Source: an optimization exercise on an open RTL-to-GDS flow (aim: small area). Production flows keep margins and buffers that such runs may drop.
Where RTL was checked, it was by simulation tests only, not by an equivalence proof against the original.
Not every run is shown, and edits may drop behaviour that the tests do not exercise.
Function not checked in run 3: the RTL went through the layout flow alone.

## constraint.sdc

```tcl
create_clock -name core_clock -period 12.0 [get_ports {clock}]
set_input_delay 2.4000 -clock core_clock [delete_from_list [all_inputs] [get_ports {clock}]]
set_output_delay 2.4000 -clock core_clock [all_outputs]
set_load 0.01 [all_outputs]
```

## design.v

```verilog
module Pong #(
    parameter CLOCK_FREQ = 25000
)(
    input clock,
    input reset,
    input key0,
    input key1,
    input key2,
    input key3,
    output [6:0] segZero,
    output [6:0] segOne,
    output [6:0] segFour,
    output [6:0] segFive,
    output             resetApp,
    output             LT24Wr_n,
    output             LT24Rd_n,
    output             LT24CS_n,
    output             LT24RS,
    output             LT24Reset_n,
    output [15:0]      LT24Data,
    output             LT24LCDOn
);
reg syncKey2a, syncKey2, syncKey3a, syncKey3;
reg menuState;
always @(posedge clock) begin
    syncKey2a <= key2;
    syncKey2  <= syncKey2a;
    syncKey3a <= key3;
    syncKey3  <= syncKey3a;
    if (reset)          menuState <= 1'b1;
    else if (menuState) menuState <= syncKey2;
    else                menuState <= !syncKey3 && !key3;
end
wire engineReset = reset || menuState || !syncKey3;
reg        engineResetDly;
reg [11:0] seqCnt;
wire loopBlk = (seqCnt[11:4] == 8'hCB);
always @(posedge clock) begin
    engineResetDly <= engineReset;
    if (engineResetDly) seqCnt <= 12'd16;
    else seqCnt <= {seqCnt[11:4] + {7'b0, (&seqCnt[3:0]) && !loopBlk}, seqCnt[3:0] + 4'd1};
end
wire dispReset  = engineResetDly || (seqCnt[11:2] == 10'd4 && !(seqCnt[1] && seqCnt[0]));
wire appRun     = (seqCnt >= 12'hC99);      
wire sendRegion = (seqCnt >= 12'hBCC);      
wire pixMode    = (seqCnt >= 12'hC9B);      
wire [3:0] phase = seqCnt[3:0];             
assign resetApp    = engineResetDly || !appRun;
assign LT24Reset_n = !dispReset;
assign LT24CS_n    = 1'b0;
assign LT24Rd_n    = 1'b1;
assign LT24LCDOn   = 1'b1;
reg [5:0] padTimer, ballTimer;
wire stepSlot    = (seqCnt[1:0] == 2'd0);
wire tickSlot    = (seqCnt[1:0] == 2'd3);
wire tickPaddles = tickSlot && (padTimer == 6'd28);
wire tickBall    = tickSlot && (ballTimer == 6'd22);
always @(posedge clock) begin
    if (engineReset || engineResetDly || (stepSlot && padTimer == 6'd56)) padTimer <= 6'd0;
    else padTimer <= padTimer + {5'd0, stepSlot};
    if (engineReset || engineResetDly || (stepSlot && ballTimer == 6'd44)) ballTimer <= 6'd0;
    else ballTimer <= ballTimer + {5'd0, stepSlot};
end
reg [7:0] xBall;
reg [8:0] yBall;
reg       xDir, yDir;
reg [8:0] yPadR, yPadL;
reg [3:0] scoreL, scoreR;
reg       resetBall;
reg [7:0] xPix;        
reg [8:0] yPix;
wire       xDirNext, yDirNext, nonBlack, white;
wire       padRUp, padRDown, padLUp, padLDown;
reg        aiFlag, drawFlag;
wire       aiFlagNext, drawFlagNext;
always @(posedge clock) begin
    aiFlag   <= aiFlagNext;
    drawFlag <= drawFlagNext;
end
GameLogic gameLogic (
    .slot(seqCnt[1:0]), .aiFlag(aiFlag), .drawFlag(drawFlag),
    .aiFlagNext(aiFlagNext), .drawFlagNext(drawFlagNext),
    .xBall(xBall), .yBall(yBall), .xDir(xDir), .yDir(yDir),
    .yPadR(yPadR), .yPadL(yPadL), .xPix(xPix), .yPix(yPix),
    .key0(key0), .key1(key1),
    .xDirNext(xDirNext), .yDirNext(yDirNext),
    .padRUp(padRUp), .padRDown(padRDown), .padLUp(padLUp), .padLDown(padLDown),
    .nonBlack(nonBlack), .white(white)
);
wire ballMove = tickBall && !resetBall;
always @(posedge clock) begin
    if (engineReset || (tickBall && resetBall)) xBall <= 8'd115;
    else xBall <= xBall + {{7{ballMove && !xDir}}, ballMove};
    if (engineReset) yBall <= 9'd240;
    else yBall <= yBall + {{8{ballMove && !yDir}}, ballMove};
    if (engineReset) begin
        xDir <= 1'b0;
        yDir <= 1'b0;
    end else if (ballMove) begin
        xDir <= xDirNext;
        yDir <= yDirNext;
    end
end
wire padReset = engineReset || (tickPaddles && resetApp);
wire padStep  = tickPaddles && !resetApp;
always @(posedge clock) begin
    if (padReset) begin
        yPadR <= 9'd240;
        yPadL <= 9'd240;
    end else begin
        yPadR <= yPadR + {{8{padStep && padRUp}}, padStep && (padRUp || padRDown)};
        yPadL <= yPadL + {{8{padStep && padLUp}}, padStep && (padLUp || padLDown)};
    end
end
wire scoreWrap = (scoreL == 4'd11) || (scoreR == 4'd11);
always @(posedge clock) begin
    if (engineReset) begin
        scoreL <= 4'd0;
        scoreR <= 4'd0;
        resetBall <= 1'b0;
    end else if (tickBall) begin
        if (!resetApp) resetBall <= (xBall == 8'd230) || (xBall == 8'd5);
        if (resetApp || scoreWrap) begin
            scoreL <= 4'd0;
            scoreR <= 4'd0;
        end else begin
            scoreL <= scoreL + {3'd0, xBall == 8'd230};
            scoreR <= scoreR + {3'd0, xBall == 8'd5};
        end
    end
end
ScoreTo7Segment scoreRightSeg (.score(scoreR), .seg({segOne, segZero}));
ScoreTo7Segment scoreLeftSeg  (.score(scoreL), .seg({segFive, segFour}));
reg nbNext, whNext;    
reg nbCur, whCur;      
wire advance = loopBlk && (phase == 4'h7);
always @(posedge clock) begin
    if (resetApp) begin
        xPix <= 8'd0;
        yPix <= 9'd0;
        nbNext <= 1'b0;
        whNext <= 1'b0;
        nbCur <= 1'b0;
        whCur <= 1'b0;
    end else begin
        if (advance) begin
            if (xPix == 8'd239) begin
                xPix <= 8'd0;
                yPix <= (yPix == 9'd319) ? 9'd0 : yPix + 9'd1;
            end else begin
                xPix <= xPix + 8'd1;
            end
        end
        if (phase == 4'hB) begin
            nbNext <= nonBlack;
            whNext <= white;
        end
        if (phase == 4'hA) begin
            nbCur <= nbNext;
            whCur <= whNext;
        end
    end
end
wire [8:0] romv;
InitRom initRom (.romIdx(seqCnt[7:1]), .romv(romv));
localparam [15:0] PIXMASK = 16'h3186;
reg [15:0] pixData;
reg        pixRS;
always @* begin
    case (phase)
        4'hB, 4'hC: begin pixData = 16'h002A; pixRS = 1'b0; end
        4'hD, 4'hE: begin pixData = 16'h0000; pixRS = 1'b1; end
        4'hF, 4'h0: begin pixData = {8'h00, xPix}; pixRS = 1'b1; end
        4'h1, 4'h2: begin pixData = 16'h002B; pixRS = 1'b0; end
        4'h3, 4'h4: begin pixData = {15'h0000, yPix[8]}; pixRS = 1'b1; end
        4'h5, 4'h6: begin pixData = {8'h00, yPix[7:0]}; pixRS = 1'b1; end
        4'h7, 4'h8: begin pixData = 16'h002C; pixRS = 1'b0; end
        default:    begin pixData = (PIXMASK & {16{nbCur}}) | (~PIXMASK & {16{whCur}}); pixRS = 1'b1; end
    endcase
end
assign LT24Data = pixMode ? pixData : (sendRegion ? {8'h00, romv[7:0]} : 16'h0000);
assign LT24RS   = pixMode ? pixRS   : (sendRegion ? romv[8] : 1'b1);
assign LT24Wr_n = pixMode ? !seqCnt[0] : (sendRegion && seqCnt[0]);
endmodule
module GameLogic (
    input  [1:0] slot,
    input  [7:0] xBall,
    input  [8:0] yBall,
    input        xDir,
    input        yDir,
    input  [8:0] yPadR,
    input  [8:0] yPadL,
    input  [7:0] xPix,
    input  [8:0] yPix,
    input        key0,
    input        key1,
    input        aiFlag,
    input        drawFlag,
    output       aiFlagNext,
    output       drawFlagNext,
    output       xDirNext,
    output       yDirNext,
    output       padRUp,
    output       padRDown,
    output       padLUp,
    output       padLDown,
    output       nonBlack,
    output       white
);
wire s0 = (slot == 2'd0);
wire s1 = (slot == 2'd1);
wire s2 = (slot == 2'd2);
wire       padSel = s2 ? xPix[7] : (!s0 && xBall[7]);
wire [8:0] opA = (s1 || s2) ? yPix : yBall;
wire [8:0] opB = s1 ? yBall : (padSel ? yPadR : yPadL);
wire [9:0] d   = {1'b0, opA} - {1'b0, opB};
wire dZero = (d == 10'd0);
wire dLe0  = d[9] || dZero;
wire dGe0  = !d[9];
wire in4   = d[9] ? (d >= 10'd1020) : (d <= 10'd4);      
wire in14  = d[9] ? (d >= 10'd1010) : (d <= 10'd14);     
wire in20  = d[9] ? (d >= 10'd1004) : (d <= 10'd20);     
wire x210  = (xBall == 8'd210);
wire x30   = (xBall == 8'd30);
wire x10   = (xBall == 8'd10);
wire colR  = x210 && in20;
wire colL  = x30 && in20;
wire hc1   = (colR || colL) && dLe0;
wire hc0   = (colR || (x10 && in20)) && dGe0;
assign xDirNext = colR ? 1'b0 : (colL ? 1'b1 : xDir);
assign yDirNext = yDir ? !(hc1 || yBall > 9'd310) : ((!hc1 && hc0) || yBall < 9'd175);
assign aiFlagNext = s0 ? dLe0 : aiFlag;
wire leftDown = xDir ? (yPadL < 9'd239) : !aiFlag;
wire leftUp   = xDir ? (yPadL > 9'd241) : aiFlag;
assign padRDown = !key1 && (yPadR < 9'd305);
assign padRUp   = !padRDown && !key0 && (yPadR > 9'd185);
assign padLDown = leftDown && (yPadL < 9'd305);
assign padLUp   = !padLDown && leftUp && (yPadL > 9'd185);
wire [8:0] dxBall = {1'b0, xPix} - {1'b0, xBall};
wire ballCol  = (xBall >= 8'd5) && (dxBall[8] ? (dxBall >= 9'd507) : (dxBall <= 9'd3));   
wire padCol   = ((xPix >= 8'd215) && (xPix <= 8'd223)) || ((xPix >= 8'd15) && (xPix <= 8'd23));
assign drawFlagNext = s1 ? (ballCol && in4) : (s2 ? (drawFlag || (padCol && in14)) : drawFlag);
wire drawWall = (xPix <= 8'd237) && (yPix >= 9'd166) && (yPix <= 9'd169);
assign nonBlack = drawWall || drawFlag;
assign white    = !drawWall && drawFlag;
endmodule
module InitRom(romIdx, romv);
  input [6:0] romIdx;
  wire [6:0] romIdx;
  output [8:0] romv;
  wire [8:0] romv;
  wire _0_;
  wire _100_;
  wire _101_;
  wire _102_;
  wire _103_;
  wire _104_;
  wire _105_;
  wire _106_;
  wire _107_;
  wire _108_;
  wire _109_;
  wire _10_;
  wire _110_;
  wire _111_;
  wire _112_;
  wire _113_;
  wire _114_;
  wire _115_;
  wire _116_;
  wire _117_;
  wire _118_;
  wire _119_;
  wire _11_;
  wire _120_;
  wire _121_;
  wire _122_;
  wire _123_;
  wire _124_;
  wire _125_;
  wire _126_;
  wire _127_;
  wire _128_;
  wire _129_;
  wire _12_;
  wire _130_;
  wire _131_;
  wire _132_;
  wire _133_;
  wire _134_;
  wire _135_;
  wire _136_;
  wire _137_;
  wire _138_;
  wire _139_;
  wire _13_;
  wire _140_;
  wire _141_;
  wire _142_;
  wire _143_;
  wire _144_;
  wire _145_;
  wire _146_;
  wire _147_;
  wire _148_;
  wire _149_;
  wire _14_;
  wire _150_;
  wire _151_;
  wire _152_;
  wire _153_;
  wire _154_;
  wire _155_;
  wire _156_;
  wire _157_;
  wire _158_;
  wire _159_;
  wire _15_;
  wire _160_;
  wire _161_;
  wire _162_;
  wire _163_;
  wire _164_;
  wire _165_;
  wire _166_;
  wire _167_;
  wire _168_;
  wire _169_;
  wire _16_;
  wire _170_;
  wire _171_;
  wire _172_;
  wire _173_;
  wire _174_;
  wire _175_;
  wire _176_;
  wire _177_;
  wire _178_;
  wire _179_;
  wire _17_;
  wire _180_;
  wire _181_;
  wire _182_;
  wire _183_;
  wire _184_;
  wire _185_;
  wire _186_;
  wire _187_;
  wire _188_;
  wire _189_;
  wire _18_;
  wire _190_;
  wire _191_;
  wire _192_;
  wire _193_;
  wire _194_;
  wire _195_;
  wire _196_;
  wire _197_;
  wire _198_;
  wire _199_;
  wire _19_;
  wire _1_;
  wire _200_;
  wire _201_;
  wire _202_;
  wire _203_;
  wire _204_;
  wire _205_;
  wire _206_;
  wire _207_;
  wire _208_;
  wire _209_;
  wire _20_;
  wire _210_;
  wire _211_;
  wire _212_;
  wire _213_;
  wire _214_;
  wire _215_;
  wire _216_;
  wire _217_;
  wire _218_;
  wire _219_;
  wire _21_;
  wire _220_;
  wire _221_;
  wire _222_;
  wire _223_;
  wire _224_;
  wire _225_;
  wire _226_;
  wire _227_;
  wire _228_;
  wire _229_;
  wire _22_;
  wire _230_;
  wire _231_;
  wire _232_;
  wire _233_;
  wire _234_;
  wire _235_;
  wire _236_;
  wire _237_;
  wire _238_;
  wire _239_;
  wire _23_;
  wire _240_;
  wire _241_;
  wire _242_;
  wire _243_;
  wire _244_;
  wire _245_;
  wire _246_;
  wire _247_;
  wire _248_;
  wire _249_;
  wire _24_;
  wire _250_;
  wire _251_;
  wire _25_;
  wire _26_;
  wire _27_;
  wire _28_;
  wire _29_;
  wire _2_;
  wire _30_;
  wire _31_;
  wire _32_;
  wire _33_;
  wire _34_;
  wire _35_;
  wire _36_;
  wire _37_;
  wire _38_;
  wire _39_;
  wire _3_;
  wire _40_;
  wire _41_;
  wire _42_;
  wire _43_;
  wire _44_;
  wire _45_;
  wire _46_;
  wire _47_;
  wire _48_;
  wire _49_;
  wire _4_;
  wire _50_;
  wire _51_;
  wire _52_;
  wire _53_;
  wire _54_;
  wire _55_;
  wire _56_;
  wire _57_;
  wire _58_;
  wire _59_;
  wire _5_;
  wire _60_;
  wire _61_;
  wire _62_;
  wire _63_;
  wire _64_;
  wire _65_;
  wire _66_;
  wire _67_;
  wire _68_;
  wire _69_;
  wire _6_;
  wire _70_;
  wire _71_;
  wire _72_;
  wire _73_;
  wire _74_;
  wire _75_;
  wire _76_;
  wire _77_;
  wire _78_;
  wire _79_;
  wire _7_;
  wire _80_;
  wire _81_;
  wire _82_;
  wire _83_;
  wire _84_;
  wire _85_;
  wire _86_;
  wire _87_;
  wire _88_;
  wire _89_;
  wire _8_;
  wire _90_;
  wire _91_;
  wire _92_;
  wire _93_;
  wire _94_;
  wire _95_;
  wire _96_;
  wire _97_;
  wire _98_;
  wire _99_;
  wire _9_;
  assign _235_ = ~romIdx[6];
  assign _234_ = romIdx[5] | ~(romIdx[3]);
  assign _233_ = romIdx[4] ? _235_ : _234_;
  assign _232_ = romIdx[2] | ~(romIdx[1]);
  assign _231_ = _232_ | _233_;
  assign _230_ = ~(romIdx[4] | romIdx[6]);
  assign _229_ = romIdx[5] | ~(romIdx[1]);
  assign _228_ = _230_ & ~(_229_);
  assign _227_ = _231_ & ~(_228_);
  assign _226_ = romIdx[3] & ~(_227_);
  assign _225_ = ~romIdx[0];
  assign _224_ = romIdx[1] | ~(romIdx[4]);
  assign _223_ = ~(romIdx[3] & romIdx[2]);
  assign _222_ = _223_ | _224_;
  assign _221_ = romIdx[5] & ~(_222_);
  assign _220_ = _221_ | _225_;
  assign _219_ = ~romIdx[5];
  assign _218_ = romIdx[3] | ~(romIdx[1]);
  assign _217_ = _218_ | _219_;
  assign _216_ = ~romIdx[2];
  assign _215_ = romIdx[4] | romIdx[6];
  assign _214_ = _215_ | _216_;
  assign _213_ = _217_ & ~(_214_);
  assign _212_ = romIdx[5] & ~(romIdx[6]);
  assign _211_ = ~romIdx[4];
  assign _210_ = ~(romIdx[1] & romIdx[2]);
  assign _209_ = _210_ | _211_;
  assign _208_ = _212_ & ~(_209_);
  assign _207_ = _208_ | _213_;
  assign _206_ = _207_ | _220_;
  assign _205_ = _206_ | _226_;
  assign _204_ = romIdx[3] | romIdx[1];
  assign _203_ = ~_204_;
  assign _202_ = _230_ | romIdx[2];
  assign _201_ = _203_ & ~(_202_);
  assign _200_ = _201_ | _205_;
  assign _199_ = romIdx[2] | ~(romIdx[5]);
  assign _198_ = romIdx[0] | ~(romIdx[4]);
  assign _197_ = _198_ | _218_;
  assign _196_ = _199_ & ~(_197_);
  assign _195_ = _196_ | _212_;
  assign _194_ = romIdx[3] & ~(romIdx[2]);
  assign _193_ = _212_ & ~(_194_);
  assign _192_ = _193_ | _211_;
  assign _191_ = _195_ & ~(_192_);
  assign _190_ = _225_ & ~(_191_);
  assign _189_ = romIdx[6] & ~(_224_);
  assign _188_ = _189_ & _194_;
  assign _187_ = _219_ & ~(_222_);
  assign _186_ = _187_ | _188_;
  assign _185_ = _190_ & ~(_186_);
  assign _184_ = _200_ & ~(_185_);
  assign _183_ = _234_ | romIdx[4];
  assign _182_ = ~(_210_ | _183_);
  assign _181_ = _211_ & ~(_199_);
  assign _180_ = _181_ & ~(_218_);
  assign _179_ = _180_ | _182_;
  assign romv[4] = _179_ | _184_;
  assign _178_ = _235_ & ~(_183_);
  assign _177_ = _178_ & ~(_205_);
  assign _176_ = romIdx[2] & ~(_212_);
  assign _175_ = romIdx[0] | ~(romIdx[5]);
  assign _174_ = _175_ | _204_;
  assign _173_ = _176_ & ~(_174_);
  assign _172_ = _173_ | _177_;
  assign _171_ = romIdx[6] & ~(romIdx[2]);
  assign _170_ = _171_ & ~(_217_);
  assign _169_ = ~(_210_ | _233_);
  assign _168_ = romIdx[4] | ~(romIdx[6]);
  assign _167_ = romIdx[5] & ~(_168_);
  assign _166_ = romIdx[2] ? romIdx[1] : romIdx[5];
  assign _165_ = _167_ & ~(_166_);
  assign _164_ = _165_ | _220_;
  assign _163_ = _164_ | _169_;
  assign _162_ = _176_ | ~(_232_);
  assign _161_ = ~(_223_ & _235_);
  assign _160_ = _162_ & ~(_161_);
  assign _159_ = ~(_160_ | _167_);
  assign _158_ = _210_ | _235_;
  assign _157_ = _219_ & ~(_158_);
  assign _156_ = _157_ | romIdx[0];
  assign _155_ = _159_ & ~(_156_);
  assign _154_ = _163_ & ~(_155_);
  assign _153_ = _154_ | _170_;
  assign romv[7] = _153_ | _172_;
  assign _152_ = ~_166_;
  assign _151_ = ~romIdx[3];
  assign _150_ = _215_ | _151_;
  assign _149_ = _151_ & ~(_168_);
  assign _148_ = _149_ | ~(_150_);
  assign _147_ = _148_ & ~(_152_);
  assign _146_ = _211_ & ~(_148_);
  assign _145_ = _224_ | romIdx[6];
  assign _144_ = romIdx[3] & ~(_145_);
  assign _143_ = romIdx[0] | ~(romIdx[2]);
  assign _142_ = _143_ | _144_;
  assign _141_ = _142_ | _146_;
  assign _140_ = romIdx[3] | ~(romIdx[4]);
  assign _139_ = romIdx[4] | ~(romIdx[1]);
  assign _138_ = _225_ & ~(_139_);
  assign _137_ = _140_ & ~(_138_);
  assign _136_ = _137_ | _219_;
  assign _135_ = ~(romIdx[2] | romIdx[0]);
  assign _134_ = romIdx[2] & romIdx[0];
  assign _133_ = ~(_134_ | _135_);
  assign _132_ = _133_ | _189_;
  assign _131_ = _136_ & ~(_132_);
  assign _130_ = _141_ & ~(_131_);
  assign _129_ = _130_ | _147_;
  assign _128_ = _129_ | _172_;
  assign _127_ = _178_ | romIdx[1];
  assign _126_ = romIdx[1] & ~(_150_);
  assign _125_ = _234_ & ~(_230_);
  assign _124_ = _125_ | _225_;
  assign _123_ = _124_ | _126_;
  assign _122_ = _127_ & ~(_123_);
  assign _121_ = ~(romIdx[5] | romIdx[0]);
  assign _120_ = _218_ | _230_;
  assign _119_ = _121_ & ~(_120_);
  assign _118_ = ~_224_;
  assign _117_ = _223_ | _235_;
  assign _116_ = _118_ & ~(_117_);
  assign _115_ = _116_ | _119_;
  assign _114_ = ~(_115_ | _122_);
  assign _113_ = ~(_168_ | _204_);
  assign _112_ = romIdx[2] | ~(romIdx[0]);
  assign _111_ = _112_ | ~(_145_);
  assign _110_ = _111_ | _113_;
  assign _109_ = _114_ & ~(_110_);
  assign _108_ = _128_ & ~(_109_);
  assign _107_ = _203_ & ~(_108_);
  assign _106_ = romIdx[6] ? _211_ : _223_;
  assign _105_ = _157_ | _178_;
  assign _104_ = _106_ & ~(_105_);
  assign _103_ = _225_ & ~(_104_);
  assign _102_ = ~(romIdx[1] & romIdx[0]);
  assign _101_ = _104_ & ~(_102_);
  assign _100_ = romIdx[5] & ~(romIdx[1]);
  assign _99_ = ~_100_;
  assign _98_ = _99_ & ~(_193_);
  assign _97_ = _222_ & ~(_98_);
  assign _96_ = _97_ | _101_;
  assign _95_ = _96_ | _103_;
  assign _94_ = _95_ | _107_;
  assign _93_ = _167_ & ~(_94_);
  assign _92_ = _94_ & ~(_216_);
  assign _91_ = _230_ & ~(_92_);
  assign _90_ = _122_ & ~(_91_);
  assign _89_ = _90_ | _93_;
  assign _88_ = _99_ & ~(_117_);
  assign _87_ = _88_ | _180_;
  assign _86_ = ~(romIdx[4] & romIdx[0]);
  assign _85_ = _86_ | romIdx[5];
  assign _84_ = ~(_194_ & romIdx[6]);
  assign _83_ = _175_ & ~(_84_);
  assign _82_ = _83_ | ~(_85_);
  assign romv[8] = _82_ | _94_;
  assign _81_ = _87_ & ~(romv[8]);
  assign _80_ = ~romIdx[1];
  assign _79_ = _80_ & ~(_234_);
  assign _78_ = ~(_79_ | _150_);
  assign _77_ = _197_ & ~(_78_);
  assign _76_ = _152_ & ~(_77_);
  assign _75_ = _100_ | _171_;
  assign _74_ = _86_ | _151_;
  assign _73_ = _75_ & ~(_74_);
  assign _72_ = _73_ | _76_;
  assign _71_ = _216_ & ~(_72_);
  assign _70_ = _224_ & ~(_216_);
  assign _69_ = _235_ & ~(_70_);
  assign _68_ = _212_ & ~(romIdx[0]);
  assign _67_ = _158_ & ~(_68_);
  assign _66_ = _67_ & ~(_69_);
  assign _65_ = romIdx[3] & ~(_168_);
  assign _64_ = _65_ | _66_;
  assign _63_ = _64_ | _71_;
  assign _62_ = romIdx[4] & romIdx[5];
  assign _61_ = ~(_62_ & _223_);
  assign _60_ = ~(_61_ | _63_);
  assign _59_ = _157_ | _188_;
  assign _58_ = _79_ & _134_;
  assign _57_ = _138_ & _149_;
  assign _56_ = _57_ | _58_;
  assign _55_ = _56_ | _59_;
  assign _54_ = _181_ & ~(_204_);
  assign _53_ = ~(_209_ | _234_);
  assign _52_ = _53_ | _54_;
  assign _51_ = _112_ | _140_;
  assign _50_ = _99_ & ~(_51_);
  assign _49_ = ~(romIdx[1] | romIdx[0]);
  assign _48_ = _49_ & ~(_150_);
  assign _47_ = _48_ | _50_;
  assign _46_ = _47_ | _52_;
  assign _45_ = _46_ | _55_;
  assign _44_ = _45_ | _60_;
  assign _43_ = _44_ | _81_;
  assign romv[3] = _43_ | _89_;
  assign _42_ = _234_ | ~(_139_);
  assign _41_ = _42_ | ~(_69_);
  assign _40_ = ~(_41_ & _190_);
  assign _39_ = _140_ | romIdx[6];
  assign _38_ = _39_ | _152_;
  assign _37_ = _38_ | _160_;
  assign _36_ = _220_ | ~(_227_);
  assign _35_ = _37_ & ~(_36_);
  assign _34_ = _40_ & ~(_35_);
  assign _33_ = _80_ & ~(_85_);
  assign _32_ = ~(romIdx[3] & romIdx[1]);
  assign _31_ = _68_ & ~(_32_);
  assign _30_ = ~(_31_ | _33_);
  assign _29_ = ~(_30_ | _133_);
  assign _28_ = _55_ | _87_;
  assign _27_ = _28_ | _29_;
  assign romv[5] = _27_ | _34_;
  assign _26_ = ~(_68_ | _140_);
  assign _25_ = _135_ & ~(_145_);
  assign _24_ = _25_ & ~(_26_);
  assign _23_ = romIdx[3] | ~(romIdx[0]);
  assign _22_ = _181_ & ~(_23_);
  assign _21_ = _22_ | _24_;
  assign _20_ = _21_ | _89_;
  assign _19_ = _20_ & ~(romIdx[2]);
  assign _18_ = _198_ & ~(_63_);
  assign _17_ = _135_ | romIdx[5];
  assign _16_ = _17_ & ~(_171_);
  assign _15_ = _16_ | _140_;
  assign _14_ = _167_ & ~(_112_);
  assign _13_ = _15_ & ~(_14_);
  assign _12_ = _13_ | romIdx[1];
  assign _11_ = ~(_12_ & _114_);
  assign _10_ = _11_ | _18_;
  assign romv[1] = _10_ | _19_;
  assign _9_ = _234_ | _235_;
  assign _8_ = _9_ | ~(_162_);
  assign _7_ = ~(_8_ & _30_);
  assign romv[0] = _7_ | _108_;
  assign _6_ = _18_ & ~(_204_);
  assign _5_ = _121_ | ~(_140_);
  assign _4_ = _5_ | _65_;
  assign _3_ = _26_ | _210_;
  assign _2_ = _4_ & ~(_3_);
  assign _1_ = _2_ | _72_;
  assign _0_ = _1_ | _172_;
  assign _251_ = _0_ | _6_;
  assign romv[2] = _251_ | _20_;
  assign _250_ = ~(_136_ | _159_);
  assign _249_ = _183_ & ~(_232_);
  assign _248_ = _249_ & ~(_125_);
  assign _247_ = _218_ & ~(_230_);
  assign _246_ = _176_ & ~(_247_);
  assign _245_ = _246_ | romIdx[0];
  assign _244_ = _245_ | _248_;
  assign _243_ = romIdx[5] & ~(_117_);
  assign _242_ = romIdx[4] & romIdx[6];
  assign _241_ = _242_ & ~(_218_);
  assign _240_ = _241_ | _54_;
  assign _239_ = _240_ | _243_;
  assign _238_ = _239_ | _220_;
  assign _237_ = ~(_238_ | _172_);
  assign _236_ = _244_ & ~(_237_);
  assign romv[6] = _236_ | _250_;
endmodule
module ScoreTo7Segment(score, seg);
  input [3:0] score;
  wire [3:0] score;
  output [13:0] seg;
  wire [13:0] seg;
  wire _0_;
  wire _1_;
  wire _2_;
  wire _3_;
  wire _4_;
  wire _5_;
  wire _6_;
  wire _7_;
  wire _8_;
  wire _9_;
  assign _7_ = score[0] | score[1];
  assign _6_ = score[2] & ~(_7_);
  assign _5_ = ~score[0];
  assign _4_ = ~(score[2] | score[3]);
  assign _8_ = score[1] ? score[3] : _4_;
  assign _9_ = _8_ & ~(_5_);
  assign seg[6] = _9_ | _6_;
  assign seg[2] = _6_ | score[0];
  assign _0_ = ~(score[0] & score[1]);
  assign _1_ = ~(_4_ & _7_);
  assign seg[1] = ~(_1_ & _0_);
  assign _2_ = score[2] & ~(_0_);
  assign seg[3] = _2_ | seg[6];
  assign _3_ = ~(_7_ & score[2]);
  assign seg[5] = _0_ & ~(_3_);
  assign seg[0] = _2_ | _8_;
  assign seg[8] = score[1] & score[3];
  assign seg[4] = _5_ & ~(_1_);
  assign { seg[13:9], seg[7] } = { seg[8], 2'h0, seg[8], seg[8], 1'h1 };
endmodule
```

## config.mk

```make
export PLATFORM = sky130hd
export DESIGN_NAME = Pong
export DESIGN_NICKNAME = Pong
export VERILOG_FILES = /design/flow/design.v
export SDC_FILE = /design/flow/constraint.sdc
export NUM_CORES = 4
export LEC_CHECK = 0
export CAP_MARGIN = 20
export CORE_MARGIN = 2
export CORE_UTILIZATION = 40
export SLEW_MARGIN = 20
```

## run.sh

```bash
#!/bin/bash
# synth_recipe.tcl (not shown) runs the flow's synth.tcl, then flattens the netlist and writes it again
# the make line also repeats each setting of config.mk as NAME=value (left out here)
make -C /OpenROAD-flow-scripts/flow DESIGN_CONFIG=/design/flow/config.mk WORK_HOME=/design/flow/orfs CLKGATE_MAP_FILE= SYNTH_SCRIPT=/design/flow/synth_recipe.tcl finish
```

Fig. 1: run 1, cell classes on the final placement
Fill, decap, tap and diode cells in grey.
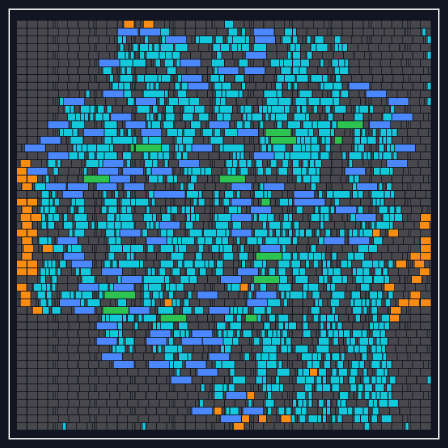
legend:
  other buffers and delay cells:
    colour: orange
    cells: 55
  clock drivers and dummy loads:
    colour: green
    cells: 15
  flops:
    colour: blue
    cells: 99
  all other logic:
    colour: cyan
    cells: 968
final core utilization: 44.8%
num rows: 53
Seq/total area: 21.3%
Design Area, Final: 0.00941 sq mm

Fig. 2: run 1, worst path highlighted
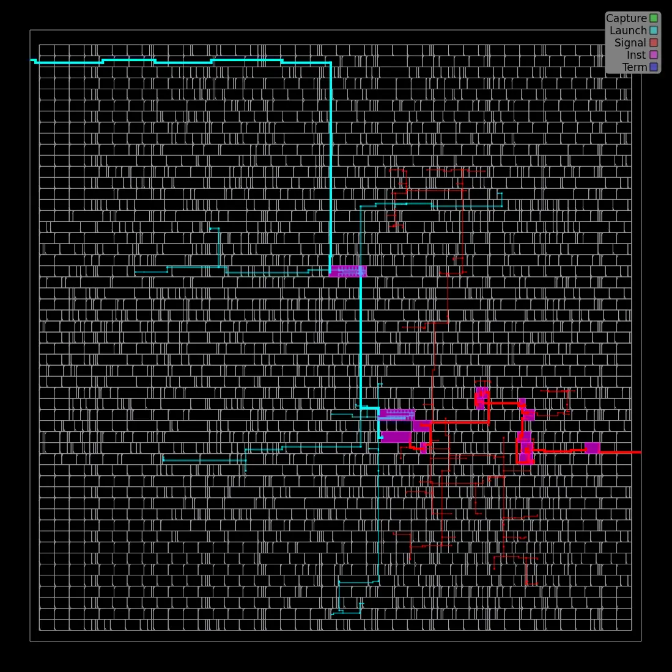
Final WS setup: 5.30 ns
Tmin final: 6.70 ns

==> run summary, run 1 <==
* Outcome: no timing/DRC/antenna violations
* Mapped Avg Cell Area at 7.54 sq um
* Mux contribution to synthesized area at 3.28%
* I/O Pins at 57
* Antenna violations before repair at 0
* Top routing layer used: met4
* Hold Path Sink: syncKey3
* Non-clock buffers at 55
* Vias in the first global route at 7454
* Nets at 1217
* Reg2Reg Depth at 16
* RSZ-0062 raised after global routing: false
* Max stage delay cell, worst path: dfxtp_1
* Arr. time, crit path at 4.30 ns
* Reg2reg start: seqCnt[1]
* FFs & Latches at 99
* Top cells by area, synth: dfxtp_1 23%, ha_1 10%, nor2_1 6.4%
* Starting Density at 40.9%
* DRT Pass-1 Iters at 5
* CP Capture Type: output port
* PortBufs at 47
* Setup TNS at 0 ns
* Post-synth top flop: dfxtp_1
* Adder-Cell Fraction of Synth Area at 12.0%
* Cells after DPL at 1397
* Seq cells post-synth at 99
* CORE AREA at 0.0210 sq mm
* Layout fillers at 2111
* Register Area at 0.00200 sq mm
* Compound-gate portion of the synthesized area at 23.7%
* Post-route clock period utilization at 55.8%
* CP Depth at 11
* Most frequent cells in the layout: 146 x nor2_1, 97 x dfxtp_1, 96 x nand2_1
* Htree depth at 3
* Clock buffer depth at 2
* Slowest stage delay, CP at 0.87 ns
* Largest family of logic cells by synthesized area: simple AND/OR/NAND/NOR gates
* Worst-Skew Late Latency at 0.36 ns
* Biggest register: seqCnt
* Seq/Total Area, Yosys at 23.3%
* Total number of vias at 8189
* Crit-path max FO at 28
* Vias per cell at 5.80
* Multi-input gates at 916
* DRC violations left at 0
* Finished Layout Cells at 1412
* Worst hold path class: reg2reg
* EDFF count, synth at 2
* Hold Fails Final Rpt at 0
* Mapped Cells at 1139
* Met1 Use GR at 29.9%
* Share of layout cells above drive strength 1 at 4.05%
* Met1 WL at 11100 microns
* Hold Startpoint: syncKey3a
* Max FFs per register at 12
* Hold Path Depth at 0
* Post-synth top area share at 22.6%
* Crit. Startpoint: seqCnt[1]
* Cell type taking the most area: multi-input gates
* Iteration-0 DRC Markers at 724
* Worst R2R Setup Slack at 5.94 ns
* Die ar. at 0.0227 sq mm
* Number of CTS-inserted buffers at 9
* Post-synthesis cell type count at 83
* Critical path type: reg2out
* Largest net degree at the start of global routing at 39
* Simple-Gate Fraction of Synth Area at 24.0%
* Met2 wire length at 10100 microns
* Clock tree sinks at 99
* Layout non-clock buf frac at 5.64%
* GRT overflow at 0
* Final Max Tran Viols at 0
* Gates resized, CTS repair at 0
* ClkCell Share at 3.31%
* Grt met2 use at 31.8%
* Die width at 151 microns
* DR WL/cell at 16.2 microns
* Synth Cell Area at 0.00859 sq mm
* Placed Area at 0.00910 sq mm
* Detail Route Antenna Nets at 0
* Worst clock skew at 0.0139 ns
* Worst slew margin at 27.5%
* Final setup vio count at 0
* GRT Total Usage at 20.6%
* Placement Setup Slack at 5.73 ns
Fig. 3: run 1, local utilization
Bar = 50 microns. 15 x 15 tiles, from white (low) to dark blue (high), 0 to 100% covered.
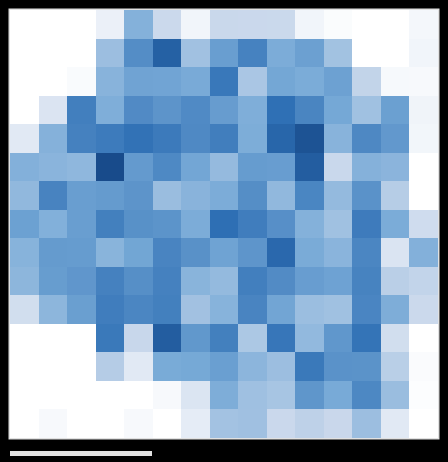
emptiest ninth of the die: south-west
tiles over 75% full: 3.1%
mean over tiles: 40%

==> run 2: changes to the inputs <==
==> flow/run.sh (new file) <==
#!/bin/bash
# Layout flow: the standard layout (standard.sh, all ORFS steps and settings)
# with two changes:
#  - synthesis: the final ABC technology mapping uses the area-oriented script
#    flow/area.abc instead of ORFS's; the rest of synth_recipe.tcl is unchanged,
#    so the registers are the standard synthesis's;
#  - port buffering uses the smallest buffer cell (sky130_fd_sc_hd__buf_1).
# The make output goes to flow_make.log; ORFS writes each step's log under orfs/logs.
set -euo pipefail
W=$(pwd)
cat "$W/flow/abc_override.tcl" "$W/synth_recipe.tcl" > "$W/area_synth.tcl"
export AREA_ABC_SCRIPT="$W/flow/area.abc"
sed -e "s#SYNTH_SCRIPT=[^ ]*#SYNTH_SCRIPT=$W/area_synth.tcl 'BUFFER_PORTS_ARGS=-buffer_cell sky130_fd_sc_hd__buf_1'#" \
    "$W/standard.sh" > "$W/area_standard.sh"
bash "$W/area_standard.sh" > "$W/flow_make.log" 2>&1
test -s "$W/out/final.def"
==> flow/abc_override.tcl (new file) <==
# Run ABC's final technology mapping with an area-oriented script (AREA_ABC_SCRIPT)
# instead of ORFS's; everything else in the standard synthesis is unchanged.
proc abc {args} {
  set out {}
  set i 0
  while {$i < [llength $args]} {
    set a [lindex $args $i]
    if {$a eq "-script"} {
      incr i
      lappend out -script $::env(AREA_ABC_SCRIPT)
    } else {
      lappend out $a
    }
    incr i
  }
  yosys abc {*}$out
}
==> flow/area.abc (new file) <==
strash
dc2
dch -f
amap
strash
dc2
dch -f
amap
==> standard.sh (new file) <==
#!/bin/bash
# synth_recipe.tcl (not shown) runs the flow's synth.tcl, then flattens the netlist and writes it again
# the make line also repeats each setting of config.mk as NAME=value (left out here)
make -C /OpenROAD-flow-scripts/flow DESIGN_CONFIG=/design/flow/config.mk WORK_HOME=/design/flow/orfs CLKGATE_MAP_FILE= SYNTH_SCRIPT=/design/flow/synth_recipe.tcl "${@:-finish}"
removed: run.sh
Fig. 4: run 2, PDN straps and rails
Pins as bars on the die edge.
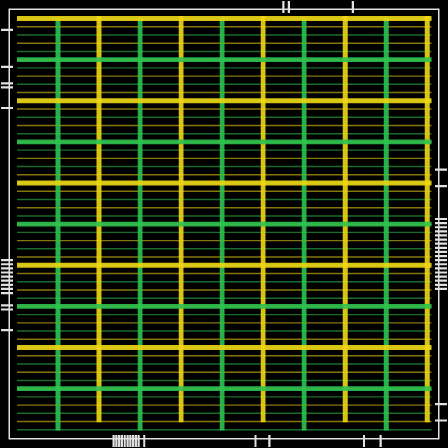
legend:
  VDD:
    colour: yellow
  VSS:
    colour: green
met4 straps: 10
met5 straps: 10
rows: 50

Fig. 5: run 2, cell classes on the final placement
Fill, decap, tap and diode cells in grey.
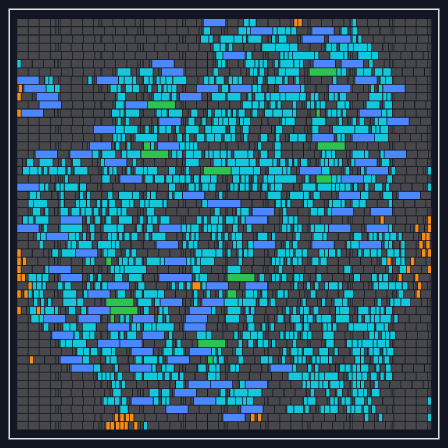
num rows: 50
final core utilization: 44.0%

==> run 2 against run 1 <==
Against the previous run:
- register-to-register slack worse by 0.42 ns
- global-route usage up 0.58 points
- synthesized area down 12%
- via count down 6.9%
- worst hold slack better by 0.0015 ns
- count of clock-buffer cells in the layout up 1
- maximum frequency down 9.8%
- critical path type unchanged
- highest routed layer unchanged
==> run summary, run 2 <==
* FFs & Latches at 99 (unchanged)
* Area leader, netlist: dfxtp_1 (unchanged)
* Top cells by area, synth: dfxtp_1 26%, ha_1 12%, nor2_1 11% (was dfxtp_1 23%, ha_1 10%, nor2_1 6.4%)
* Mapped Cells at 1066 (was 1139)
* Reg2Reg Depth at 26 (was 16)
* Post-synth top flop: dfxtp_1 (unchanged)
* Hold Fails Final Rpt at 0 (unchanged)
* Mapped Avg Cell Area at 7.10 sq um (was 7.54 sq um)
* DRC violations left at 0 (unchanged)
* CORE AREA at 0.0186 sq mm (was 0.0210 sq mm)
* Cell type taking the most area: multi-input gates (unchanged)
* Post-route clock period utilization at 61.9% (was 55.8%)
* Layout non-clock buf frac at 2.24% (was 5.64%)
* Outcome: no timing/DRC/antenna violations (unchanged)
* Placed Area at 0.00791 sq mm (was 0.00910 sq mm)
* ClkCell Share at 3.31% (about the same)
* Number of CTS-inserted buffers at 9 (unchanged)
* Non-clock buffers at 48 (was 55)
* GRT overflow at 0 (unchanged)
* Share of layout cells above drive strength 1 at 1.52% (was 4.05%)
* Mux contribution to synthesized area at 0% (was 3.28%)
* Seq/total area at 24.4% (was 21.3%)
* Largest family of logic cells by synthesized area: compound AO/OA/AOI/OAI gates (was simple AND/OR/NAND/NOR gates)
* Setup TNS at 0 ns (unchanged)
* Synth Cell Area at 0.00757 sq mm (was 0.00859 sq mm)
* Clock buffers at 12 (was 11)
* Tmin final at 7.42 ns (was 6.70 ns)
* Biggest register: seqCnt (unchanged)
* Finished Layout Cells at 1350 (was 1412)
* DR WL/cell at 15.5 microns (was 16.2 microns)
* Max FFs per register at 12 (unchanged)
* Worst clock skew at 0.00558 ns (was 0.0139 ns)
* Adder-Cell Fraction of Synth Area at 13.5% (was 12.0%)
* Met1 Use GR at 30.7% (was 29.9%)
* Worst R2R Setup Slack at 5.52 ns (was 5.94 ns)
* EDFF count, synth at 2 (unchanged)
* Iteration-0 DRC Markers at 595 (was 724)
* Final setup vio count at 0 (unchanged)
* Crit. Startpoint: seqCnt[3] (was seqCnt[1])
* Antenna violations before repair at 0 (unchanged)
* Slowest stage delay, CP at 0.81 ns (was 0.87 ns)
* Nets at 1195 (was 1217)
* Final Max Tran Viols at 0 (unchanged)
* Total number of vias at 7623 (was 8189)
* Critical path type: reg2out (unchanged)
* Clock buffer depth at 2 (unchanged)
* Starting Density at 40.6% (was 40.9%)
* Design Area, Final at 0.00820 sq mm (was 0.00941 sq mm)
* Nonclk inv count at 134 (was 52)
* PortBufs at 47 (unchanged)
* DRT Pass-1 Iters at 7 (was 5)
* Hold Path Depth at 0 (unchanged)
* Vias in the first global route at 6925 (was 7454)
* CP Capture Type: output port (unchanged)
* Worst hold path class: reg2reg (unchanged)
* Register Area at 0.00200 sq mm (unchanged)
* Top routing layer used: met4 (unchanged)
* Grt met2 use at 32.8% (was 31.8%)
* Crit-path max FO at 18 (was 28)
* Final WS setup at 4.58 ns (was 5.30 ns)
* Gates resized, CTS repair at 0 (unchanged)
* Die ar. at 0.0200 sq mm (was 0.0227 sq mm)
* Detail Route Antenna Nets at 0 (unchanged)
* Clock tree sinks at 99 (unchanged)
* Layout fillers at 1924 (was 2111)
* Seq cells post-synth at 99 (unchanged)
* I/O Pins at 57 (unchanged)
* Most frequent cells in the layout: 213 x nor2_1, 134 x clkinv_1, 97 x dfxtp_1 (was 146 x nor2_1, 97 x dfxtp_1, 96 x nand2_1)
* RSZ-0062 raised after global routing: false (unchanged)
* Seq/Total Area, Yosys at 26.5% (was 23.3%)
* Simple-Gate Fraction of Synth Area at 25.4% (was 24.0%)
* Worst slew margin at 31.5% (was 27.5%)
* Met1 WL at 10400 microns (was 11100 microns)
* GRT Total Usage at 21.2% (was 20.6%)
* CP Depth at 16 (was 11)
* Post-synthesis cell type count at 49 (was 83)
* Hold Path Sink: syncKey2 (was syncKey3)
* Largest net degree at the start of global routing at 21 (was 39)
* Multi-input gates at 819 (was 916)
* Post-synth top area share at 25.7% (was 22.6%)
* Htree depth at 3 (unchanged)
* Met2 wire length at 8820 microns (was 10100 microns)
* Arr. time, crit path at 5.02 ns (was 4.30 ns)
==> run 3: changes to the inputs <==
--- a/design.v
+++ b/design.v
@@ -71,15 +71,7 @@
 reg [8:0] yPix;
 wire       xDirNext, yDirNext, nonBlack, white;
 wire       padRUp, padRDown, padLUp, padLDown;
-reg        aiFlag, drawFlag;
-wire       aiFlagNext, drawFlagNext;
-always @(posedge clock) begin
-    aiFlag   <= aiFlagNext;
-    drawFlag <= drawFlagNext;
-end
 GameLogic gameLogic (
-    .slot(seqCnt[1:0]), .aiFlag(aiFlag), .drawFlag(drawFlag),
-    .aiFlagNext(aiFlagNext), .drawFlagNext(drawFlagNext),
     .xBall(xBall), .yBall(yBall), .xDir(xDir), .yDir(yDir),
     .yPadR(yPadR), .yPadL(yPadL), .xPix(xPix), .yPix(yPix),
     .key0(key0), .key1(key1),
@@ -183,7 +175,6 @@
 assign LT24Wr_n = pixMode ? !seqCnt[0] : (sendRegion && seqCnt[0]);
 endmodule
 module GameLogic (
-    input  [1:0] slot,
     input  [7:0] xBall,
     input  [8:0] yBall,
     input        xDir,
@@ -194,10 +185,6 @@
     input  [8:0] yPix,
     input        key0,
     input        key1,
-    input        aiFlag,
-    input        drawFlag,
-    output       aiFlagNext,
-    output       drawFlagNext,
     output       xDirNext,
     output       yDirNext,
     output       padRUp,
@@ -207,42 +194,41 @@
     output       nonBlack,
     output       white
 );
-wire s0 = (slot == 2'd0);
-wire s1 = (slot == 2'd1);
-wire s2 = (slot == 2'd2);
-wire       padSel = s2 ? xPix[7] : (!s0 && xBall[7]);
-wire [8:0] opA = (s1 || s2) ? yPix : yBall;
-wire [8:0] opB = s1 ? yBall : (padSel ? yPadR : yPadL);
-wire [9:0] d   = {1'b0, opA} - {1'b0, opB};
-wire dZero = (d == 10'd0);
-wire dLe0  = d[9] || dZero;
-wire dGe0  = !d[9];
-wire in4   = d[9] ? (d >= 10'd1020) : (d <= 10'd4);      
-wire in14  = d[9] ? (d >= 10'd1010) : (d <= 10'd14);     
-wire in20  = d[9] ? (d >= 10'd1004) : (d <= 10'd20);     
+wire [9:0] dR = {1'b0, yBall} - {1'b0, yPadR};
+wire [9:0] dL = {1'b0, yBall} - {1'b0, yPadL};
+wire inR20 = ($signed(dR) >= -10'sd20) && ($signed(dR) <= 10'sd20);
+wire inL20 = ($signed(dL) >= -10'sd20) && ($signed(dL) <= 10'sd20);
+wire rLe0  = dR[9] || (dR == 10'd0);
+wire lLe0  = dL[9] || (dL == 10'd0);
+wire rGe0  = !dR[9];
+wire lGe0  = !dL[9];
 wire x210  = (xBall == 8'd210);
 wire x30   = (xBall == 8'd30);
 wire x10   = (xBall == 8'd10);
-wire colR  = x210 && in20;
-wire colL  = x30 && in20;
-wire hc1   = (colR || colL) && dLe0;
-wire hc0   = (colR || (x10 && in20)) && dGe0;
+wire colR  = x210 && inR20;
+wire colL  = x30 && inL20;
+wire hc1   = (colR && rLe0) || (colL && lLe0);
+wire hc0   = (colR && rGe0) || (x10 && inL20 && lGe0);
 assign xDirNext = colR ? 1'b0 : (colL ? 1'b1 : xDir);
 assign yDirNext = yDir ? !(hc1 || yBall > 9'd310) : ((!hc1 && hc0) || yBall < 9'd175);
-assign aiFlagNext = s0 ? dLe0 : aiFlag;
-wire leftDown = xDir ? (yPadL < 9'd239) : !aiFlag;
-wire leftUp   = xDir ? (yPadL > 9'd241) : aiFlag;
+wire leftDown = xDir ? (yPadL < 9'd239) : !lLe0;
+wire leftUp   = xDir ? (yPadL > 9'd241) : lLe0;
 assign padRDown = !key1 && (yPadR < 9'd305);
 assign padRUp   = !padRDown && !key0 && (yPadR > 9'd185);
 assign padLDown = leftDown && (yPadL < 9'd305);
 assign padLUp   = !padLDown && leftUp && (yPadL > 9'd185);
 wire [8:0] dxBall = {1'b0, xPix} - {1'b0, xBall};
-wire ballCol  = (xBall >= 8'd5) && (dxBall[8] ? (dxBall >= 9'd507) : (dxBall <= 9'd3));   
+wire [9:0] dyBall = {1'b0, yPix} - {1'b0, yBall};
+wire [8:0] yPad   = xPix[7] ? yPadR : yPadL;
+wire [9:0] dyPad  = {1'b0, yPix} - {1'b0, yPad};
+wire drawBall = (xBall >= 8'd5) && ($signed(dxBall) >= -9'sd5) && ($signed(dxBall) <= 9'sd3)
+             && ($signed(dyBall) >= -10'sd4) && ($signed(dyBall) <= 10'sd4);
 wire padCol   = ((xPix >= 8'd215) && (xPix <= 8'd223)) || ((xPix >= 8'd15) && (xPix <= 8'd23));
-assign drawFlagNext = s1 ? (ballCol && in4) : (s2 ? (drawFlag || (padCol && in14)) : drawFlag);
+wire drawPad  = padCol && ($signed(dyPad) >= -10'sd14) && ($signed(dyPad) <= 10'sd14);
 wire drawWall = (xPix <= 8'd237) && (yPix >= 9'd166) && (yPix <= 9'd169);
-assign nonBlack = drawWall || drawFlag;
-assign white    = !drawWall && drawFlag;
+wire drawWhite = drawBall || drawPad;
+assign nonBlack = drawWall || drawWhite;
+assign white    = !drawWall && drawWhite;
 endmodule
 module InitRom(romIdx, romv);
   input [6:0] romIdx;
==> run.sh (new file) <==
#!/bin/bash
# synth_recipe.tcl (not shown) runs the flow's synth.tcl, then flattens the netlist and writes it again
# the make line also repeats each setting of config.mk as NAME=value (left out here)
make -C /OpenROAD-flow-scripts/flow DESIGN_CONFIG=/design/flow/config.mk WORK_HOME=/design/flow/orfs CLKGATE_MAP_FILE= SYNTH_SCRIPT=/design/flow/synth_recipe.tcl finish
removed: flow/run.sh
removed: flow/abc_override.tcl
removed: flow/area.abc
removed: standard.sh
Fig. 6: run 3, worst path highlighted
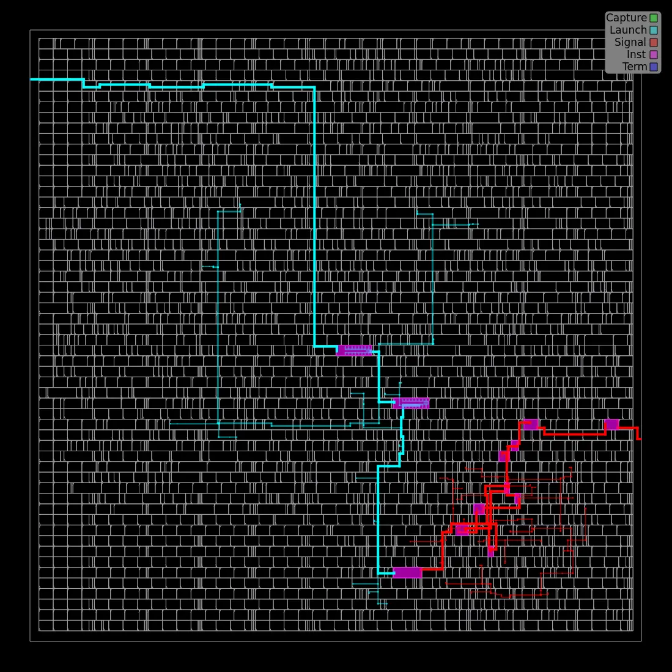
Finished Layout Cells: 1580
final core utilization: 44.3%
setup TNS: 0 ns

==> run 3 against run 2 <==
Against the previous run:
- still clean
- synthesized area up 24%
- wire length increased by 24%
- maximum frequency grew 19%
- worst hold slack improved by 0.0066 ns
- register-to-register slack improved by 1.4 ns
- setup slack gained 1.2 ns
- first-iteration DRC count down 3.7%
- critical path type unchanged
- largest cell class unchanged
==> run summary, run 3 <==
* # Max-Cap Violations at 0 (unchanged)
* CP Depth at 9 (was 16)
* Met3 wire length at 1340 microns (was 1270 microns)
* Final setup vio count at 0 (unchanged)
* CP Capture Type: output port (unchanged)
* Arr. time, crit path at 3.83 ns (was 5.02 ns)
* Clock buffers at 9 (was 12)
* Hold Fails Final Rpt at 0 (unchanged)
* Mapped Avg Cell Area at 7.50 sq um (was 7.10 sq um)
* Layout non-clock buf frac at 5.36% (was 2.24%)
* Worst Tran Pin Value at 1.00 ns (was 1.03 ns)
* FFs & Latches at 97 (was 99)
* Area Growth Syn to Fin at 9.82% (was 8.32%)
* Slowest stage delay, CP at 0.91 ns (was 0.81 ns)
* DR WL/cell at 16.4 microns (was 15.5 microns)
* Post-synth top area share at 20.7% (was 25.7%)
* Vias in the first global route at 8182 (was 6925)
* Antenna violations before repair at 0 (unchanged)
* Die width at 157 microns (was 142 microns)
* Global-route wire length before repair at 41800 microns (was 34500 microns)
* Final hold slack at 0.336 ns (was 0.329 ns)
* Nets at 1370 (was 1195)
* Top routing layer used: met4 (unchanged)
* Met2 wire length at 11400 microns (was 8820 microns)
* DRC violations left at 0 (unchanged)
* PortBufs at 47 (unchanged)
* Mapped Cells at 1252 (was 1066)
* Biggest register: seqCnt (unchanged)
* GRT Total Usage at 20.9% (was 21.2%)
* Top cells by area, synth: dfxtp_1 21%, ha_1 13%, nor2_1 5.6% (was dfxtp_1 26%, ha_1 12%, nor2_1 11%)
* Iteration-0 DRC Markers at 573 (was 595)
* Htree depth at 3 (unchanged)
* Reg2reg start: yBall[0] (was seqCnt[3])
* Routed wire length at 25900 microns (was 20900 microns)
* Area leader, netlist: dfxtp_1 (unchanged)
* Die height at 157 microns (was 142 microns)
* Seq/Total Area, Yosys at 20.7% (was 26.5%)
* Worst R2R Setup Slack at 6.96 ns (was 5.52 ns)
* Compound-gate portion of the synthesized area at 23.7% (was 25.9%)
* Crit-path max FO at 25 (was 18)
* Detail Route Antenna Nets at 0 (unchanged)
* Final Max Tran Viols at 0 (unchanged)
* Fmax at 161 MHz (was 135 MHz)
* Worst-Skew Late Latency at 0.36 ns (was 0.35 ns)
* Hold Path Depth at 0 (unchanged)
* Cells after DPL at 1564 (was 1334)
* I/O Pins at 57 (unchanged)
* Worst slew margin at 32.8% (was 31.5%)
* RR Endpoint: yPadL[8] (unchanged)
* Ys async rst share at 0% (unchanged)
* Starting Density at 40.4% (was 40.6%)
* DRT Pass-1 Iters at 5 (was 7)
* Synth Cell Area at 0.00939 sq mm (was 0.00757 sq mm)
* Area of the multi-input gates at 0.00681 sq mm (was 0.00494 sq mm)
* Max FFs per register at 12 (unchanged)
* Well Taps at 319 (was 234)
* Grt met2 use at 33.1% (was 32.8%)
* Max stage delay cell, worst path: dfxtp_1 (was nor2_1)
* Met1 Use GR at 29.5% (was 30.7%)
* Met1 WL at 12700 microns (was 10400 microns)
* GR peak layer: met2 (unchanged)
* Worst clock skew at 0.00978 ns (was 0.00558 ns)
* Hold Startpoint: syncKey3a (was syncKey2a)
* GRT overflow at 0 (unchanged)
* Register Area at 0.00194 sq mm (was 0.00200 sq mm)
* Seq cells post-synth at 97 (was 99)
* CTS clk-pin slew, worst paths at 0.07 ns (about the same)
* Tmin final at 6.23 ns (was 7.42 ns)
* Non-clock buffers at 58 (was 48)
* Gates resized, CTS repair at 0 (unchanged)
* Startpoint types: flip-flop (unchanged)
* Grt met3 use at 2.81% (was 3.14%)
* Hold Path Sink: syncKey3 (was syncKey2)
* Largest net degree at the start of global routing at 43 (was 21)
* Count leader, synth: nor2_1 (unchanged)
* EDFF count, synth at 0 (was 2)
* Clock tree sinks at 97 (was 99)
* Post-synthesis cell type count at 78 (was 49)
* Mux contribution to synthesized area at 1.41% (was 0%)
* Nonclk inv count at 82 (was 134)
* Layout fillers at 2397 (was 1924)
* Clock root cell: clkbuf_16 (unchanged)
* Total number of vias at 8937 (was 7623)
* Final WS setup at 5.77 ns (was 4.58 ns)
* Number of CTS-inserted buffers at 9 (unchanged)
* Antenna fix cells at 0 (unchanged)
* Cell type taking the most area: multi-input gates (unchanged)
* Die ar. at 0.0247 sq mm (was 0.0200 sq mm)
* Placement Setup Slack at 6.26 ns (was 5.16 ns)
* RSZ-0062 raised after global routing: false (unchanged)
* CTS tree: built (unchanged)
* Synth Area in XOR/XNOR at 8.12% (was 0%)
* Crit. Startpoint: seqCnt[4] (was seqCnt[3])
* Post-synth top flop: dfxtp_1 (unchanged)
* Adder-Cell Fraction of Synth Area at 15.2% (was 13.5%)
* Multi-input gates at 1008 (was 819)
* Largest family of logic cells by synthesized area: compound AO/OA/AOI/OAI gates (unchanged)
* Simple-Gate Fraction of Synth Area at 23.6% (was 25.4%)
* Critical path type: reg2out (unchanged)
* Clock buffer depth at 2 (unchanged)
* Worst hold path class: reg2reg (unchanged)
* Most frequent cells in the layout: 140 x nor2_1, 101 x nand2_1, 99 x ha_1 (was 213 x nor2_1, 134 x clkinv_1, 97 x dfxtp_1)
* CP cell instances: inv_1 > nand2_1 > a32oi_1 > o211ai_1 > nand2_1 > o31ai_1 > o21ai_0 > a221o_1 > clkdlybuf4s50_1 (was clkinv_1 > nor2_1 > clkinv_1 > nor3_1 > nor3_1 > nor2_1 > a21oi_1 > nor2_1 > o21ai_0 > a21oi_1 > o22ai_1 > a311oi_1 > or2_0 > a31oi_1 > or3_1 > buf_1)
* Vias per cell at 5.66 (was 5.65)
* ClkCell Share at 2.89% (was 3.31%)
* Post-route clock period utilization at 51.9% (was 61.9%)
* Outcome: no timing/DRC/antenna violations (unchanged)
* Placed Area at 0.0100 sq mm (was 0.00791 sq mm)
* Reg2Reg Depth at 23 (was 26)
* Share of layout cells above drive strength 1 at 3.57% (was 1.52%)
* Post-CTS Hold Buffers at 0 (unchanged)
Fig. 7: run 3, cell classes on the final placement
Fill, decap, tap and diode cells in grey.
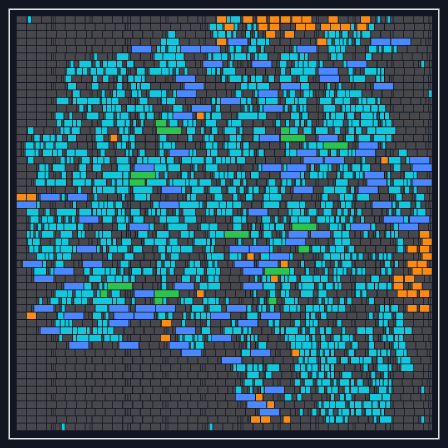
legend:
  flops:
    colour: blue
    cells: 97
  all other logic:
    colour: cyan
    cells: 1090
  clock drivers and dummy loads:
    colour: green
    cells: 16
  other buffers and delay cells:
    colour: orange
    cells: 58
num rows: 56
CORE AREA: 0.0233 sq mm
Seq/total area: 18.8%
Design Area, Final: 0.0103 sq mm

==> run 4: changes to the inputs <==
--- a/design.v
+++ b/design.v
@@ -62,18 +62,26 @@
     else ballTimer <= ballTimer + {5'd0, stepSlot};
 end
 reg [7:0] xBall;
-reg [8:0] yBall;
+reg [7:0] yBallOff;    
 reg       xDir, yDir;
-reg [8:0] yPadR, yPadL;
+reg [6:0] yPadROff, yPadLOff;    
 reg [3:0] scoreL, scoreR;
 reg       resetBall;
 reg [7:0] xPix;        
 reg [8:0] yPix;
 wire       xDirNext, yDirNext, nonBlack, white;
 wire       padRUp, padRDown, padLUp, padLDown;
+reg        aiFlag, drawFlag;
+wire       aiFlagNext, drawFlagNext;
+always @(posedge clock) begin
+    aiFlag   <= aiFlagNext;
+    drawFlag <= drawFlagNext;
+end
 GameLogic gameLogic (
-    .xBall(xBall), .yBall(yBall), .xDir(xDir), .yDir(yDir),
-    .yPadR(yPadR), .yPadL(yPadL), .xPix(xPix), .yPix(yPix),
+    .slot(seqCnt[1:0]), .aiFlag(aiFlag), .drawFlag(drawFlag),
+    .aiFlagNext(aiFlagNext), .drawFlagNext(drawFlagNext),
+    .xBall(xBall), .yBallOff(yBallOff), .xDir(xDir), .yDir(yDir),
+    .yPadROff(yPadROff), .yPadLOff(yPadLOff), .xPix(xPix), .yPix(yPix),
     .key0(key0), .key1(key1),
     .xDirNext(xDirNext), .yDirNext(yDirNext),
     .padRUp(padRUp), .padRDown(padRDown), .padLUp(padLUp), .padLDown(padLDown),
@@ -83,8 +91,8 @@
 always @(posedge clock) begin
     if (engineReset || (tickBall && resetBall)) xBall <= 8'd115;
     else xBall <= xBall + {{7{ballMove && !xDir}}, ballMove};
-    if (engineReset) yBall <= 9'd240;
-    else yBall <= yBall + {{8{ballMove && !yDir}}, ballMove};
+    if (engineReset) yBallOff <= 8'd67;    
+    else yBallOff <= yBallOff + {{7{ballMove && !yDir}}, ballMove};
     if (engineReset) begin
         xDir <= 1'b0;
         yDir <= 1'b0;
@@ -97,11 +105,11 @@
 wire padStep  = tickPaddles && !resetApp;
 always @(posedge clock) begin
     if (padReset) begin
-        yPadR <= 9'd240;
-        yPadL <= 9'd240;
+        yPadROff <= 7'd55;    
+        yPadLOff <= 7'd55;
     end else begin
-        yPadR <= yPadR + {{8{padStep && padRUp}}, padStep && (padRUp || padRDown)};
-        yPadL <= yPadL + {{8{padStep && padLUp}}, padStep && (padLUp || padLDown)};
+        yPadROff <= yPadROff + {{6{padStep && padRUp}}, padStep && (padRUp || padRDown)};
+        yPadLOff <= yPadLOff + {{6{padStep && padLUp}}, padStep && (padLUp || padLDown)};
     end
 end
 wire scoreWrap = (scoreL == 4'd11) || (scoreR == 4'd11);
@@ -175,16 +183,21 @@
 assign LT24Wr_n = pixMode ? !seqCnt[0] : (sendRegion && seqCnt[0]);
 endmodule
 module GameLogic (
+    input  [1:0] slot,
     input  [7:0] xBall,
-    input  [8:0] yBall,
+    input  [7:0] yBallOff,
     input        xDir,
     input        yDir,
-    input  [8:0] yPadR,
-    input  [8:0] yPadL,
+    input  [6:0] yPadROff,
+    input  [6:0] yPadLOff,
     input  [7:0] xPix,
     input  [8:0] yPix,
     input        key0,
     input        key1,
+    input        aiFlag,
+    input        drawFlag,
+    output       aiFlagNext,
+    output       drawFlagNext,
     output       xDirNext,
     output       yDirNext,
     output       padRUp,
@@ -194,41 +207,42 @@
     output       nonBlack,
     output       white
 );
-wire [9:0] dR = {1'b0, yBall} - {1'b0, yPadR};
-wire [9:0] dL = {1'b0, yBall} - {1'b0, yPadL};
-wire inR20 = ($signed(dR) >= -10'sd20) && ($signed(dR) <= 10'sd20);
-wire inL20 = ($signed(dL) >= -10'sd20) && ($signed(dL) <= 10'sd20);
-wire rLe0  = dR[9] || (dR == 10'd0);
-wire lLe0  = dL[9] || (dL == 10'd0);
-wire rGe0  = !dR[9];
-wire lGe0  = !dL[9];
+wire s0 = (slot == 2'd0);
+wire s1 = (slot == 2'd1);
+wire s2 = (slot == 2'd2);
+wire       padSel = s2 ? xPix[7] : (!s0 && xBall[7]);
+wire [8:0] opA = (s1 || s2) ? yPix : {1'b0, yBallOff};
+wire [7:0] opB = s1 ? yBallOff : {1'b0, (padSel ? yPadROff : yPadLOff)};
+wire [9:0] d   = {1'b0, opA} - {2'b0, opB};
+wire [9:0] dB  = d + 10'd8;            
+wire padLe0 = d[9] || (d <= 10'd12);
+wire padGe0 = !d[9] && (d >= 10'd12);
+wire in20   = (dB <= 10'd40);
+wire in4    = (d >= 10'd169) && (d <= 10'd177);
+wire in14   = (d >= 10'd171) && (d <= 10'd199);
 wire x210  = (xBall == 8'd210);
 wire x30   = (xBall == 8'd30);
 wire x10   = (xBall == 8'd10);
-wire colR  = x210 && inR20;
-wire colL  = x30 && inL20;
-wire hc1   = (colR && rLe0) || (colL && lLe0);
-wire hc0   = (colR && rGe0) || (x10 && inL20 && lGe0);
+wire colR  = x210 && in20;
+wire colL  = x30 && in20;
+wire hc1   = (colR || colL) && padLe0;
+wire hc0   = (colR || (x10 && in20)) && padGe0;
 assign xDirNext = colR ? 1'b0 : (colL ? 1'b1 : xDir);
-assign yDirNext = yDir ? !(hc1 || yBall > 9'd310) : ((!hc1 && hc0) || yBall < 9'd175);
-wire leftDown = xDir ? (yPadL < 9'd239) : !lLe0;
-wire leftUp   = xDir ? (yPadL > 9'd241) : lLe0;
-assign padRDown = !key1 && (yPadR < 9'd305);
-assign padRUp   = !padRDown && !key0 && (yPadR > 9'd185);
-assign padLDown = leftDown && (yPadL < 9'd305);
-assign padLUp   = !padLDown && leftUp && (yPadL > 9'd185);
+assign yDirNext = yDir ? !(hc1 || yBallOff > 8'd137) : ((!hc1 && hc0) || yBallOff < 8'd2);
+assign aiFlagNext = s0 ? padLe0 : aiFlag;
+wire leftDown = xDir ? (yPadLOff < 7'd54) : !aiFlag;    
+wire leftUp   = xDir ? (yPadLOff > 7'd56) : aiFlag;     
+assign padRDown = !key1 && (yPadROff != 7'd120);
+assign padRUp   = !padRDown && !key0 && (yPadROff != 7'd0);
+assign padLDown = leftDown && (yPadLOff != 7'd120);
+assign padLUp   = !padLDown && leftUp && (yPadLOff != 7'd0);
 wire [8:0] dxBall = {1'b0, xPix} - {1'b0, xBall};
-wire [9:0] dyBall = {1'b0, yPix} - {1'b0, yBall};
-wire [8:0] yPad   = xPix[7] ? yPadR : yPadL;
-wire [9:0] dyPad  = {1'b0, yPix} - {1'b0, yPad};
-wire drawBall = (xBall >= 8'd5) && ($signed(dxBall) >= -9'sd5) && ($signed(dxBall) <= 9'sd3)
-             && ($signed(dyBall) >= -10'sd4) && ($signed(dyBall) <= 10'sd4);
+wire ballCol  = (xBall >= 8'd5) && (dxBall[8] ? (dxBall >= 9'd507) : (dxBall <= 9'd3));   
 wire padCol   = ((xPix >= 8'd215) && (xPix <= 8'd223)) || ((xPix >= 8'd15) && (xPix <= 8'd23));
-wire drawPad  = padCol && ($signed(dyPad) >= -10'sd14) && ($signed(dyPad) <= 10'sd14);
+assign drawFlagNext = s1 ? (ballCol && in4) : (s2 ? (drawFlag || (padCol && in14)) : drawFlag);
 wire drawWall = (xPix <= 8'd237) && (yPix >= 9'd166) && (yPix <= 9'd169);
-wire drawWhite = drawBall || drawPad;
-assign nonBlack = drawWall || drawWhite;
-assign white    = !drawWall && drawWhite;
+assign nonBlack = drawWall || drawFlag;
+assign white    = !drawWall && drawFlag;
 endmodule
 module InitRom(romIdx, romv);
   input [6:0] romIdx;
==> flow/run.sh (new file) <==
#!/bin/bash
# Layout flow: the standard layout (standard.sh, all ORFS steps and settings)
# with two changes:
#  - synthesis: the final ABC technology mapping uses the area-oriented script
#    flow/area.abc instead of ORFS's; the rest of synth_recipe.tcl is unchanged,
#    so the registers are the standard synthesis's;
#  - port buffering uses the smallest buffer cell (sky130_fd_sc_hd__buf_1);
#  - adders are left to ABC (ADDER_MAP_FILE empty) instead of being mapped to
#    half/full adder cells before it.
# The make output goes to flow_make.log; ORFS writes each step's log under orfs/logs.
set -euo pipefail
W=$(pwd)
cat "$W/flow/abc_override.tcl" "$W/synth_recipe.tcl" > "$W/area_synth.tcl"
export AREA_ABC_SCRIPT="$W/flow/area.abc"
sed -e "s#SYNTH_SCRIPT=[^ ]*#SYNTH_SCRIPT=$W/area_synth.tcl 'BUFFER_PORTS_ARGS=-buffer_cell sky130_fd_sc_hd__buf_1' ADDER_MAP_FILE=#" \
    "$W/standard.sh" > "$W/area_standard.sh"
bash "$W/area_standard.sh" > "$W/flow_make.log" 2>&1
test -s "$W/out/final.def"
==> flow/abc_override.tcl (new file) <==
# Run ABC's final technology mapping with an area-oriented script (AREA_ABC_SCRIPT)
# instead of ORFS's; everything else in the standard synthesis is unchanged.
proc abc {args} {
  set out {}
  set i 0
  while {$i < [llength $args]} {
    set a [lindex $args $i]
    if {$a eq "-script"} {
      incr i
      lappend out -script $::env(AREA_ABC_SCRIPT)
    } else {
      lappend out $a
    }
    incr i
  }
  yosys abc {*}$out
}
==> flow/area.abc (new file) <==
strash
dc2
dch -f
amap
strash
dc2
dch -f
amap
==> standard.sh (new file) <==
#!/bin/bash
# synth_recipe.tcl (not shown) runs the flow's synth.tcl, then flattens the netlist and writes it again
# the make line also repeats each setting of config.mk as NAME=value (left out here)
make -C /OpenROAD-flow-scripts/flow DESIGN_CONFIG=/design/flow/config.mk WORK_HOME=/design/flow/orfs CLKGATE_MAP_FILE= SYNTH_SCRIPT=/design/flow/synth_recipe.tcl "${@:-finish}"
removed: run.sh
==> run 4 against run 3 <==
Against the previous run:
- still clean
- count of clock-buffer cells in the layout up 1
- cell count down 19%
- setup slack worse by 1.5 ns
- critical path depth up 7
- sequential share of layout area up 7.8 points
- critical path type unchanged
- highest routed layer unchanged
==> run summary, run 4 <==
* Outcome: no timing/DRC/antenna violations (unchanged)
* Total number of vias at 7219 (was 8937)
* Biggest register: seqCnt (unchanged)
* Arr. time, crit path at 5.36 ns (was 3.83 ns)
* Cell type taking the most area: multi-input gates (unchanged)
* DRC violations left at 0 (unchanged)
* Hold Startpoint: syncKey3a (unchanged)
* Placement Setup Slack at 4.85 ns (was 6.26 ns)
* Final setup vio count at 0 (unchanged)
* Critical path type: reg2out (unchanged)
* Met2 wire length at 8250 microns (was 11400 microns)
* Seq cells post-synth at 94 (was 97)
* Starting Density at 40.9% (was 40.4%)
* Hold Path Sink: syncKey3 (unchanged)
* DRT Pass-1 Iters at 5 (unchanged)
* CP Capture Type: output port (unchanged)
* I/O Pins at 57 (unchanged)
* Grt met3 use at 4.15% (was 2.81%)
* Simple-Gate Fraction of Synth Area at 30.1% (was 23.6%)
* Seq/total area at 26.6% (was 18.8%)
* Antenna fix cells at 0 (unchanged)
* Nonclk inv count at 136 (was 82)
* CP cell instances: clkinv_1 > nor2_1 > a211oi_1 > a311oi_1 > o21ai_0 > o31ai_1 > o21ai_0 > a221oi_1 > o21ai_0 > a21oi_1 > o22ai_1 > a311oi_1 > or2_0 > a31oi_1 > or3_1 > buf_1 (was inv_1 > nand2_1 > a32oi_1 > o211ai_1 > nand2_1 > o31ai_1 > o21ai_0 > a221o_1 > clkdlybuf4s50_1)
* Routed wire length at 19600 microns (was 25900 microns)
* Reg2Reg Depth at 29 (was 23)
* Vias per cell at 5.63 (was 5.66)
* Antenna violations before repair at 0 (unchanged)
* Adder-Cell Fraction of Synth Area at 0% (was 15.2%)
* Largest family of logic cells by synthesized area: compound AO/OA/AOI/OAI gates (unchanged)
* Clock buffers at 10 (was 9)
* Vias in the first global route at 6530 (was 8182)
* # Max-Cap Violations at 0 (unchanged)
* Top routing layer used: met4 (unchanged)
* Compound-gate portion of the synthesized area at 30.3% (was 23.7%)
* Top cells by area, synth: dfxtp_1 28%, nor2_1 14%, clkinv_1 7.8% (was dfxtp_1 21%, ha_1 13%, nor2_1 5.6%)
* Synth Cell Area at 0.00653 sq mm (was 0.00939 sq mm)
* Post-CTS Hold Buffers at 0 (unchanged)
* Met3 wire length at 1040 microns (was 1340 microns)
* Layout non-clock buf frac at 2.68% (was 5.36%)
* Clock buffer depth at 2 (unchanged)
* Slowest stage delay, CP at 0.65 ns (was 0.91 ns)
* Nets at 1067 (was 1370)
* Synth Area in XOR/XNOR at 0.134% (was 8.12%)
* Final Max Tran Viols at 0 (unchanged)
* Seq/Total Area, Yosys at 29.1% (was 20.7%)
* Grt met2 use at 34.4% (was 33.1%)
* Worst R2R Setup Slack at 5.70 ns (was 6.96 ns)
* Largest net degree at the start of global routing at 19 (was 43)
* PortBufs at 47 (unchanged)
* Register Area at 0.00190 sq mm (was 0.00194 sq mm)
* Cells after DPL at 1266 (was 1564)
* Placed Area at 0.00686 sq mm (was 0.0100 sq mm)
* Worst-Skew Late Latency at 0.35 ns (was 0.36 ns)
* ClkCell Share at 4.06% (was 2.89%)
* Reg2reg start: seqCnt[1] (was yBall[0])
* Post-route clock period utilization at 64.6% (was 51.9%)
* Layout fillers at 1769 (was 2397)
* Ys async rst share at 0% (unchanged)
* DR WL/cell at 15.3 microns (was 16.4 microns)
* RR Endpoint: drawFlag (was yPadL[8])
* Share of layout cells above drive strength 1 at 1.59% (was 3.57%)
* Htree depth at 3 (unchanged)
* Hold Path Depth at 0 (unchanged)
* Design Area, Final at 0.00715 sq mm (was 0.0103 sq mm)
* CTS clk-pin slew, worst paths at 0.07 ns (about the same)
* Mapped Avg Cell Area at 6.43 sq um (was 7.50 sq um)
* Most frequent cells in the layout: 241 x nor2_1, 136 x clkinv_1, 97 x o21ai_0 (was 140 x nor2_1, 101 x nand2_1, 99 x ha_1)
* Clock tree sinks at 94 (was 97)
* Area of the multi-input gates at 0.00398 sq mm (was 0.00681 sq mm)
* Worst clock skew at 0.0105 ns (was 0.00978 ns)
* GRT Total Usage at 22.7% (was 20.9%)
* Num rows at 46 (was 56)
* EDFF count, synth at 2 (was 0)
* Iteration-0 DRC Markers at 778 (was 573)
* Max stage delay cell, worst path: dfxtp_1 (unchanged)
* Worst slew margin at 26.3% (was 32.8%)
* Final hold slack at 0.328 ns (was 0.336 ns)
* Fmax at 129 MHz (was 161 MHz)
* Post-synth top flop: dfxtp_1 (unchanged)
* Worst Tran Pin Value at 1.08 ns (was 1.00 ns)
* Worst hold path class: reg2reg (unchanged)
* Met1 Use GR at 32.3% (was 29.5%)
Fig. 8: run 4, PDN straps and rails
Pins as bars on the die edge.
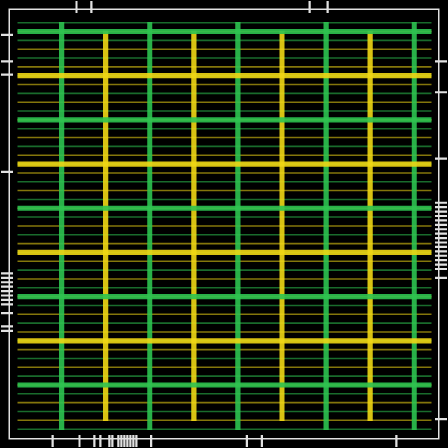
legend:
  VSS:
    colour: green
  VDD:
    colour: yellow
met4 straps: 9
met1 rails: 47
rows: 46
die width: 132 microns
die height: 132 microns
CORE AREA: 0.0159 sq mm

Fig. 9: run 4, worst path highlighted
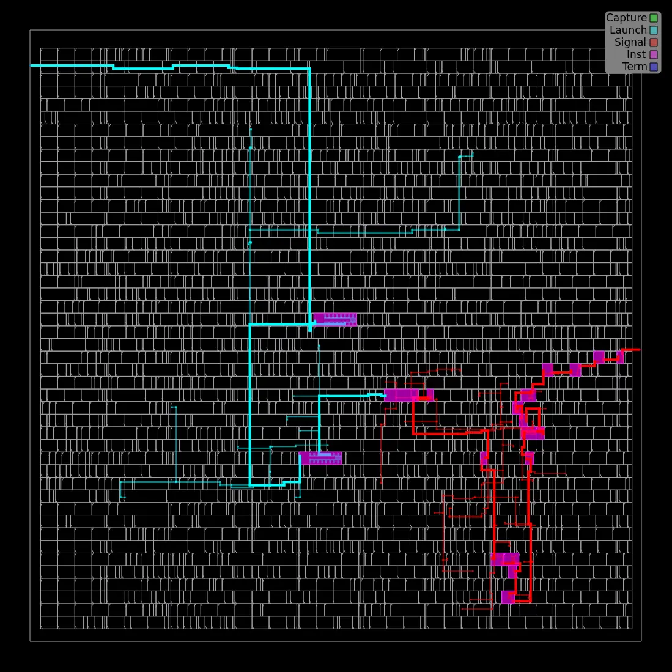
Tmin final: 7.76 ns
final core utilization: 44.8%
Final WS setup: 4.24 ns
Finished Layout Cells: 1282

Fig. 10: run 4, cell classes on the final placement
Fill, decap, tap and diode cells in grey.
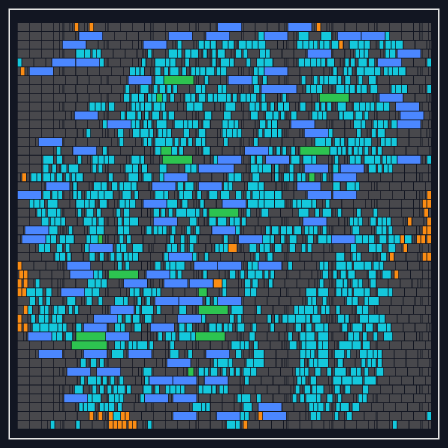

## Run 5: large edit since run 4, in outline
design.v: 800 -> 830 lines; modules unchanged: 1
  Pong: edited, 184 -> 183 lines
  GameLogic: edited, 62 -> 57 lines
  InitRom: edited, 519 -> 555 lines
==> module GameLogic as of run 5 <==
module GameLogic (
    input  [1:0] slot,
    input  [7:0] xBall,
    input  [7:0] yBallOff,
    input        xDir,
    input        yDir,
    input  [6:0] yPadROff,
    input  [6:0] yPadLOff,
    input  [7:0] xPix,
    input  [8:0] yPix,
    input        key0,
    input        key1,
    input        aiFlag,
    input        drawFlag,
    output       aiFlagNext,
    output       drawFlagNext,
    output       xDirNext,
    output       yDirNext,
    output       padRUp,
    output       padRDown,
    output       padLUp,
    output       padLDown
);
wire s0 = (slot == 2'd0);
wire s1 = (slot == 2'd1);
wire s2 = (slot == 2'd2);
wire       padSel = s2 ? xPix[7] : (!s0 && xBall[7]);
wire [8:0] opA = (s1 || s2) ? yPix : {1'b0, yBallOff};
wire [7:0] opB = s1 ? yBallOff : {1'b0, (padSel ? yPadROff : yPadLOff)};
wire [9:0] d   = {1'b0, opA} - {2'b0, opB};
wire [9:0] dB  = d + 10'd8;            
wire padLe0 = d[9] || (d <= 10'd12);
wire padGe0 = !d[9] && (d >= 10'd12);
wire in20   = (dB <= 10'd40);
wire in4    = (d >= 10'd169) && (d <= 10'd177);
wire in14   = (d >= 10'd171) && (d <= 10'd199);
wire x210  = (xBall == 8'd210);
wire x30   = (xBall == 8'd30);
wire x10   = (xBall == 8'd10);
wire colR  = x210 && in20;
wire colL  = x30 && in20;
wire hc1   = (colR || colL) && padLe0;
wire hc0   = (colR || (x10 && in20)) && padGe0;
assign xDirNext = colR ? 1'b0 : (colL ? 1'b1 : xDir);
assign yDirNext = yDir ? !(hc1 || yBallOff > 8'd137) : ((!hc1 && hc0) || yBallOff < 8'd2);
assign aiFlagNext = s0 ? padLe0 : aiFlag;
wire leftDown = xDir ? (yPadLOff < 7'd54) : !aiFlag;    
wire leftUp   = xDir ? (yPadLOff > 7'd56) : aiFlag;     
assign padRDown = !key1 && (yPadROff != 7'd120);
assign padRUp   = !padRDown && !key0 && (yPadROff != 7'd0);
assign padLDown = leftDown && (yPadLOff != 7'd120);
assign padLUp   = !padLDown && leftUp && (yPadLOff != 7'd0);
wire [8:0] dxBall = {1'b0, xPix} - {1'b0, xBall};
wire ballCol  = (xBall >= 8'd5) && (dxBall[8] ? (dxBall >= 9'd507) : (dxBall <= 9'd3));   
wire padCol   = ((xPix >= 8'd215) && (xPix <= 8'd223)) || ((xPix >= 8'd15) && (xPix <= 8'd23));
assign drawFlagNext = s1 ? (ballCol && in4) : (s2 ? (drawFlag || (padCol && in14)) : drawFlag);
endmodule
==> module Pong as of run 5 <==
module Pong #(
    parameter CLOCK_FREQ = 25000
)(
    input clock,
    input reset,
    input key0,
    input key1,
    input key2,
    input key3,
    output [6:0] segZero,
    output [6:0] segOne,
    output [6:0] segFour,
    output [6:0] segFive,
    output             resetApp,
    output             LT24Wr_n,
    output             LT24Rd_n,
    output             LT24CS_n,
    output             LT24RS,
    output             LT24Reset_n,
    output [15:0]      LT24Data,
    output             LT24LCDOn
);
reg syncKey2a, syncKey2, syncKey3a, syncKey3;
reg menuState;
always @(posedge clock) begin
    syncKey2a <= key2;
    syncKey2  <= syncKey2a;
    syncKey3a <= key3;
    syncKey3  <= syncKey3a;
    if (reset)          menuState <= 1'b1;
    else if (menuState) menuState <= syncKey2;
    else                menuState <= !syncKey3 && !key3;
end
wire engineReset = reset || menuState || !syncKey3;
reg        engineResetDly;
reg [3:0]  phase;
reg [7:0]  xPix;       
reg [8:0]  yPix;       
reg        pixLoop;
wire phaseWrap = &phase;
wire xZero     = (xPix == 8'd0);
wire enterLoop = !pixLoop && xZero && phaseWrap;
always @(posedge clock) begin
    engineResetDly <= engineReset;
    if (engineResetDly) begin
        phase   <= 4'd8;
        xPix    <= 8'h37;
        yPix    <= 9'd0;
        pixLoop <= 1'b0;
    end else begin
        phase <= phase + 4'd1;
        if (enterLoop) pixLoop <= 1'b1;
        if (phaseWrap && !enterLoop) begin
            if (pixLoop && xPix == 8'd239) begin
                xPix <= 8'd0;
                yPix <= (yPix == 9'd319) ? 9'd0 : yPix + 9'd1;
            end else begin
                xPix <= xPix + 8'd1;
            end
        end
    end
end
wire dispReset  = engineResetDly ||
                  (!pixLoop && xPix == 8'h37 && phase[3:2] == 2'b10 && !(phase[1] && phase[0]));
wire appRun     = pixLoop || (xZero && phase != 4'd0);    
wire pixMode    = pixLoop || (xZero && phase >= 4'd3);    
wire sendRegion = xZero || (xPix[7:4] == 4'hF &&           
                  (xPix[3:0] > 4'd3 || (xPix[3:0] == 4'd3 && phase >= 4'd4)));
assign resetApp    = engineResetDly || !appRun;
assign LT24Reset_n = !dispReset;
assign LT24CS_n    = 1'b0;
assign LT24Rd_n    = 1'b1;
assign LT24LCDOn   = 1'b1;
reg [5:0] padTimer, ballTimer;
wire stepSlot    = (phase[1:0] == 2'd0);
wire tickSlot    = (phase[1:0] == 2'd3);
wire tickPaddles = tickSlot && (padTimer == 6'd28);
wire tickBall    = tickSlot && (ballTimer == 6'd22);
always @(posedge clock) begin
    if (engineReset || engineResetDly || (stepSlot && padTimer == 6'd56)) padTimer <= 6'd0;
    else padTimer <= padTimer + {5'd0, stepSlot};
    if (engineReset || engineResetDly || (stepSlot && ballTimer == 6'd44)) ballTimer <= 6'd0;
    else ballTimer <= ballTimer + {5'd0, stepSlot};
end
reg [7:0] xBall;
reg [7:0] yBallOff;    
reg       xDir, yDir;
reg [6:0] yPadROff, yPadLOff;    
reg [3:0] scoreL, scoreR;
reg       resetBall;
wire       xDirNext, yDirNext;
wire       padRUp, padRDown, padLUp, padLDown;
reg        aiFlag, drawFlag;
wire       aiFlagNext, drawFlagNext;
always @(posedge clock) begin
    aiFlag   <= aiFlagNext;
    drawFlag <= drawFlagNext;
end
GameLogic gameLogic (
    .slot(phase[1:0]), .aiFlag(aiFlag), .drawFlag(drawFlag),
    .aiFlagNext(aiFlagNext), .drawFlagNext(drawFlagNext),
    .xBall(xBall), .yBallOff(yBallOff), .xDir(xDir), .yDir(yDir),
    .yPadROff(yPadROff), .yPadLOff(yPadLOff), .xPix(xPix), .yPix(yPix),
    .key0(key0), .key1(key1),
    .xDirNext(xDirNext), .yDirNext(yDirNext),
    .padRUp(padRUp), .padRDown(padRDown), .padLUp(padLUp), .padLDown(padLDown)
);
wire ballMove = tickBall && !resetBall;
always @(posedge clock) begin
    if (engineReset || (tickBall && resetBall)) xBall <= 8'd115;
    else xBall <= xBall + {{7{ballMove && !xDir}}, ballMove};
    if (engineReset) yBallOff <= 8'd67;    
    else yBallOff <= yBallOff + {{7{ballMove && !yDir}}, ballMove};
    if (engineReset) begin
        xDir <= 1'b0;
        yDir <= 1'b0;
    end else if (ballMove) begin
        xDir <= xDirNext;
        yDir <= yDirNext;
    end
end
wire padReset = engineReset || (tickPaddles && resetApp);
wire padStep  = tickPaddles && !resetApp;
always @(posedge clock) begin
    if (padReset) begin
        yPadROff <= 7'd55;    
        yPadLOff <= 7'd55;
    end else begin
        yPadROff <= yPadROff + {{6{padStep && padRUp}}, padStep && (padRUp || padRDown)};
        yPadLOff <= yPadLOff + {{6{padStep && padLUp}}, padStep && (padLUp || padLDown)};
    end
end
wire scoreWrap = (scoreL == 4'd11) || (scoreR == 4'd11);
always @(posedge clock) begin
    if (engineReset) begin
        scoreL <= 4'd0;
        scoreR <= 4'd0;
        resetBall <= 1'b0;
    end else if (tickBall) begin
        if (!resetApp) resetBall <= (xBall == 8'd230) || (xBall == 8'd5);
        if (resetApp || scoreWrap) begin
            scoreL <= 4'd0;
            scoreR <= 4'd0;
        end else begin
            scoreL <= scoreL + {3'd0, xBall == 8'd230};
            scoreR <= scoreR + {3'd0, xBall == 8'd5};
        end
    end
end
ScoreTo7Segment scoreRightSeg (.score(scoreR), .seg({segOne, segZero}));
ScoreTo7Segment scoreLeftSeg  (.score(scoreL), .seg({segFive, segFour}));
reg objNext, objCur;
always @(posedge clock) begin
    if (resetApp) begin
        objNext <= 1'b0;
        objCur  <= 1'b0;
    end else begin
        if (phase == 4'h3) objNext <= drawFlag;
        if (phase == 4'h2) objCur  <= objNext;
    end
end
wire wallCur = (xPix >= 8'd2) && (yPix >= 9'd166) && (yPix <= 9'd169);
wire [8:0] romv;
InitRom initRom (.romIdx({xPix[3:0], phase[3:1]}), .romv(romv));
localparam [15:0] PIXMASK = 16'h3186;
reg [15:0] pixData;
reg        pixRS;
always @* begin
    case (phase)
        4'h3, 4'h4: begin pixData = 16'h002A; pixRS = 1'b0; end
        4'h5, 4'h6: begin pixData = 16'h0000; pixRS = 1'b1; end
        4'h7, 4'h8: begin pixData = {8'h00, xPix}; pixRS = 1'b1; end
        4'h9, 4'hA: begin pixData = 16'h002B; pixRS = 1'b0; end
        4'hB, 4'hC: begin pixData = {15'h0000, yPix[8]}; pixRS = 1'b1; end
        4'hD, 4'hE: begin pixData = {8'h00, yPix[7:0]}; pixRS = 1'b1; end
        4'hF, 4'h0: begin pixData = 16'h002C; pixRS = 1'b0; end
        default:    begin pixData = (PIXMASK & {16{wallCur || objCur}}) | (~PIXMASK & {16{!wallCur && objCur}}); pixRS = 1'b1; end
    endcase
end
assign LT24Data = pixMode ? pixData : (sendRegion ? {8'h00, romv[7:0]} : 16'h0000);
assign LT24RS   = pixMode ? pixRS   : (sendRegion ? romv[8] : 1'b1);
assign LT24Wr_n = pixMode ? !phase[0] : (sendRegion && phase[0]);
endmodule
--- a/flow/run.sh
+++ b/flow/run.sh
@@ -1,5 +1,5 @@
 #!/bin/bash
 # Layout flow: the standard layout (standard.sh, all ORFS steps and settings)
-# with two changes:
+# with three changes:
 #  - synthesis: the final ABC technology mapping uses the area-oriented script
 #    flow/area.abc instead of ORFS's; the rest of synth_recipe.tcl is unchanged,
Fig. 11: run 5, cell classes on the final placement
Fill, decap, tap and diode cells in grey.
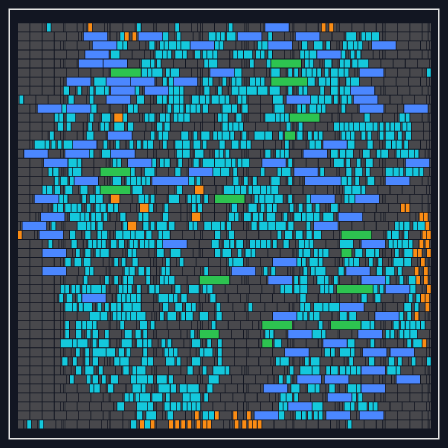
legend:
  clock drivers and dummy loads:
    colour: green
    cells: 16
  all other logic:
    colour: cyan
    cells: 898
  flops:
    colour: blue
    cells: 85
  other buffers and delay cells:
    colour: orange
    cells: 53

Fig. 12: run 5, worst path highlighted
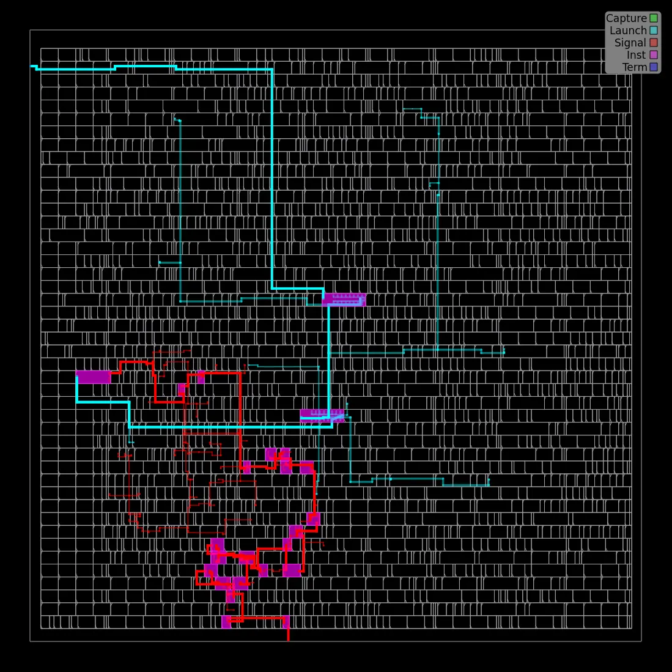
final core utilization: 45.6%
Finished Layout Cells: 1263
Tmin final: 8.12 ns
Final WS setup: 3.88 ns

==> run 5 against run 4 <==
Against the previous run:
- first-iteration DRC count shrank 11%
- synthesized area shrank 4.2%
- die area shrank 4.1%
- setup slack lost 0.36 ns
- cell area shrank 2.7%
- via count grew 0.84%
- sequential share of layout area shrank 1.9 points
- wire length grew 5.3%
- utilization grew 0.76 points
==> run summary, run 5 <==
* Largest net degree at the start of global routing at 22 (was 19)
* Share of layout cells above drive strength 1 at 2.09% (was 1.59%)
* Antenna fix cells at 0 (unchanged)
* Area of the multi-input gates at 0.00389 sq mm (was 0.00398 sq mm)
* FFs & Latches at 85 (was 94)
* Post-route clock period utilization at 67.7% (was 64.6%)
* Total number of vias at 7280 (was 7219)
* RR Endpoint: yDir (was drawFlag)
* Post-CTS Hold Buffers at 0 (unchanged)
* Gates resized, CTS repair at 0 (unchanged)
* PortBufs at 47 (unchanged)
* Reg2reg start: phase[1] (was seqCnt[1])
* Met1 Use GR at 34.7% (was 32.3%)
* Top routing layer used: met4 (unchanged)
* Hold Fails Final Rpt at 0 (unchanged)
* Slowest stage delay, CP at 0.81 ns (was 0.65 ns)
* Outcome: no timing/DRC/antenna violations (unchanged)
* DRT Pass-1 Iters at 5 (unchanged)
* CTS tree: built (unchanged)
* Htree depth at 3 (unchanged)
* CTS clk-pin slew, worst paths at 0.07 ns (about the same)
* Mapped Cells at 997 (was 1015)
* Grt met3 use at 4.87% (was 4.15%)
* Register Area at 0.00172 sq mm (was 0.00190 sq mm)
* Critical path type: reg2out (unchanged)
* Die width at 129 microns (was 132 microns)
* Non-clock buffers at 53 (was 49)
* Seq cells post-synth at 85 (was 94)
* Worst-Skew Late Latency at 0.36 ns (was 0.35 ns)
* Worst hold path class: reg2reg (unchanged)
* Starting Density at 41.0% (was 40.9%)
* Final hold slack at 0.330 ns (was 0.328 ns)
* CP Depth at 21 (was 16)
* GRT overflow at 0 (unchanged)
* Final setup vio count at 0 (unchanged)
* Reg2Reg Depth at 34 (was 29)
* Crit-path max FO at 21 (was 17)
* Mapped Avg Cell Area at 6.27 sq um (was 6.43 sq um)
* Seq/total area at 24.7% (was 26.6%)
* EDFF count, synth at 2 (unchanged)
* GRT Total Usage at 25.0% (was 22.7%)
* Area Growth Syn to Fin at 11.3% (was 9.51%)
* Iteration-0 DRC Markers at 693 (was 778)
* Mux contribution to synthesized area at 0% (unchanged)
* Arr. time, crit path at 5.72 ns (was 5.36 ns)
* Ys async rst share at 0% (unchanged)
* Worst Tran Pin Value at 0.902 ns (was 1.08 ns)
* Hold Startpoint: syncKey3a (unchanged)
* Clock buffers at 10 (unchanged)
* Placed Area at 0.00661 sq mm (was 0.00686 sq mm)
* DR WL/cell at 16.4 microns (was 15.3 microns)
* Seq/Total Area, Yosys at 27.5% (was 29.1%)
* Layout non-clock buf frac at 3.18% (was 2.68%)
* Placement Setup Slack at 4.46 ns (was 4.85 ns)
* Area leader, netlist: dfxtp_1 (unchanged)
* Startpoint types: flip-flop (unchanged)
* Post-synth top area share at 26.6% (was 28.2%)
* Routed wire length at 20700 microns (was 19600 microns)
* Grt met2 use at 37.5% (was 34.4%)
* DRC violations left at 0 (unchanged)
* RSZ-0062 raised after global routing: false (unchanged)
* Multi-input gates at 764 (was 771)
* Die height at 129 microns (was 132 microns)
* I/O Pins at 57 (unchanged)
* Layout fillers at 1634 (was 1769)
* Cells after DPL at 1247 (was 1266)
* GR peak layer: met2 (unchanged)
==> run 6: changes to the inputs <==
--- a/design.v
+++ b/design.v
@@ -97,7 +97,7 @@
     drawFlag <= drawFlagNext;
 end
 GameLogic gameLogic (
-    .slot(phase[1:0]), .aiFlag(aiFlag), .drawFlag(drawFlag),
+    .slot(phase[1:0]), .drawGroup(phase[3:2] == 2'd0), .aiFlag(aiFlag), .drawFlag(drawFlag),
     .aiFlagNext(aiFlagNext), .drawFlagNext(drawFlagNext),
     .xBall(xBall), .yBallOff(yBallOff), .xDir(xDir), .yDir(yDir),
     .yPadROff(yPadROff), .yPadLOff(yPadLOff), .xPix(xPix), .yPix(yPix),
@@ -183,6 +183,7 @@
 endmodule
 module GameLogic (
     input  [1:0] slot,
+    input        drawGroup,
     input  [7:0] xBall,
     input  [7:0] yBallOff,
     input        xDir,
@@ -207,16 +208,17 @@
 wire s0 = (slot == 2'd0);
 wire s1 = (slot == 2'd1);
 wire s2 = (slot == 2'd2);
+wire xSlot = s0 && drawGroup;
 wire       padSel = s2 ? xPix[7] : (!s0 && xBall[7]);
-wire [8:0] opA = (s1 || s2) ? yPix : {1'b0, yBallOff};
-wire [7:0] opB = s1 ? yBallOff : {1'b0, (padSel ? yPadROff : yPadLOff)};
+wire [8:0] opA = (s1 || s2) ? yPix : (xSlot ? {1'b0, xPix} : {1'b0, yBallOff});
+wire [7:0] opB = s1 ? yBallOff : (xSlot ? xBall : {1'b0, (padSel ? yPadROff : yPadLOff)});
 wire [9:0] d   = {1'b0, opA} - {2'b0, opB};
-wire [9:0] dB  = d + 10'd8;            
 wire padLe0 = d[9] || (d <= 10'd12);
 wire padGe0 = !d[9] && (d >= 10'd12);
-wire in20   = (dB <= 10'd40);
+wire in20   = d[9] ? (d >= 10'd1016) : (d <= 10'd32);
 wire in4    = (d >= 10'd169) && (d <= 10'd177);
 wire in14   = (d >= 10'd171) && (d <= 10'd199);
+wire inX    = d[9] ? (d >= 10'd1019) : (d <= 10'd3);
 wire x210  = (xBall == 8'd210);
 wire x30   = (xBall == 8'd30);
 wire x10   = (xBall == 8'd10);
@@ -226,17 +228,17 @@
 wire hc0   = (colR || (x10 && in20)) && padGe0;
 assign xDirNext = colR ? 1'b0 : (colL ? 1'b1 : xDir);
 assign yDirNext = yDir ? !(hc1 || yBallOff > 8'd137) : ((!hc1 && hc0) || yBallOff < 8'd2);
-assign aiFlagNext = s0 ? padLe0 : aiFlag;
+assign aiFlagNext = (s0 && !drawGroup) ? padLe0 : aiFlag;
 wire leftDown = xDir ? (yPadLOff < 7'd54) : !aiFlag;    
 wire leftUp   = xDir ? (yPadLOff > 7'd56) : aiFlag;     
 assign padRDown = !key1 && (yPadROff != 7'd120);
 assign padRUp   = !padRDown && !key0 && (yPadROff != 7'd0);
 assign padLDown = leftDown && (yPadLOff != 7'd120);
 assign padLUp   = !padLDown && leftUp && (yPadLOff != 7'd0);
-wire [8:0] dxBall = {1'b0, xPix} - {1'b0, xBall};
-wire ballCol  = (xBall >= 8'd5) && (dxBall[8] ? (dxBall >= 9'd507) : (dxBall <= 9'd3));   
 wire padCol   = ((xPix >= 8'd215) && (xPix <= 8'd223)) || ((xPix >= 8'd15) && (xPix <= 8'd23));
-assign drawFlagNext = s1 ? (ballCol && in4) : (s2 ? (drawFlag || (padCol && in14)) : drawFlag);
+assign drawFlagNext = xSlot ? ((xBall >= 8'd5) && inX) :
+                      s1    ? (drawFlag && in4) :
+                      s2    ? (drawFlag || (padCol && in14)) : drawFlag;
 endmodule
 module InitRom(romIdx, romv);
   input [6:0] romIdx;
==> flow/run.sh (replaced) <==
#!/bin/bash
# Layout flow: the standard layout (standard.sh, all ORFS steps and settings)
# with these changes:
#  - synthesis: the final ABC technology mapping uses the area-oriented script
#    flow/area.abc instead of ORFS's; the rest of synth_recipe.tcl is unchanged,
#    so the registers are the standard synthesis's;
#  - port buffering uses the smallest buffer cell (sky130_fd_sc_hd__buf_1);
#  - adders are left to ABC (ADDER_MAP_FILE empty) instead of being mapped to
#    half/full adder cells before it;
#  - clock tree: clkbuf_8 buffers and no dummy loads (CTS_ARGS).
# The make output goes to flow_make.log; ORFS writes each step's log under orfs/logs.
set -euo pipefail
W=$(pwd)
cat "$W/flow/abc_override.tcl" "$W/synth_recipe.tcl" > "$W/area_synth.tcl"
export AREA_ABC_SCRIPT="$W/flow/area.abc"
sed -e "s#SYNTH_SCRIPT=[^ ]*#SYNTH_SCRIPT=$W/area_synth.tcl 'BUFFER_PORTS_ARGS=-buffer_cell sky130_fd_sc_hd__buf_1' ADDER_MAP_FILE= 'CTS_ARGS=-sink_clustering_enable -repair_clock_nets -buf_list sky130_fd_sc_hd__clkbuf_8 -dont_use_dummy_load'#" \
    "$W/standard.sh" > "$W/area_standard.sh"
bash "$W/area_standard.sh" > "$W/flow_make.log" 2>&1
test -s "$W/out/final.def"
==> run 6 against run 5 <==
Against the previous run:
- still clean
- synthesized area shrank 1.4%
- via count down 3.9%
- first-iteration DRC count rose by 7.2%
- cell count decreased by 4.4%
- setup slack worse by 0.25 ns
- critical endpoint unchanged
==> run summary, run 6 <==
* Outcome: no timing/DRC/antenna violations (unchanged)
* Cells after DPL at 1199 (was 1247)
* Fmax at 119 MHz (was 123 MHz)
* I/O Pins at 57 (unchanged)
* Worst-Skew Late Latency at 0.38 ns (was 0.36 ns)
* CP cell instances: buf_4 > clkinv_1 > nor2_1 > clkinv_1 > o22ai_1 > a21oi_1 > o22ai_1 > o21ai_0 > o211ai_1 > a221oi_1 > o21a_1 > o21ai_0 > a21oi_1 > o32ai_1 > o21a_1 > o2111ai_1 > o21ai_0 > a221oi_1 > nor4_1 > a21oi_1 > or3_1 > buf_1 (was clkinv_1 > nor2_1 > clkinv_1 > o22ai_1 > a21oi_1 > o22ai_1 > o31ai_1 > o211ai_1 > a211oi_1 > o32a_1 > o21ai_0 > a21oi_1 > o32ai_1 > o21a_1 > o2111ai_1 > o22a_1 > o21a_1 > o311ai_0 > a21oi_1 > o21ai_0 > buf_1)
* Worst R2R Setup Slack at 4.91 ns (was 5.42 ns)
* Crit. Startpoint: phase[3] (unchanged)
* CP Depth at 22 (was 21)
* CTS clk-pin slew, worst paths at 0.09 ns (was 0.07 ns)
* Starting Density at 40.7% (was 41.0%)
* Max FFs per register at 9 (unchanged)
* Hold Startpoint: syncKey3a (unchanged)
* Well Taps at 188 (was 211)
* Synth Cell Area at 0.00616 sq mm (was 0.00625 sq mm)
* Largest family of logic cells by synthesized area: compound AO/OA/AOI/OAI gates (was simple AND/OR/NAND/NOR gates)
* GRT Total Usage at 26.4% (was 25.0%)
* Num rows at 45 (unchanged)
* Cell type taking the most area: multi-input gates (unchanged)
* Detail Route Antenna Nets at 0 (unchanged)
* Share of layout cells above drive strength 1 at 1.27% (was 2.09%)
* Post-synth top area share at 27.0% (was 26.6%)
* Antenna fix cells at 0 (unchanged)
* Hold Path Depth at 0 (unchanged)
* Post-synthesis cell type count at 44 (was 52)
* Worst hold path class: reg2reg (unchanged)
* Max stage delay cell, worst path: nor2_1 (was dfxtp_1)
* Synth cell count leaders: 231 x nor2_1, 136 x clkinv_1, 92 x o21ai_0, 83 x dfxtp_1, 79 x nand2_1 (was 244 x nor2_1, 134 x clkinv_1, 88 x o21ai_0, 87 x nand2_1, 83 x dfxtp_1)
* Met1 WL at 10200 microns (was 9480 microns)
* Antenna violations before repair at 0 (unchanged)
* Adder-Cell Fraction of Synth Area at 0% (unchanged)
* Met1 Use GR at 37.8% (was 34.7%)
* Htree depth at 3 (unchanged)
* Area Growth Syn to Fin at 7.05% (was 11.3%)
* Layout fillers at 1659 (was 1634)
* Grt met3 use at 8.56% (was 4.87%)
* Routability cong. at 1.01 (was 1.00)
* RR Endpoint: yDir (unchanged)
* ClkCell Share at 1.88% (was 5.07%)
* Vias per cell at 5.79 (was 5.76)
* Post-route clock period utilization at 69.8% (was 67.7%)
* Fraction of area in multi-input gates at 57.6% (was 56.0%)
* DRC violations left at 0 (unchanged)
* Routed wire length at 21300 microns (was 20700 microns)
* Most common cell after layout, fill and taps aside: nor2_1 (unchanged)
* CP Capture Type: output port (unchanged)
* Worst Path Buf+Inv at 4 (was 3)
* Clock buffers at 9 (was 10)
* Synth warn at 1 (unchanged)
* Reg2reg start: phase[1] (unchanged)
* Startpoint types: flip-flop (unchanged)
* Compound-gate portion of the synthesized area at 32.3% (was 30.1%)
* Tmin final at 8.37 ns (was 8.12 ns)
* Arr. time, crit path at 5.97 ns (was 5.72 ns)
* Crit-path max FO at 22 (was 21)
* Dpl hpwl at 16900 microns (was 16200 microns)
* Synth Area in XOR/XNOR at 0.142% (was 0.280%)
* Simple-Gate Fraction of Synth Area at 28.7% (was 31.4%)
* Hold Fails Final Rpt at 0 (unchanged)
* Iteration-0 DRC Markers at 743 (was 693)
* Total number of vias at 6997 (was 7280)
* Area leader, netlist: dfxtp_1 (unchanged)
* Count leader, synth: nor2_1 (unchanged)
* DRT Pass-1 Iters at 7 (was 5)
* Grt met2 use at 38.5% (was 37.5%)
* Worst Tran Pin Value at 0.963 ns (was 0.902 ns)
* Biggest register: yPix (unchanged)
* Largest net degree at the start of global routing at 23 (was 22)
* Die ar. at 0.0164 sq mm (was 0.0166 sq mm)
* Ys async rst share at 0% (unchanged)
* Slowest stage delay, CP at 0.57 ns (was 0.81 ns)
* Mapped Avg Cell Area at 6.33 sq um (was 6.27 sq um)
* Register Area at 0.00172 sq mm (unchanged)
* Mapped Cells at 974 (was 997)
* Hold Path Sink: syncKey3 (unchanged)
* Clock root cell: clkbuf_8 (was clkbuf_16)
* Final hold slack at 0.332 ns (was 0.330 ns)
* Design Area, Final at 0.00660 sq mm (was 0.00696 sq mm)
* Post-CTS Hold Buffers at 0 (unchanged)
* Seq/Total Area, Yosys at 27.9% (was 27.5%)
* Postcts setup bufs at 0 (unchanged)
* Final WS setup at 3.63 ns (was 3.88 ns)
* Final setup vio count at 0 (unchanged)
* Seq/total area at 26.1% (was 24.7%)
* Most frequent cells in the layout: 231 x nor2_1, 136 x clkinv_1, 92 x o21ai_0 (was 244 x nor2_1, 134 x clkinv_1, 88 x o21ai_0)
* DR WL/cell at 17.6 microns (was 16.4 microns)
* Worst Path Required at 9.60 ns (about the same)
* Top routing layer used: met4 (unchanged)
* Worst slew margin at 35.3% (was 39.2%)
* Critical path type: reg2out (unchanged)
* Final Max Tran Viols at 0 (unchanged)
* Mux contribution to synthesized area at 0% (unchanged)
* GRT overflow at 0 (unchanged)
* Nets at 1028 (was 1053)
* Worst Setup EP: LT24Data[0] (unchanged)
* Met2 wire length at 8830 microns (was 8420 microns)
* Final core utilization at 43.5% (was 45.6%)
* CTS tree: built (unchanged)
* Post-synth top flop: dfxtp_1 (unchanged)
* RSZ-0062 raised after global routing: false (unchanged)
* Area of the multi-input gates at 0.00380 sq mm (was 0.00389 sq mm)
* FFs & Latches at 85 (unchanged)
* Top cells by area, synth: dfxtp_1 27%, nor2_1 14%, clkinv_1 8.3% (was dfxtp_1 27%, nor2_1 15%, clkinv_1 8.0%)
* Global-route wire length before repair at 34000 microns (was 32500 microns)
* Nonclk inv count at 136 (was 134)
* Worst clock skew at 0.0271 ns (was 0.00787 ns)
* Gates resized, CTS repair at 0 (unchanged)
* Layout non-clock buf frac at 3.13% (was 3.18%)
* Number of CTS-inserted buffers at 9 (unchanged)
* Reg2Reg Depth at 35 (was 34)
* Multi-input gates at 739 (was 764)
* GR peak layer: met2 (unchanged)
* # Max-Cap Violations at 0 (unchanged)
* Vias in the first global route at 6322 (was 6291)
* EDFF count, synth at 2 (unchanged)
* Placement Setup Slack at 4.27 ns (was 4.46 ns)
* Seq cells post-synth at 85 (unchanged)
* Clock buffer depth at 2 (unchanged)
* Clock tree sinks at 85 (unchanged)
* PortBufs at 47 (unchanged)
* Met3 wire length at 1940 microns (was 1670 microns)
* Placed Area at 0.00647 sq mm (was 0.00661 sq mm)
* Cell family with most CP delay: compound AO/OA/AOI/OAI gates (unchanged)
* Non-clock buffers at 51 (was 53)
* Finished Layout Cells at 1208 (was 1263)
* Setup TNS at 0 ns (unchanged)
Fig. 13: run 6, cell sizes after repair
Bar = 50 microns.
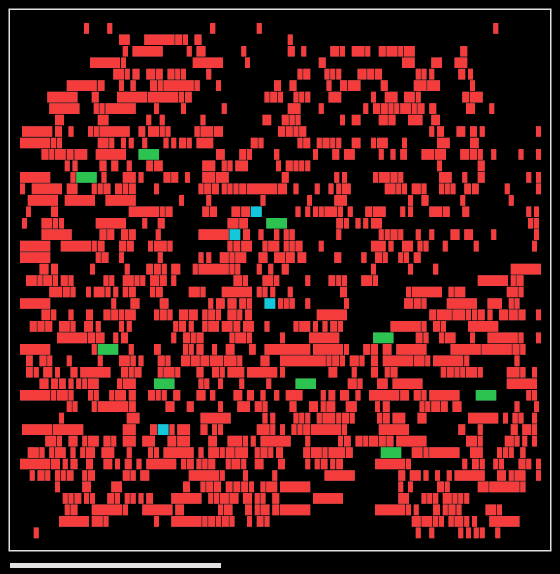
legend:
  drive 6 and up:
    colour: green
    cells: 9
    share: 0.88%
    most_used: clkbuf_8
  drive 3 to 4:
    colour: cyan
    cells: 4
    share: 0.39%
    most_used: buf_4
  drive 1 or less:
    colour: red
    cells: 1007
    share: 99%
    most_used: nor2_1

Fig. 14: run 6, PDN straps and rails
Pins as bars on the die edge.
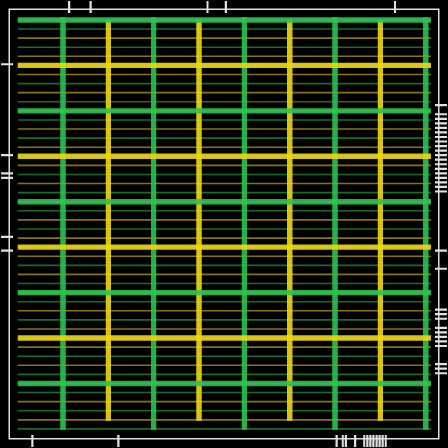
legend:
  VDD:
    colour: yellow
  VSS:
    colour: green
met4 straps: 9
signal pins: 57
die width: 128 microns
die height: 128 microns
CORE AREA: 0.0151 sq mm

==> run 7: changes to the inputs <==
--- a/design.v
+++ b/design.v
@@ -51,9 +51,9 @@
         phase <= phase + 4'd1;
         if (enterLoop) pixLoop <= 1'b1;
         if (phaseWrap && !enterLoop) begin
-            if (pixLoop && xPix == 8'd239) begin
+            if (pixLoop && xPix[7:5] == 3'b111 && xPix[3:0] == 4'hF) begin    
                 xPix <= 8'd0;
-                yPix <= (yPix == 9'd319) ? 9'd0 : yPix + 9'd1;
+                yPix <= (yPix[8] && yPix[5:0] == 6'h3F) ? 9'd0 : yPix + 9'd1;    
             end else begin
                 xPix <= xPix + 8'd1;
             end
@@ -77,9 +77,9 @@
 wire tickPaddles = tickSlot && (padTimer == 6'd28);
 wire tickBall    = tickSlot && (ballTimer == 6'd22);
 always @(posedge clock) begin
-    if (engineReset || engineResetDly || (stepSlot && padTimer == 6'd56)) padTimer <= 6'd0;
+    if (engineReset || engineResetDly || (stepSlot && padTimer[5:3] == 3'b111)) padTimer <= 6'd0;    
     else padTimer <= padTimer + {5'd0, stepSlot};
-    if (engineReset || engineResetDly || (stepSlot && ballTimer == 6'd44)) ballTimer <= 6'd0;
+    if (engineReset || engineResetDly || (stepSlot && ballTimer[5] && ballTimer[3] && ballTimer[2])) ballTimer <= 6'd0;    
     else ballTimer <= ballTimer + {5'd0, stepSlot};
 end
 reg [7:0] xBall;
@@ -106,11 +106,20 @@
     .padRUp(padRUp), .padRDown(padRDown), .padLUp(padLUp), .padLDown(padLDown)
 );
 wire ballMove = tickBall && !resetBall;
+wire [7:0] xBallT, yBallT;
+wire [6:0] yPadRT, yPadLT;
+assign xBallT[0] = ballMove;
+assign yBallT[0] = ballMove;
+genvar gi;
+generate for (gi = 1; gi < 8; gi = gi + 1) begin : ballToggle
+    assign xBallT[gi] = xBallT[gi-1] && (xBall[gi-1] ^ !xDir);
+    assign yBallT[gi] = yBallT[gi-1] && (yBallOff[gi-1] ^ !yDir);
+end endgenerate
 always @(posedge clock) begin
     if (engineReset || (tickBall && resetBall)) xBall <= 8'd115;
-    else xBall <= xBall + {{7{ballMove && !xDir}}, ballMove};
+    else xBall <= xBall ^ xBallT;
     if (engineReset) yBallOff <= 8'd67;    
-    else yBallOff <= yBallOff + {{7{ballMove && !yDir}}, ballMove};
+    else yBallOff <= yBallOff ^ yBallT;
     if (engineReset) begin
         xDir <= 1'b0;
         yDir <= 1'b0;
@@ -126,24 +135,32 @@
         yPadROff <= 7'd55;    
         yPadLOff <= 7'd55;
     end else begin
-        yPadROff <= yPadROff + {{6{padStep && padRUp}}, padStep && (padRUp || padRDown)};
-        yPadLOff <= yPadLOff + {{6{padStep && padLUp}}, padStep && (padLUp || padLDown)};
+        yPadROff <= yPadROff ^ yPadRT;
+        yPadLOff <= yPadLOff ^ yPadLT;
     end
 end
-wire scoreWrap = (scoreL == 4'd11) || (scoreR == 4'd11);
+assign yPadRT[0] = padStep && (padRUp || padRDown);
+assign yPadLT[0] = padStep && (padLUp || padLDown);
+generate for (gi = 1; gi < 7; gi = gi + 1) begin : padToggle
+    assign yPadRT[gi] = yPadRT[gi-1] && (yPadROff[gi-1] ^ padRUp);
+    assign yPadLT[gi] = yPadLT[gi-1] && (yPadLOff[gi-1] ^ padLUp);
+end endgenerate
+wire xAt230 = (xBall[7:5] == 3'b111) && (xBall[2:0] == 3'b110);
+wire xAt5   = (xBall[7:3] == 5'd0) && (xBall[1:0] == 2'b01);
+wire scoreWrap = (scoreL[3] && scoreL[1] && scoreL[0]) || (scoreR[3] && scoreR[1] && scoreR[0]);
 always @(posedge clock) begin
     if (engineReset) begin
         scoreL <= 4'd0;
         scoreR <= 4'd0;
         resetBall <= 1'b0;
     end else if (tickBall) begin
-        if (!resetApp) resetBall <= (xBall == 8'd230) || (xBall == 8'd5);
+        if (!resetApp) resetBall <= xAt230 || xAt5;
         if (resetApp || scoreWrap) begin
             scoreL <= 4'd0;
             scoreR <= 4'd0;
         end else begin
-            scoreL <= scoreL + {3'd0, xBall == 8'd230};
-            scoreR <= scoreR + {3'd0, xBall == 8'd5};
+            scoreL <= scoreL + {3'd0, xAt230};
+            scoreR <= scoreR + {3'd0, xAt5};
         end
     end
 end
@@ -227,7 +244,9 @@
 wire hc1   = (colR || colL) && padLe0;
 wire hc0   = (colR || (x10 && in20)) && padGe0;
 assign xDirNext = colR ? 1'b0 : (colL ? 1'b1 : xDir);
-assign yDirNext = yDir ? !(hc1 || yBallOff > 8'd137) : ((!hc1 && hc0) || yBallOff < 8'd2);
+wire yBallLow  = (yBallOff[7:1] == 7'd0);                       
+wire yBallHigh = yBallOff[7] && yBallOff[3] && yBallOff[1];     
+assign yDirNext = yDir ? !(hc1 || yBallHigh) : ((!hc1 && hc0) || yBallLow);
 assign aiFlagNext = (s0 && !drawGroup) ? padLe0 : aiFlag;
 wire leftDown = xDir ? (yPadLOff < 7'd54) : !aiFlag;    
 wire leftUp   = xDir ? (yPadLOff > 7'd56) : aiFlag;     
@@ -236,7 +255,8 @@
 assign padLDown = leftDown && (yPadLOff != 7'd120);
 assign padLUp   = !padLDown && leftUp && (yPadLOff != 7'd0);
 wire padCol   = ((xPix >= 8'd215) && (xPix <= 8'd223)) || ((xPix >= 8'd15) && (xPix <= 8'd23));
-assign drawFlagNext = xSlot ? ((xBall >= 8'd5) && inX) :
+wire xBallIs4 = (xBall[7:3] == 5'd0) && (xBall[1:0] == 2'd0);
+assign drawFlagNext = xSlot ? (!xBallIs4 && inX) :
                       s1    ? (drawFlag && in4) :
                       s2    ? (drawFlag || (padCol && in14)) : drawFlag;
 endmodule
Fig. 15: run 7, cell sizes after repair
Bar = 50 microns.
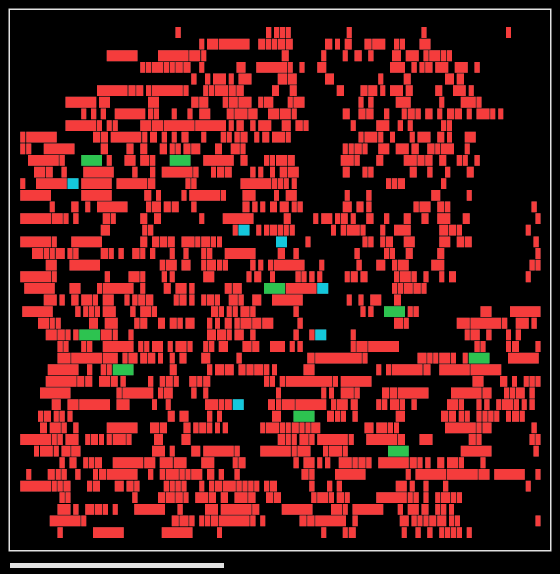
legend:
  drive 6 and up:
    colour: green
    cells: 9
    share: 0.91%
    most_used: clkbuf_8
  drive 1 or less:
    colour: red
    cells: 974
    share: 98%
    most_used: nor2_1
  drive 3 to 4:
    colour: cyan
    cells: 6
    share: 0.61%
    most_used: buf_4
Final WS setup: 3.33 ns
Non-clock buffers: 53
Area Growth Syn to Fin: 7.42%

Fig. 16: run 7, local utilization
Bar = 50 microns. 13 x 13 tiles, from white (low) to dark blue (high), 0 to 100% covered.
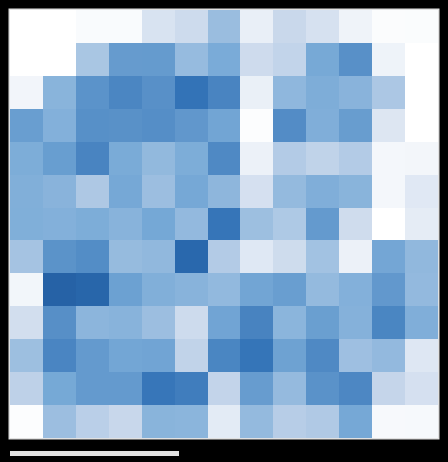
mean over tiles: 39%
tiles over 75% full: 1.8%
emptiest ninth of the die: north-east

==> run 7 against run 6 <==
Against the previous run:
- register-to-register slack worse by 0.25 ns
- first-iteration DRC count decreased by 2.6%
- wire length shrank 5.0%
- count of clock-buffer cells in the layout is the same
- cell count down 2.9%
- highest routed layer unchanged
==> run summary, run 7 <==
* Biggest register: yPix (unchanged)
* Die ar. at 0.0160 sq mm (was 0.0164 sq mm)
* Seq/Total Area, Yosys at 28.8% (was 27.9%)
* Antenna violations before repair at 0 (unchanged)
* Count leader, synth: nor2_1 (unchanged)
* Reg2Reg Depth at 36 (was 35)
* Post-CTS Hold Buffers at 0 (unchanged)
* Register Area at 0.00172 sq mm (unchanged)
* Cell family with most CP delay: compound AO/OA/AOI/OAI gates (unchanged)
* Global-route wire length before repair at 31900 microns (was 34000 microns)
* Gates resized, CTS repair at 0 (unchanged)
* Ys async rst share at 0% (unchanged)
* Final setup vio count at 0 (unchanged)
* Crit-path max FO at 20 (was 22)
* Outcome: no timing/DRC/antenna violations (unchanged)
* Tmin final at 8.67 ns (was 8.37 ns)
* Share of layout cells above drive strength 1 at 1.52% (was 1.27%)
* Clock buffer depth at 2 (unchanged)
* Well Taps at 184 (was 188)
* EDFF count, synth at 2 (unchanged)
* Critical path type: reg2out (unchanged)
* Clock root cell: clkbuf_8 (unchanged)
* Post-route clock period utilization at 72.3% (was 69.8%)
* Final core utilization at 44.1% (was 43.5%)
* Num rows at 44 (was 45)
* DR WL/cell at 17.3 microns (was 17.6 microns)
* Detail Route Antenna Nets at 0 (unchanged)
* GRT Total Usage at 25.1% (was 26.4%)
* CP Depth at 21 (was 22)
* Post-synthesis cell type count at 44 (unchanged)
* Crit. Startpoint: phase[3] (unchanged)
* Finished Layout Cells at 1173 (was 1208)
* Total number of vias at 6843 (was 6997)
* Met2 wire length at 8700 microns (was 8830 microns)
* # Max-Cap Violations at 0 (unchanged)
* Setup TNS at 0 ns (unchanged)
* Synth cell count leaders: 235 x nor2_1, 137 x clkinv_1, 83 x dfxtp_1, 83 x o21ai_0, 78 x nand2_1 (was 231 x nor2_1, 136 x clkinv_1, 92 x o21ai_0, 83 x dfxtp_1, 79 x nand2_1)
* Reg2reg start: phase[1] (unchanged)
* Dpl hpwl at 15700 microns (was 16900 microns)
* Mux contribution to synthesized area at 0% (unchanged)
* Seq/total area at 26.8% (was 26.1%)
* Synth Area in XOR/XNOR at 0% (was 0.142%)
* PortBufs at 47 (unchanged)
* Vias per cell at 5.83 (was 5.79)
* Placement Setup Slack at 4.00 ns (was 4.27 ns)
* Worst slew margin at 32.3% (was 35.3%)
* DRT Pass-1 Iters at 5 (was 7)
* Met1 WL at 9440 microns (was 10200 microns)
* Clock buffers at 9 (unchanged)
* Synth Cell Area at 0.00598 sq mm (was 0.00616 sq mm)
* Post-synth top flop: dfxtp_1 (unchanged)
* Number of CTS-inserted buffers at 9 (unchanged)
* Cell type taking the most area: multi-input gates (unchanged)
* I/O Pins at 57 (unchanged)
* CP Capture Type: output port (unchanged)
* Worst clock skew at 0.0428 ns (was 0.0271 ns)
* CP cell instances: clkinv_1 > nor2_1 > clkinv_1 > o22ai_1 > o22ai_1 > o31ai_1 > clkinv_1 > o221ai_1 > a21oi_1 > o32a_1 > o21ai_0 > a21oi_1 > o32ai_1 > o21a_1 > o2111ai_1 > o21ai_0 > a21oi_1 > a221oi_1 > a2111oi_0 > o21ai_0 > buf_1 (was buf_4 > clkinv_1 > nor2_1 > clkinv_1 > o22ai_1 > a21oi_1 > o22ai_1 > o21ai_0 > o211ai_1 > a221oi_1 > o21a_1 > o21ai_0 > a21oi_1 > o32ai_1 > o21a_1 > o2111ai_1 > o21ai_0 > a221oi_1 > nor4_1 > a21oi_1 > or3_1 > buf_1)
* Layout fillers at 1570 (was 1659)
* Worst-Skew Late Latency at 0.39 ns (was 0.38 ns)
* Area leader, netlist: dfxtp_1 (unchanged)
* Antenna fix cells at 0 (unchanged)
* Fraction of area in multi-input gates at 56.3% (was 57.6%)
* Worst Tran Pin Value at 1.00 ns (was 0.963 ns)
* Met1 Use GR at 34.7% (was 37.8%)
* Iteration-0 DRC Markers at 724 (was 743)
* Seq cells post-synth at 85 (unchanged)
* Slowest stage delay, CP at 0.80 ns (was 0.57 ns)
* RR Endpoint: yDir (unchanged)
* FFs & Latches at 85 (unchanged)
* Max FFs per register at 9 (unchanged)
* Area of the multi-input gates at 0.00362 sq mm (was 0.00380 sq mm)
* Met3 wire length at 1340 microns (was 1940 microns)
* Design Area, Final at 0.00643 sq mm (was 0.00660 sq mm)
* Starting Density at 41.0% (was 40.7%)

## Gallery

PDN straps and rails.
Pins as bars on the die edge.
panel A
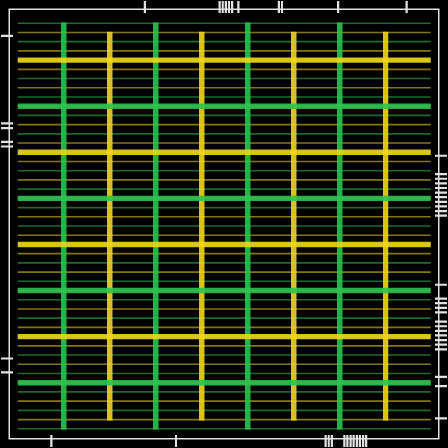
panel B
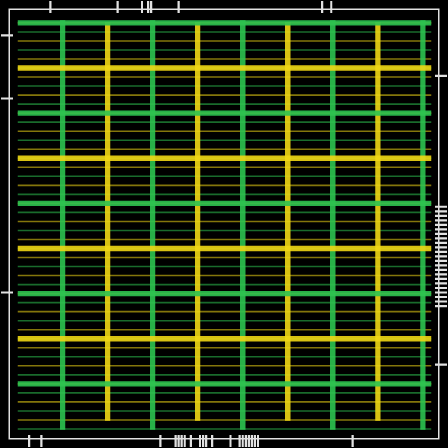
panel C
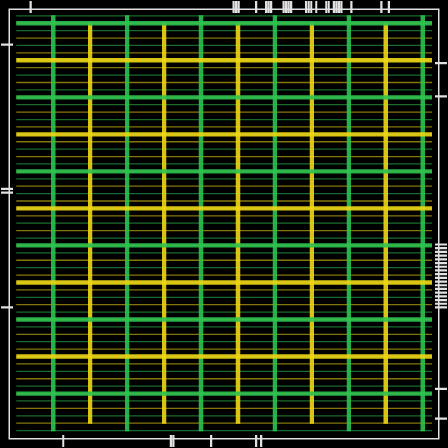
panel D
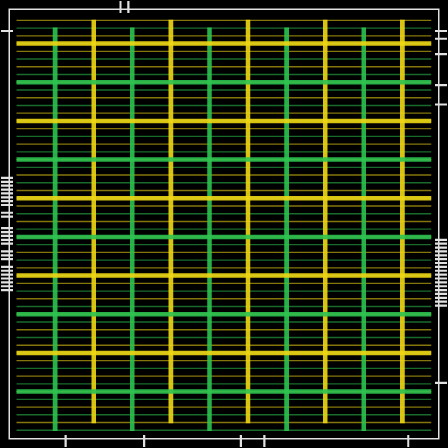
For run 7, see panel A.
For run 5, see panel B.
For run 1, see panel D.
For run 3, see panel C.


==> screenshots <==
Worst path highlighted.
shot_01.png
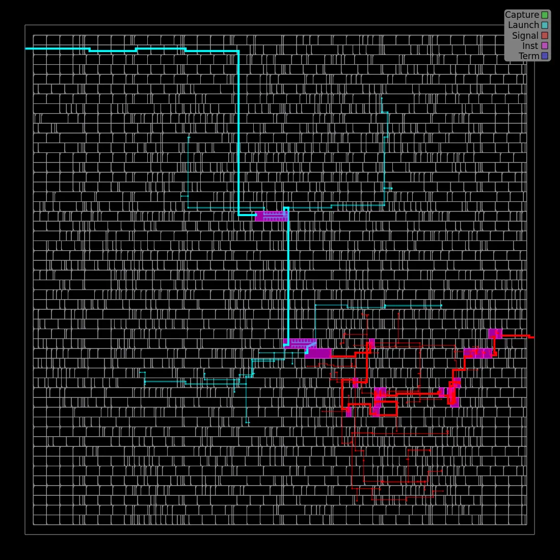
shot_02.png
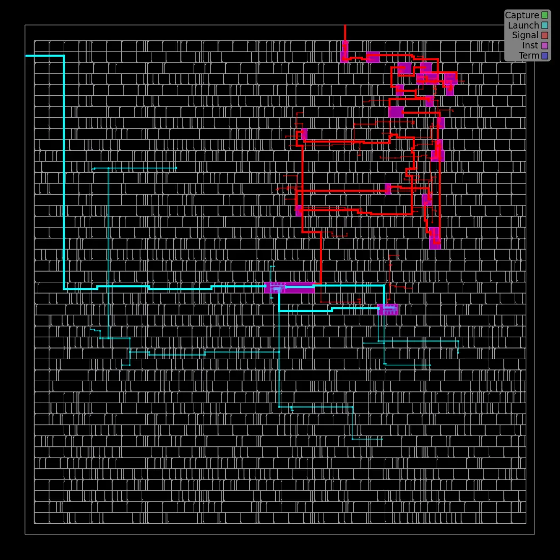
shot_02.png comes from run 7.
shot_01.png comes from run 2.
The one with the most cells is shot_01.png.

[separate check: timing with driven ports]
Ports are ideal in the flow. The routed layouts listed here were re-timed in OpenROAD. Step 1 (the two cells are an assumption about what drives the block):
set clk [get_ports {clock}]
set_driving_cell -lib_cell sky130_fd_sc_hd__clkbuf_16 $clk
set_driving_cell -lib_cell sky130_fd_sc_hd__buf_2 [delete_from_list [all_inputs] $clk]
Step 2 moves the port delays by t, midway between the first and last clock arrival at a register: inputs arrive t later, outputs are due t later. That takes back most of the time a late clock gives input paths. a / b / c = ideal / step 1 / step 2; a / b = the first two.
run | t, ns | setup slack, ns | hold slack, ns | clock arrival spread, ns | worst data-port slew with drivers (ns)
run 1 | 0.392 | 5.302 / 5.259 / 5.651 | 0.328 / 0.328 / 0.328 | 0.014 / 0.014 | 0.03
run 2 | 0.381 | 4.576 / 4.538 / 4.918 | 0.329 / 0.329 / 0.329 | 0.007 / 0.007 | 0.03
run 3 | 0.401 | 5.772 / 5.724 / 6.124 | 0.336 / 0.336 / 0.336 | 0.011 / 0.011 | 0.05
run 4 | 0.389 | 4.245 / 4.201 / 4.590 | 0.328 / 0.328 / 0.328 | 0.010 / 0.010 | 0.03
run 5 | 0.392 | 3.880 / 3.839 / 4.231 | 0.330 / 0.330 / 0.330 | 0.008 / 0.008 | 0.03
run 6 | 0.401 | 3.630 / 3.596 / 3.997 | 0.332 / 0.332 / 0.332 | 0.027 / 0.027 | 0.05
run 7 | 0.404 | 3.327 / 3.290 / 3.694 | 0.338 / 0.338 / 0.338 | 0.042 / 0.043 | 0.03
After both steps every run listed still meets setup and hold.
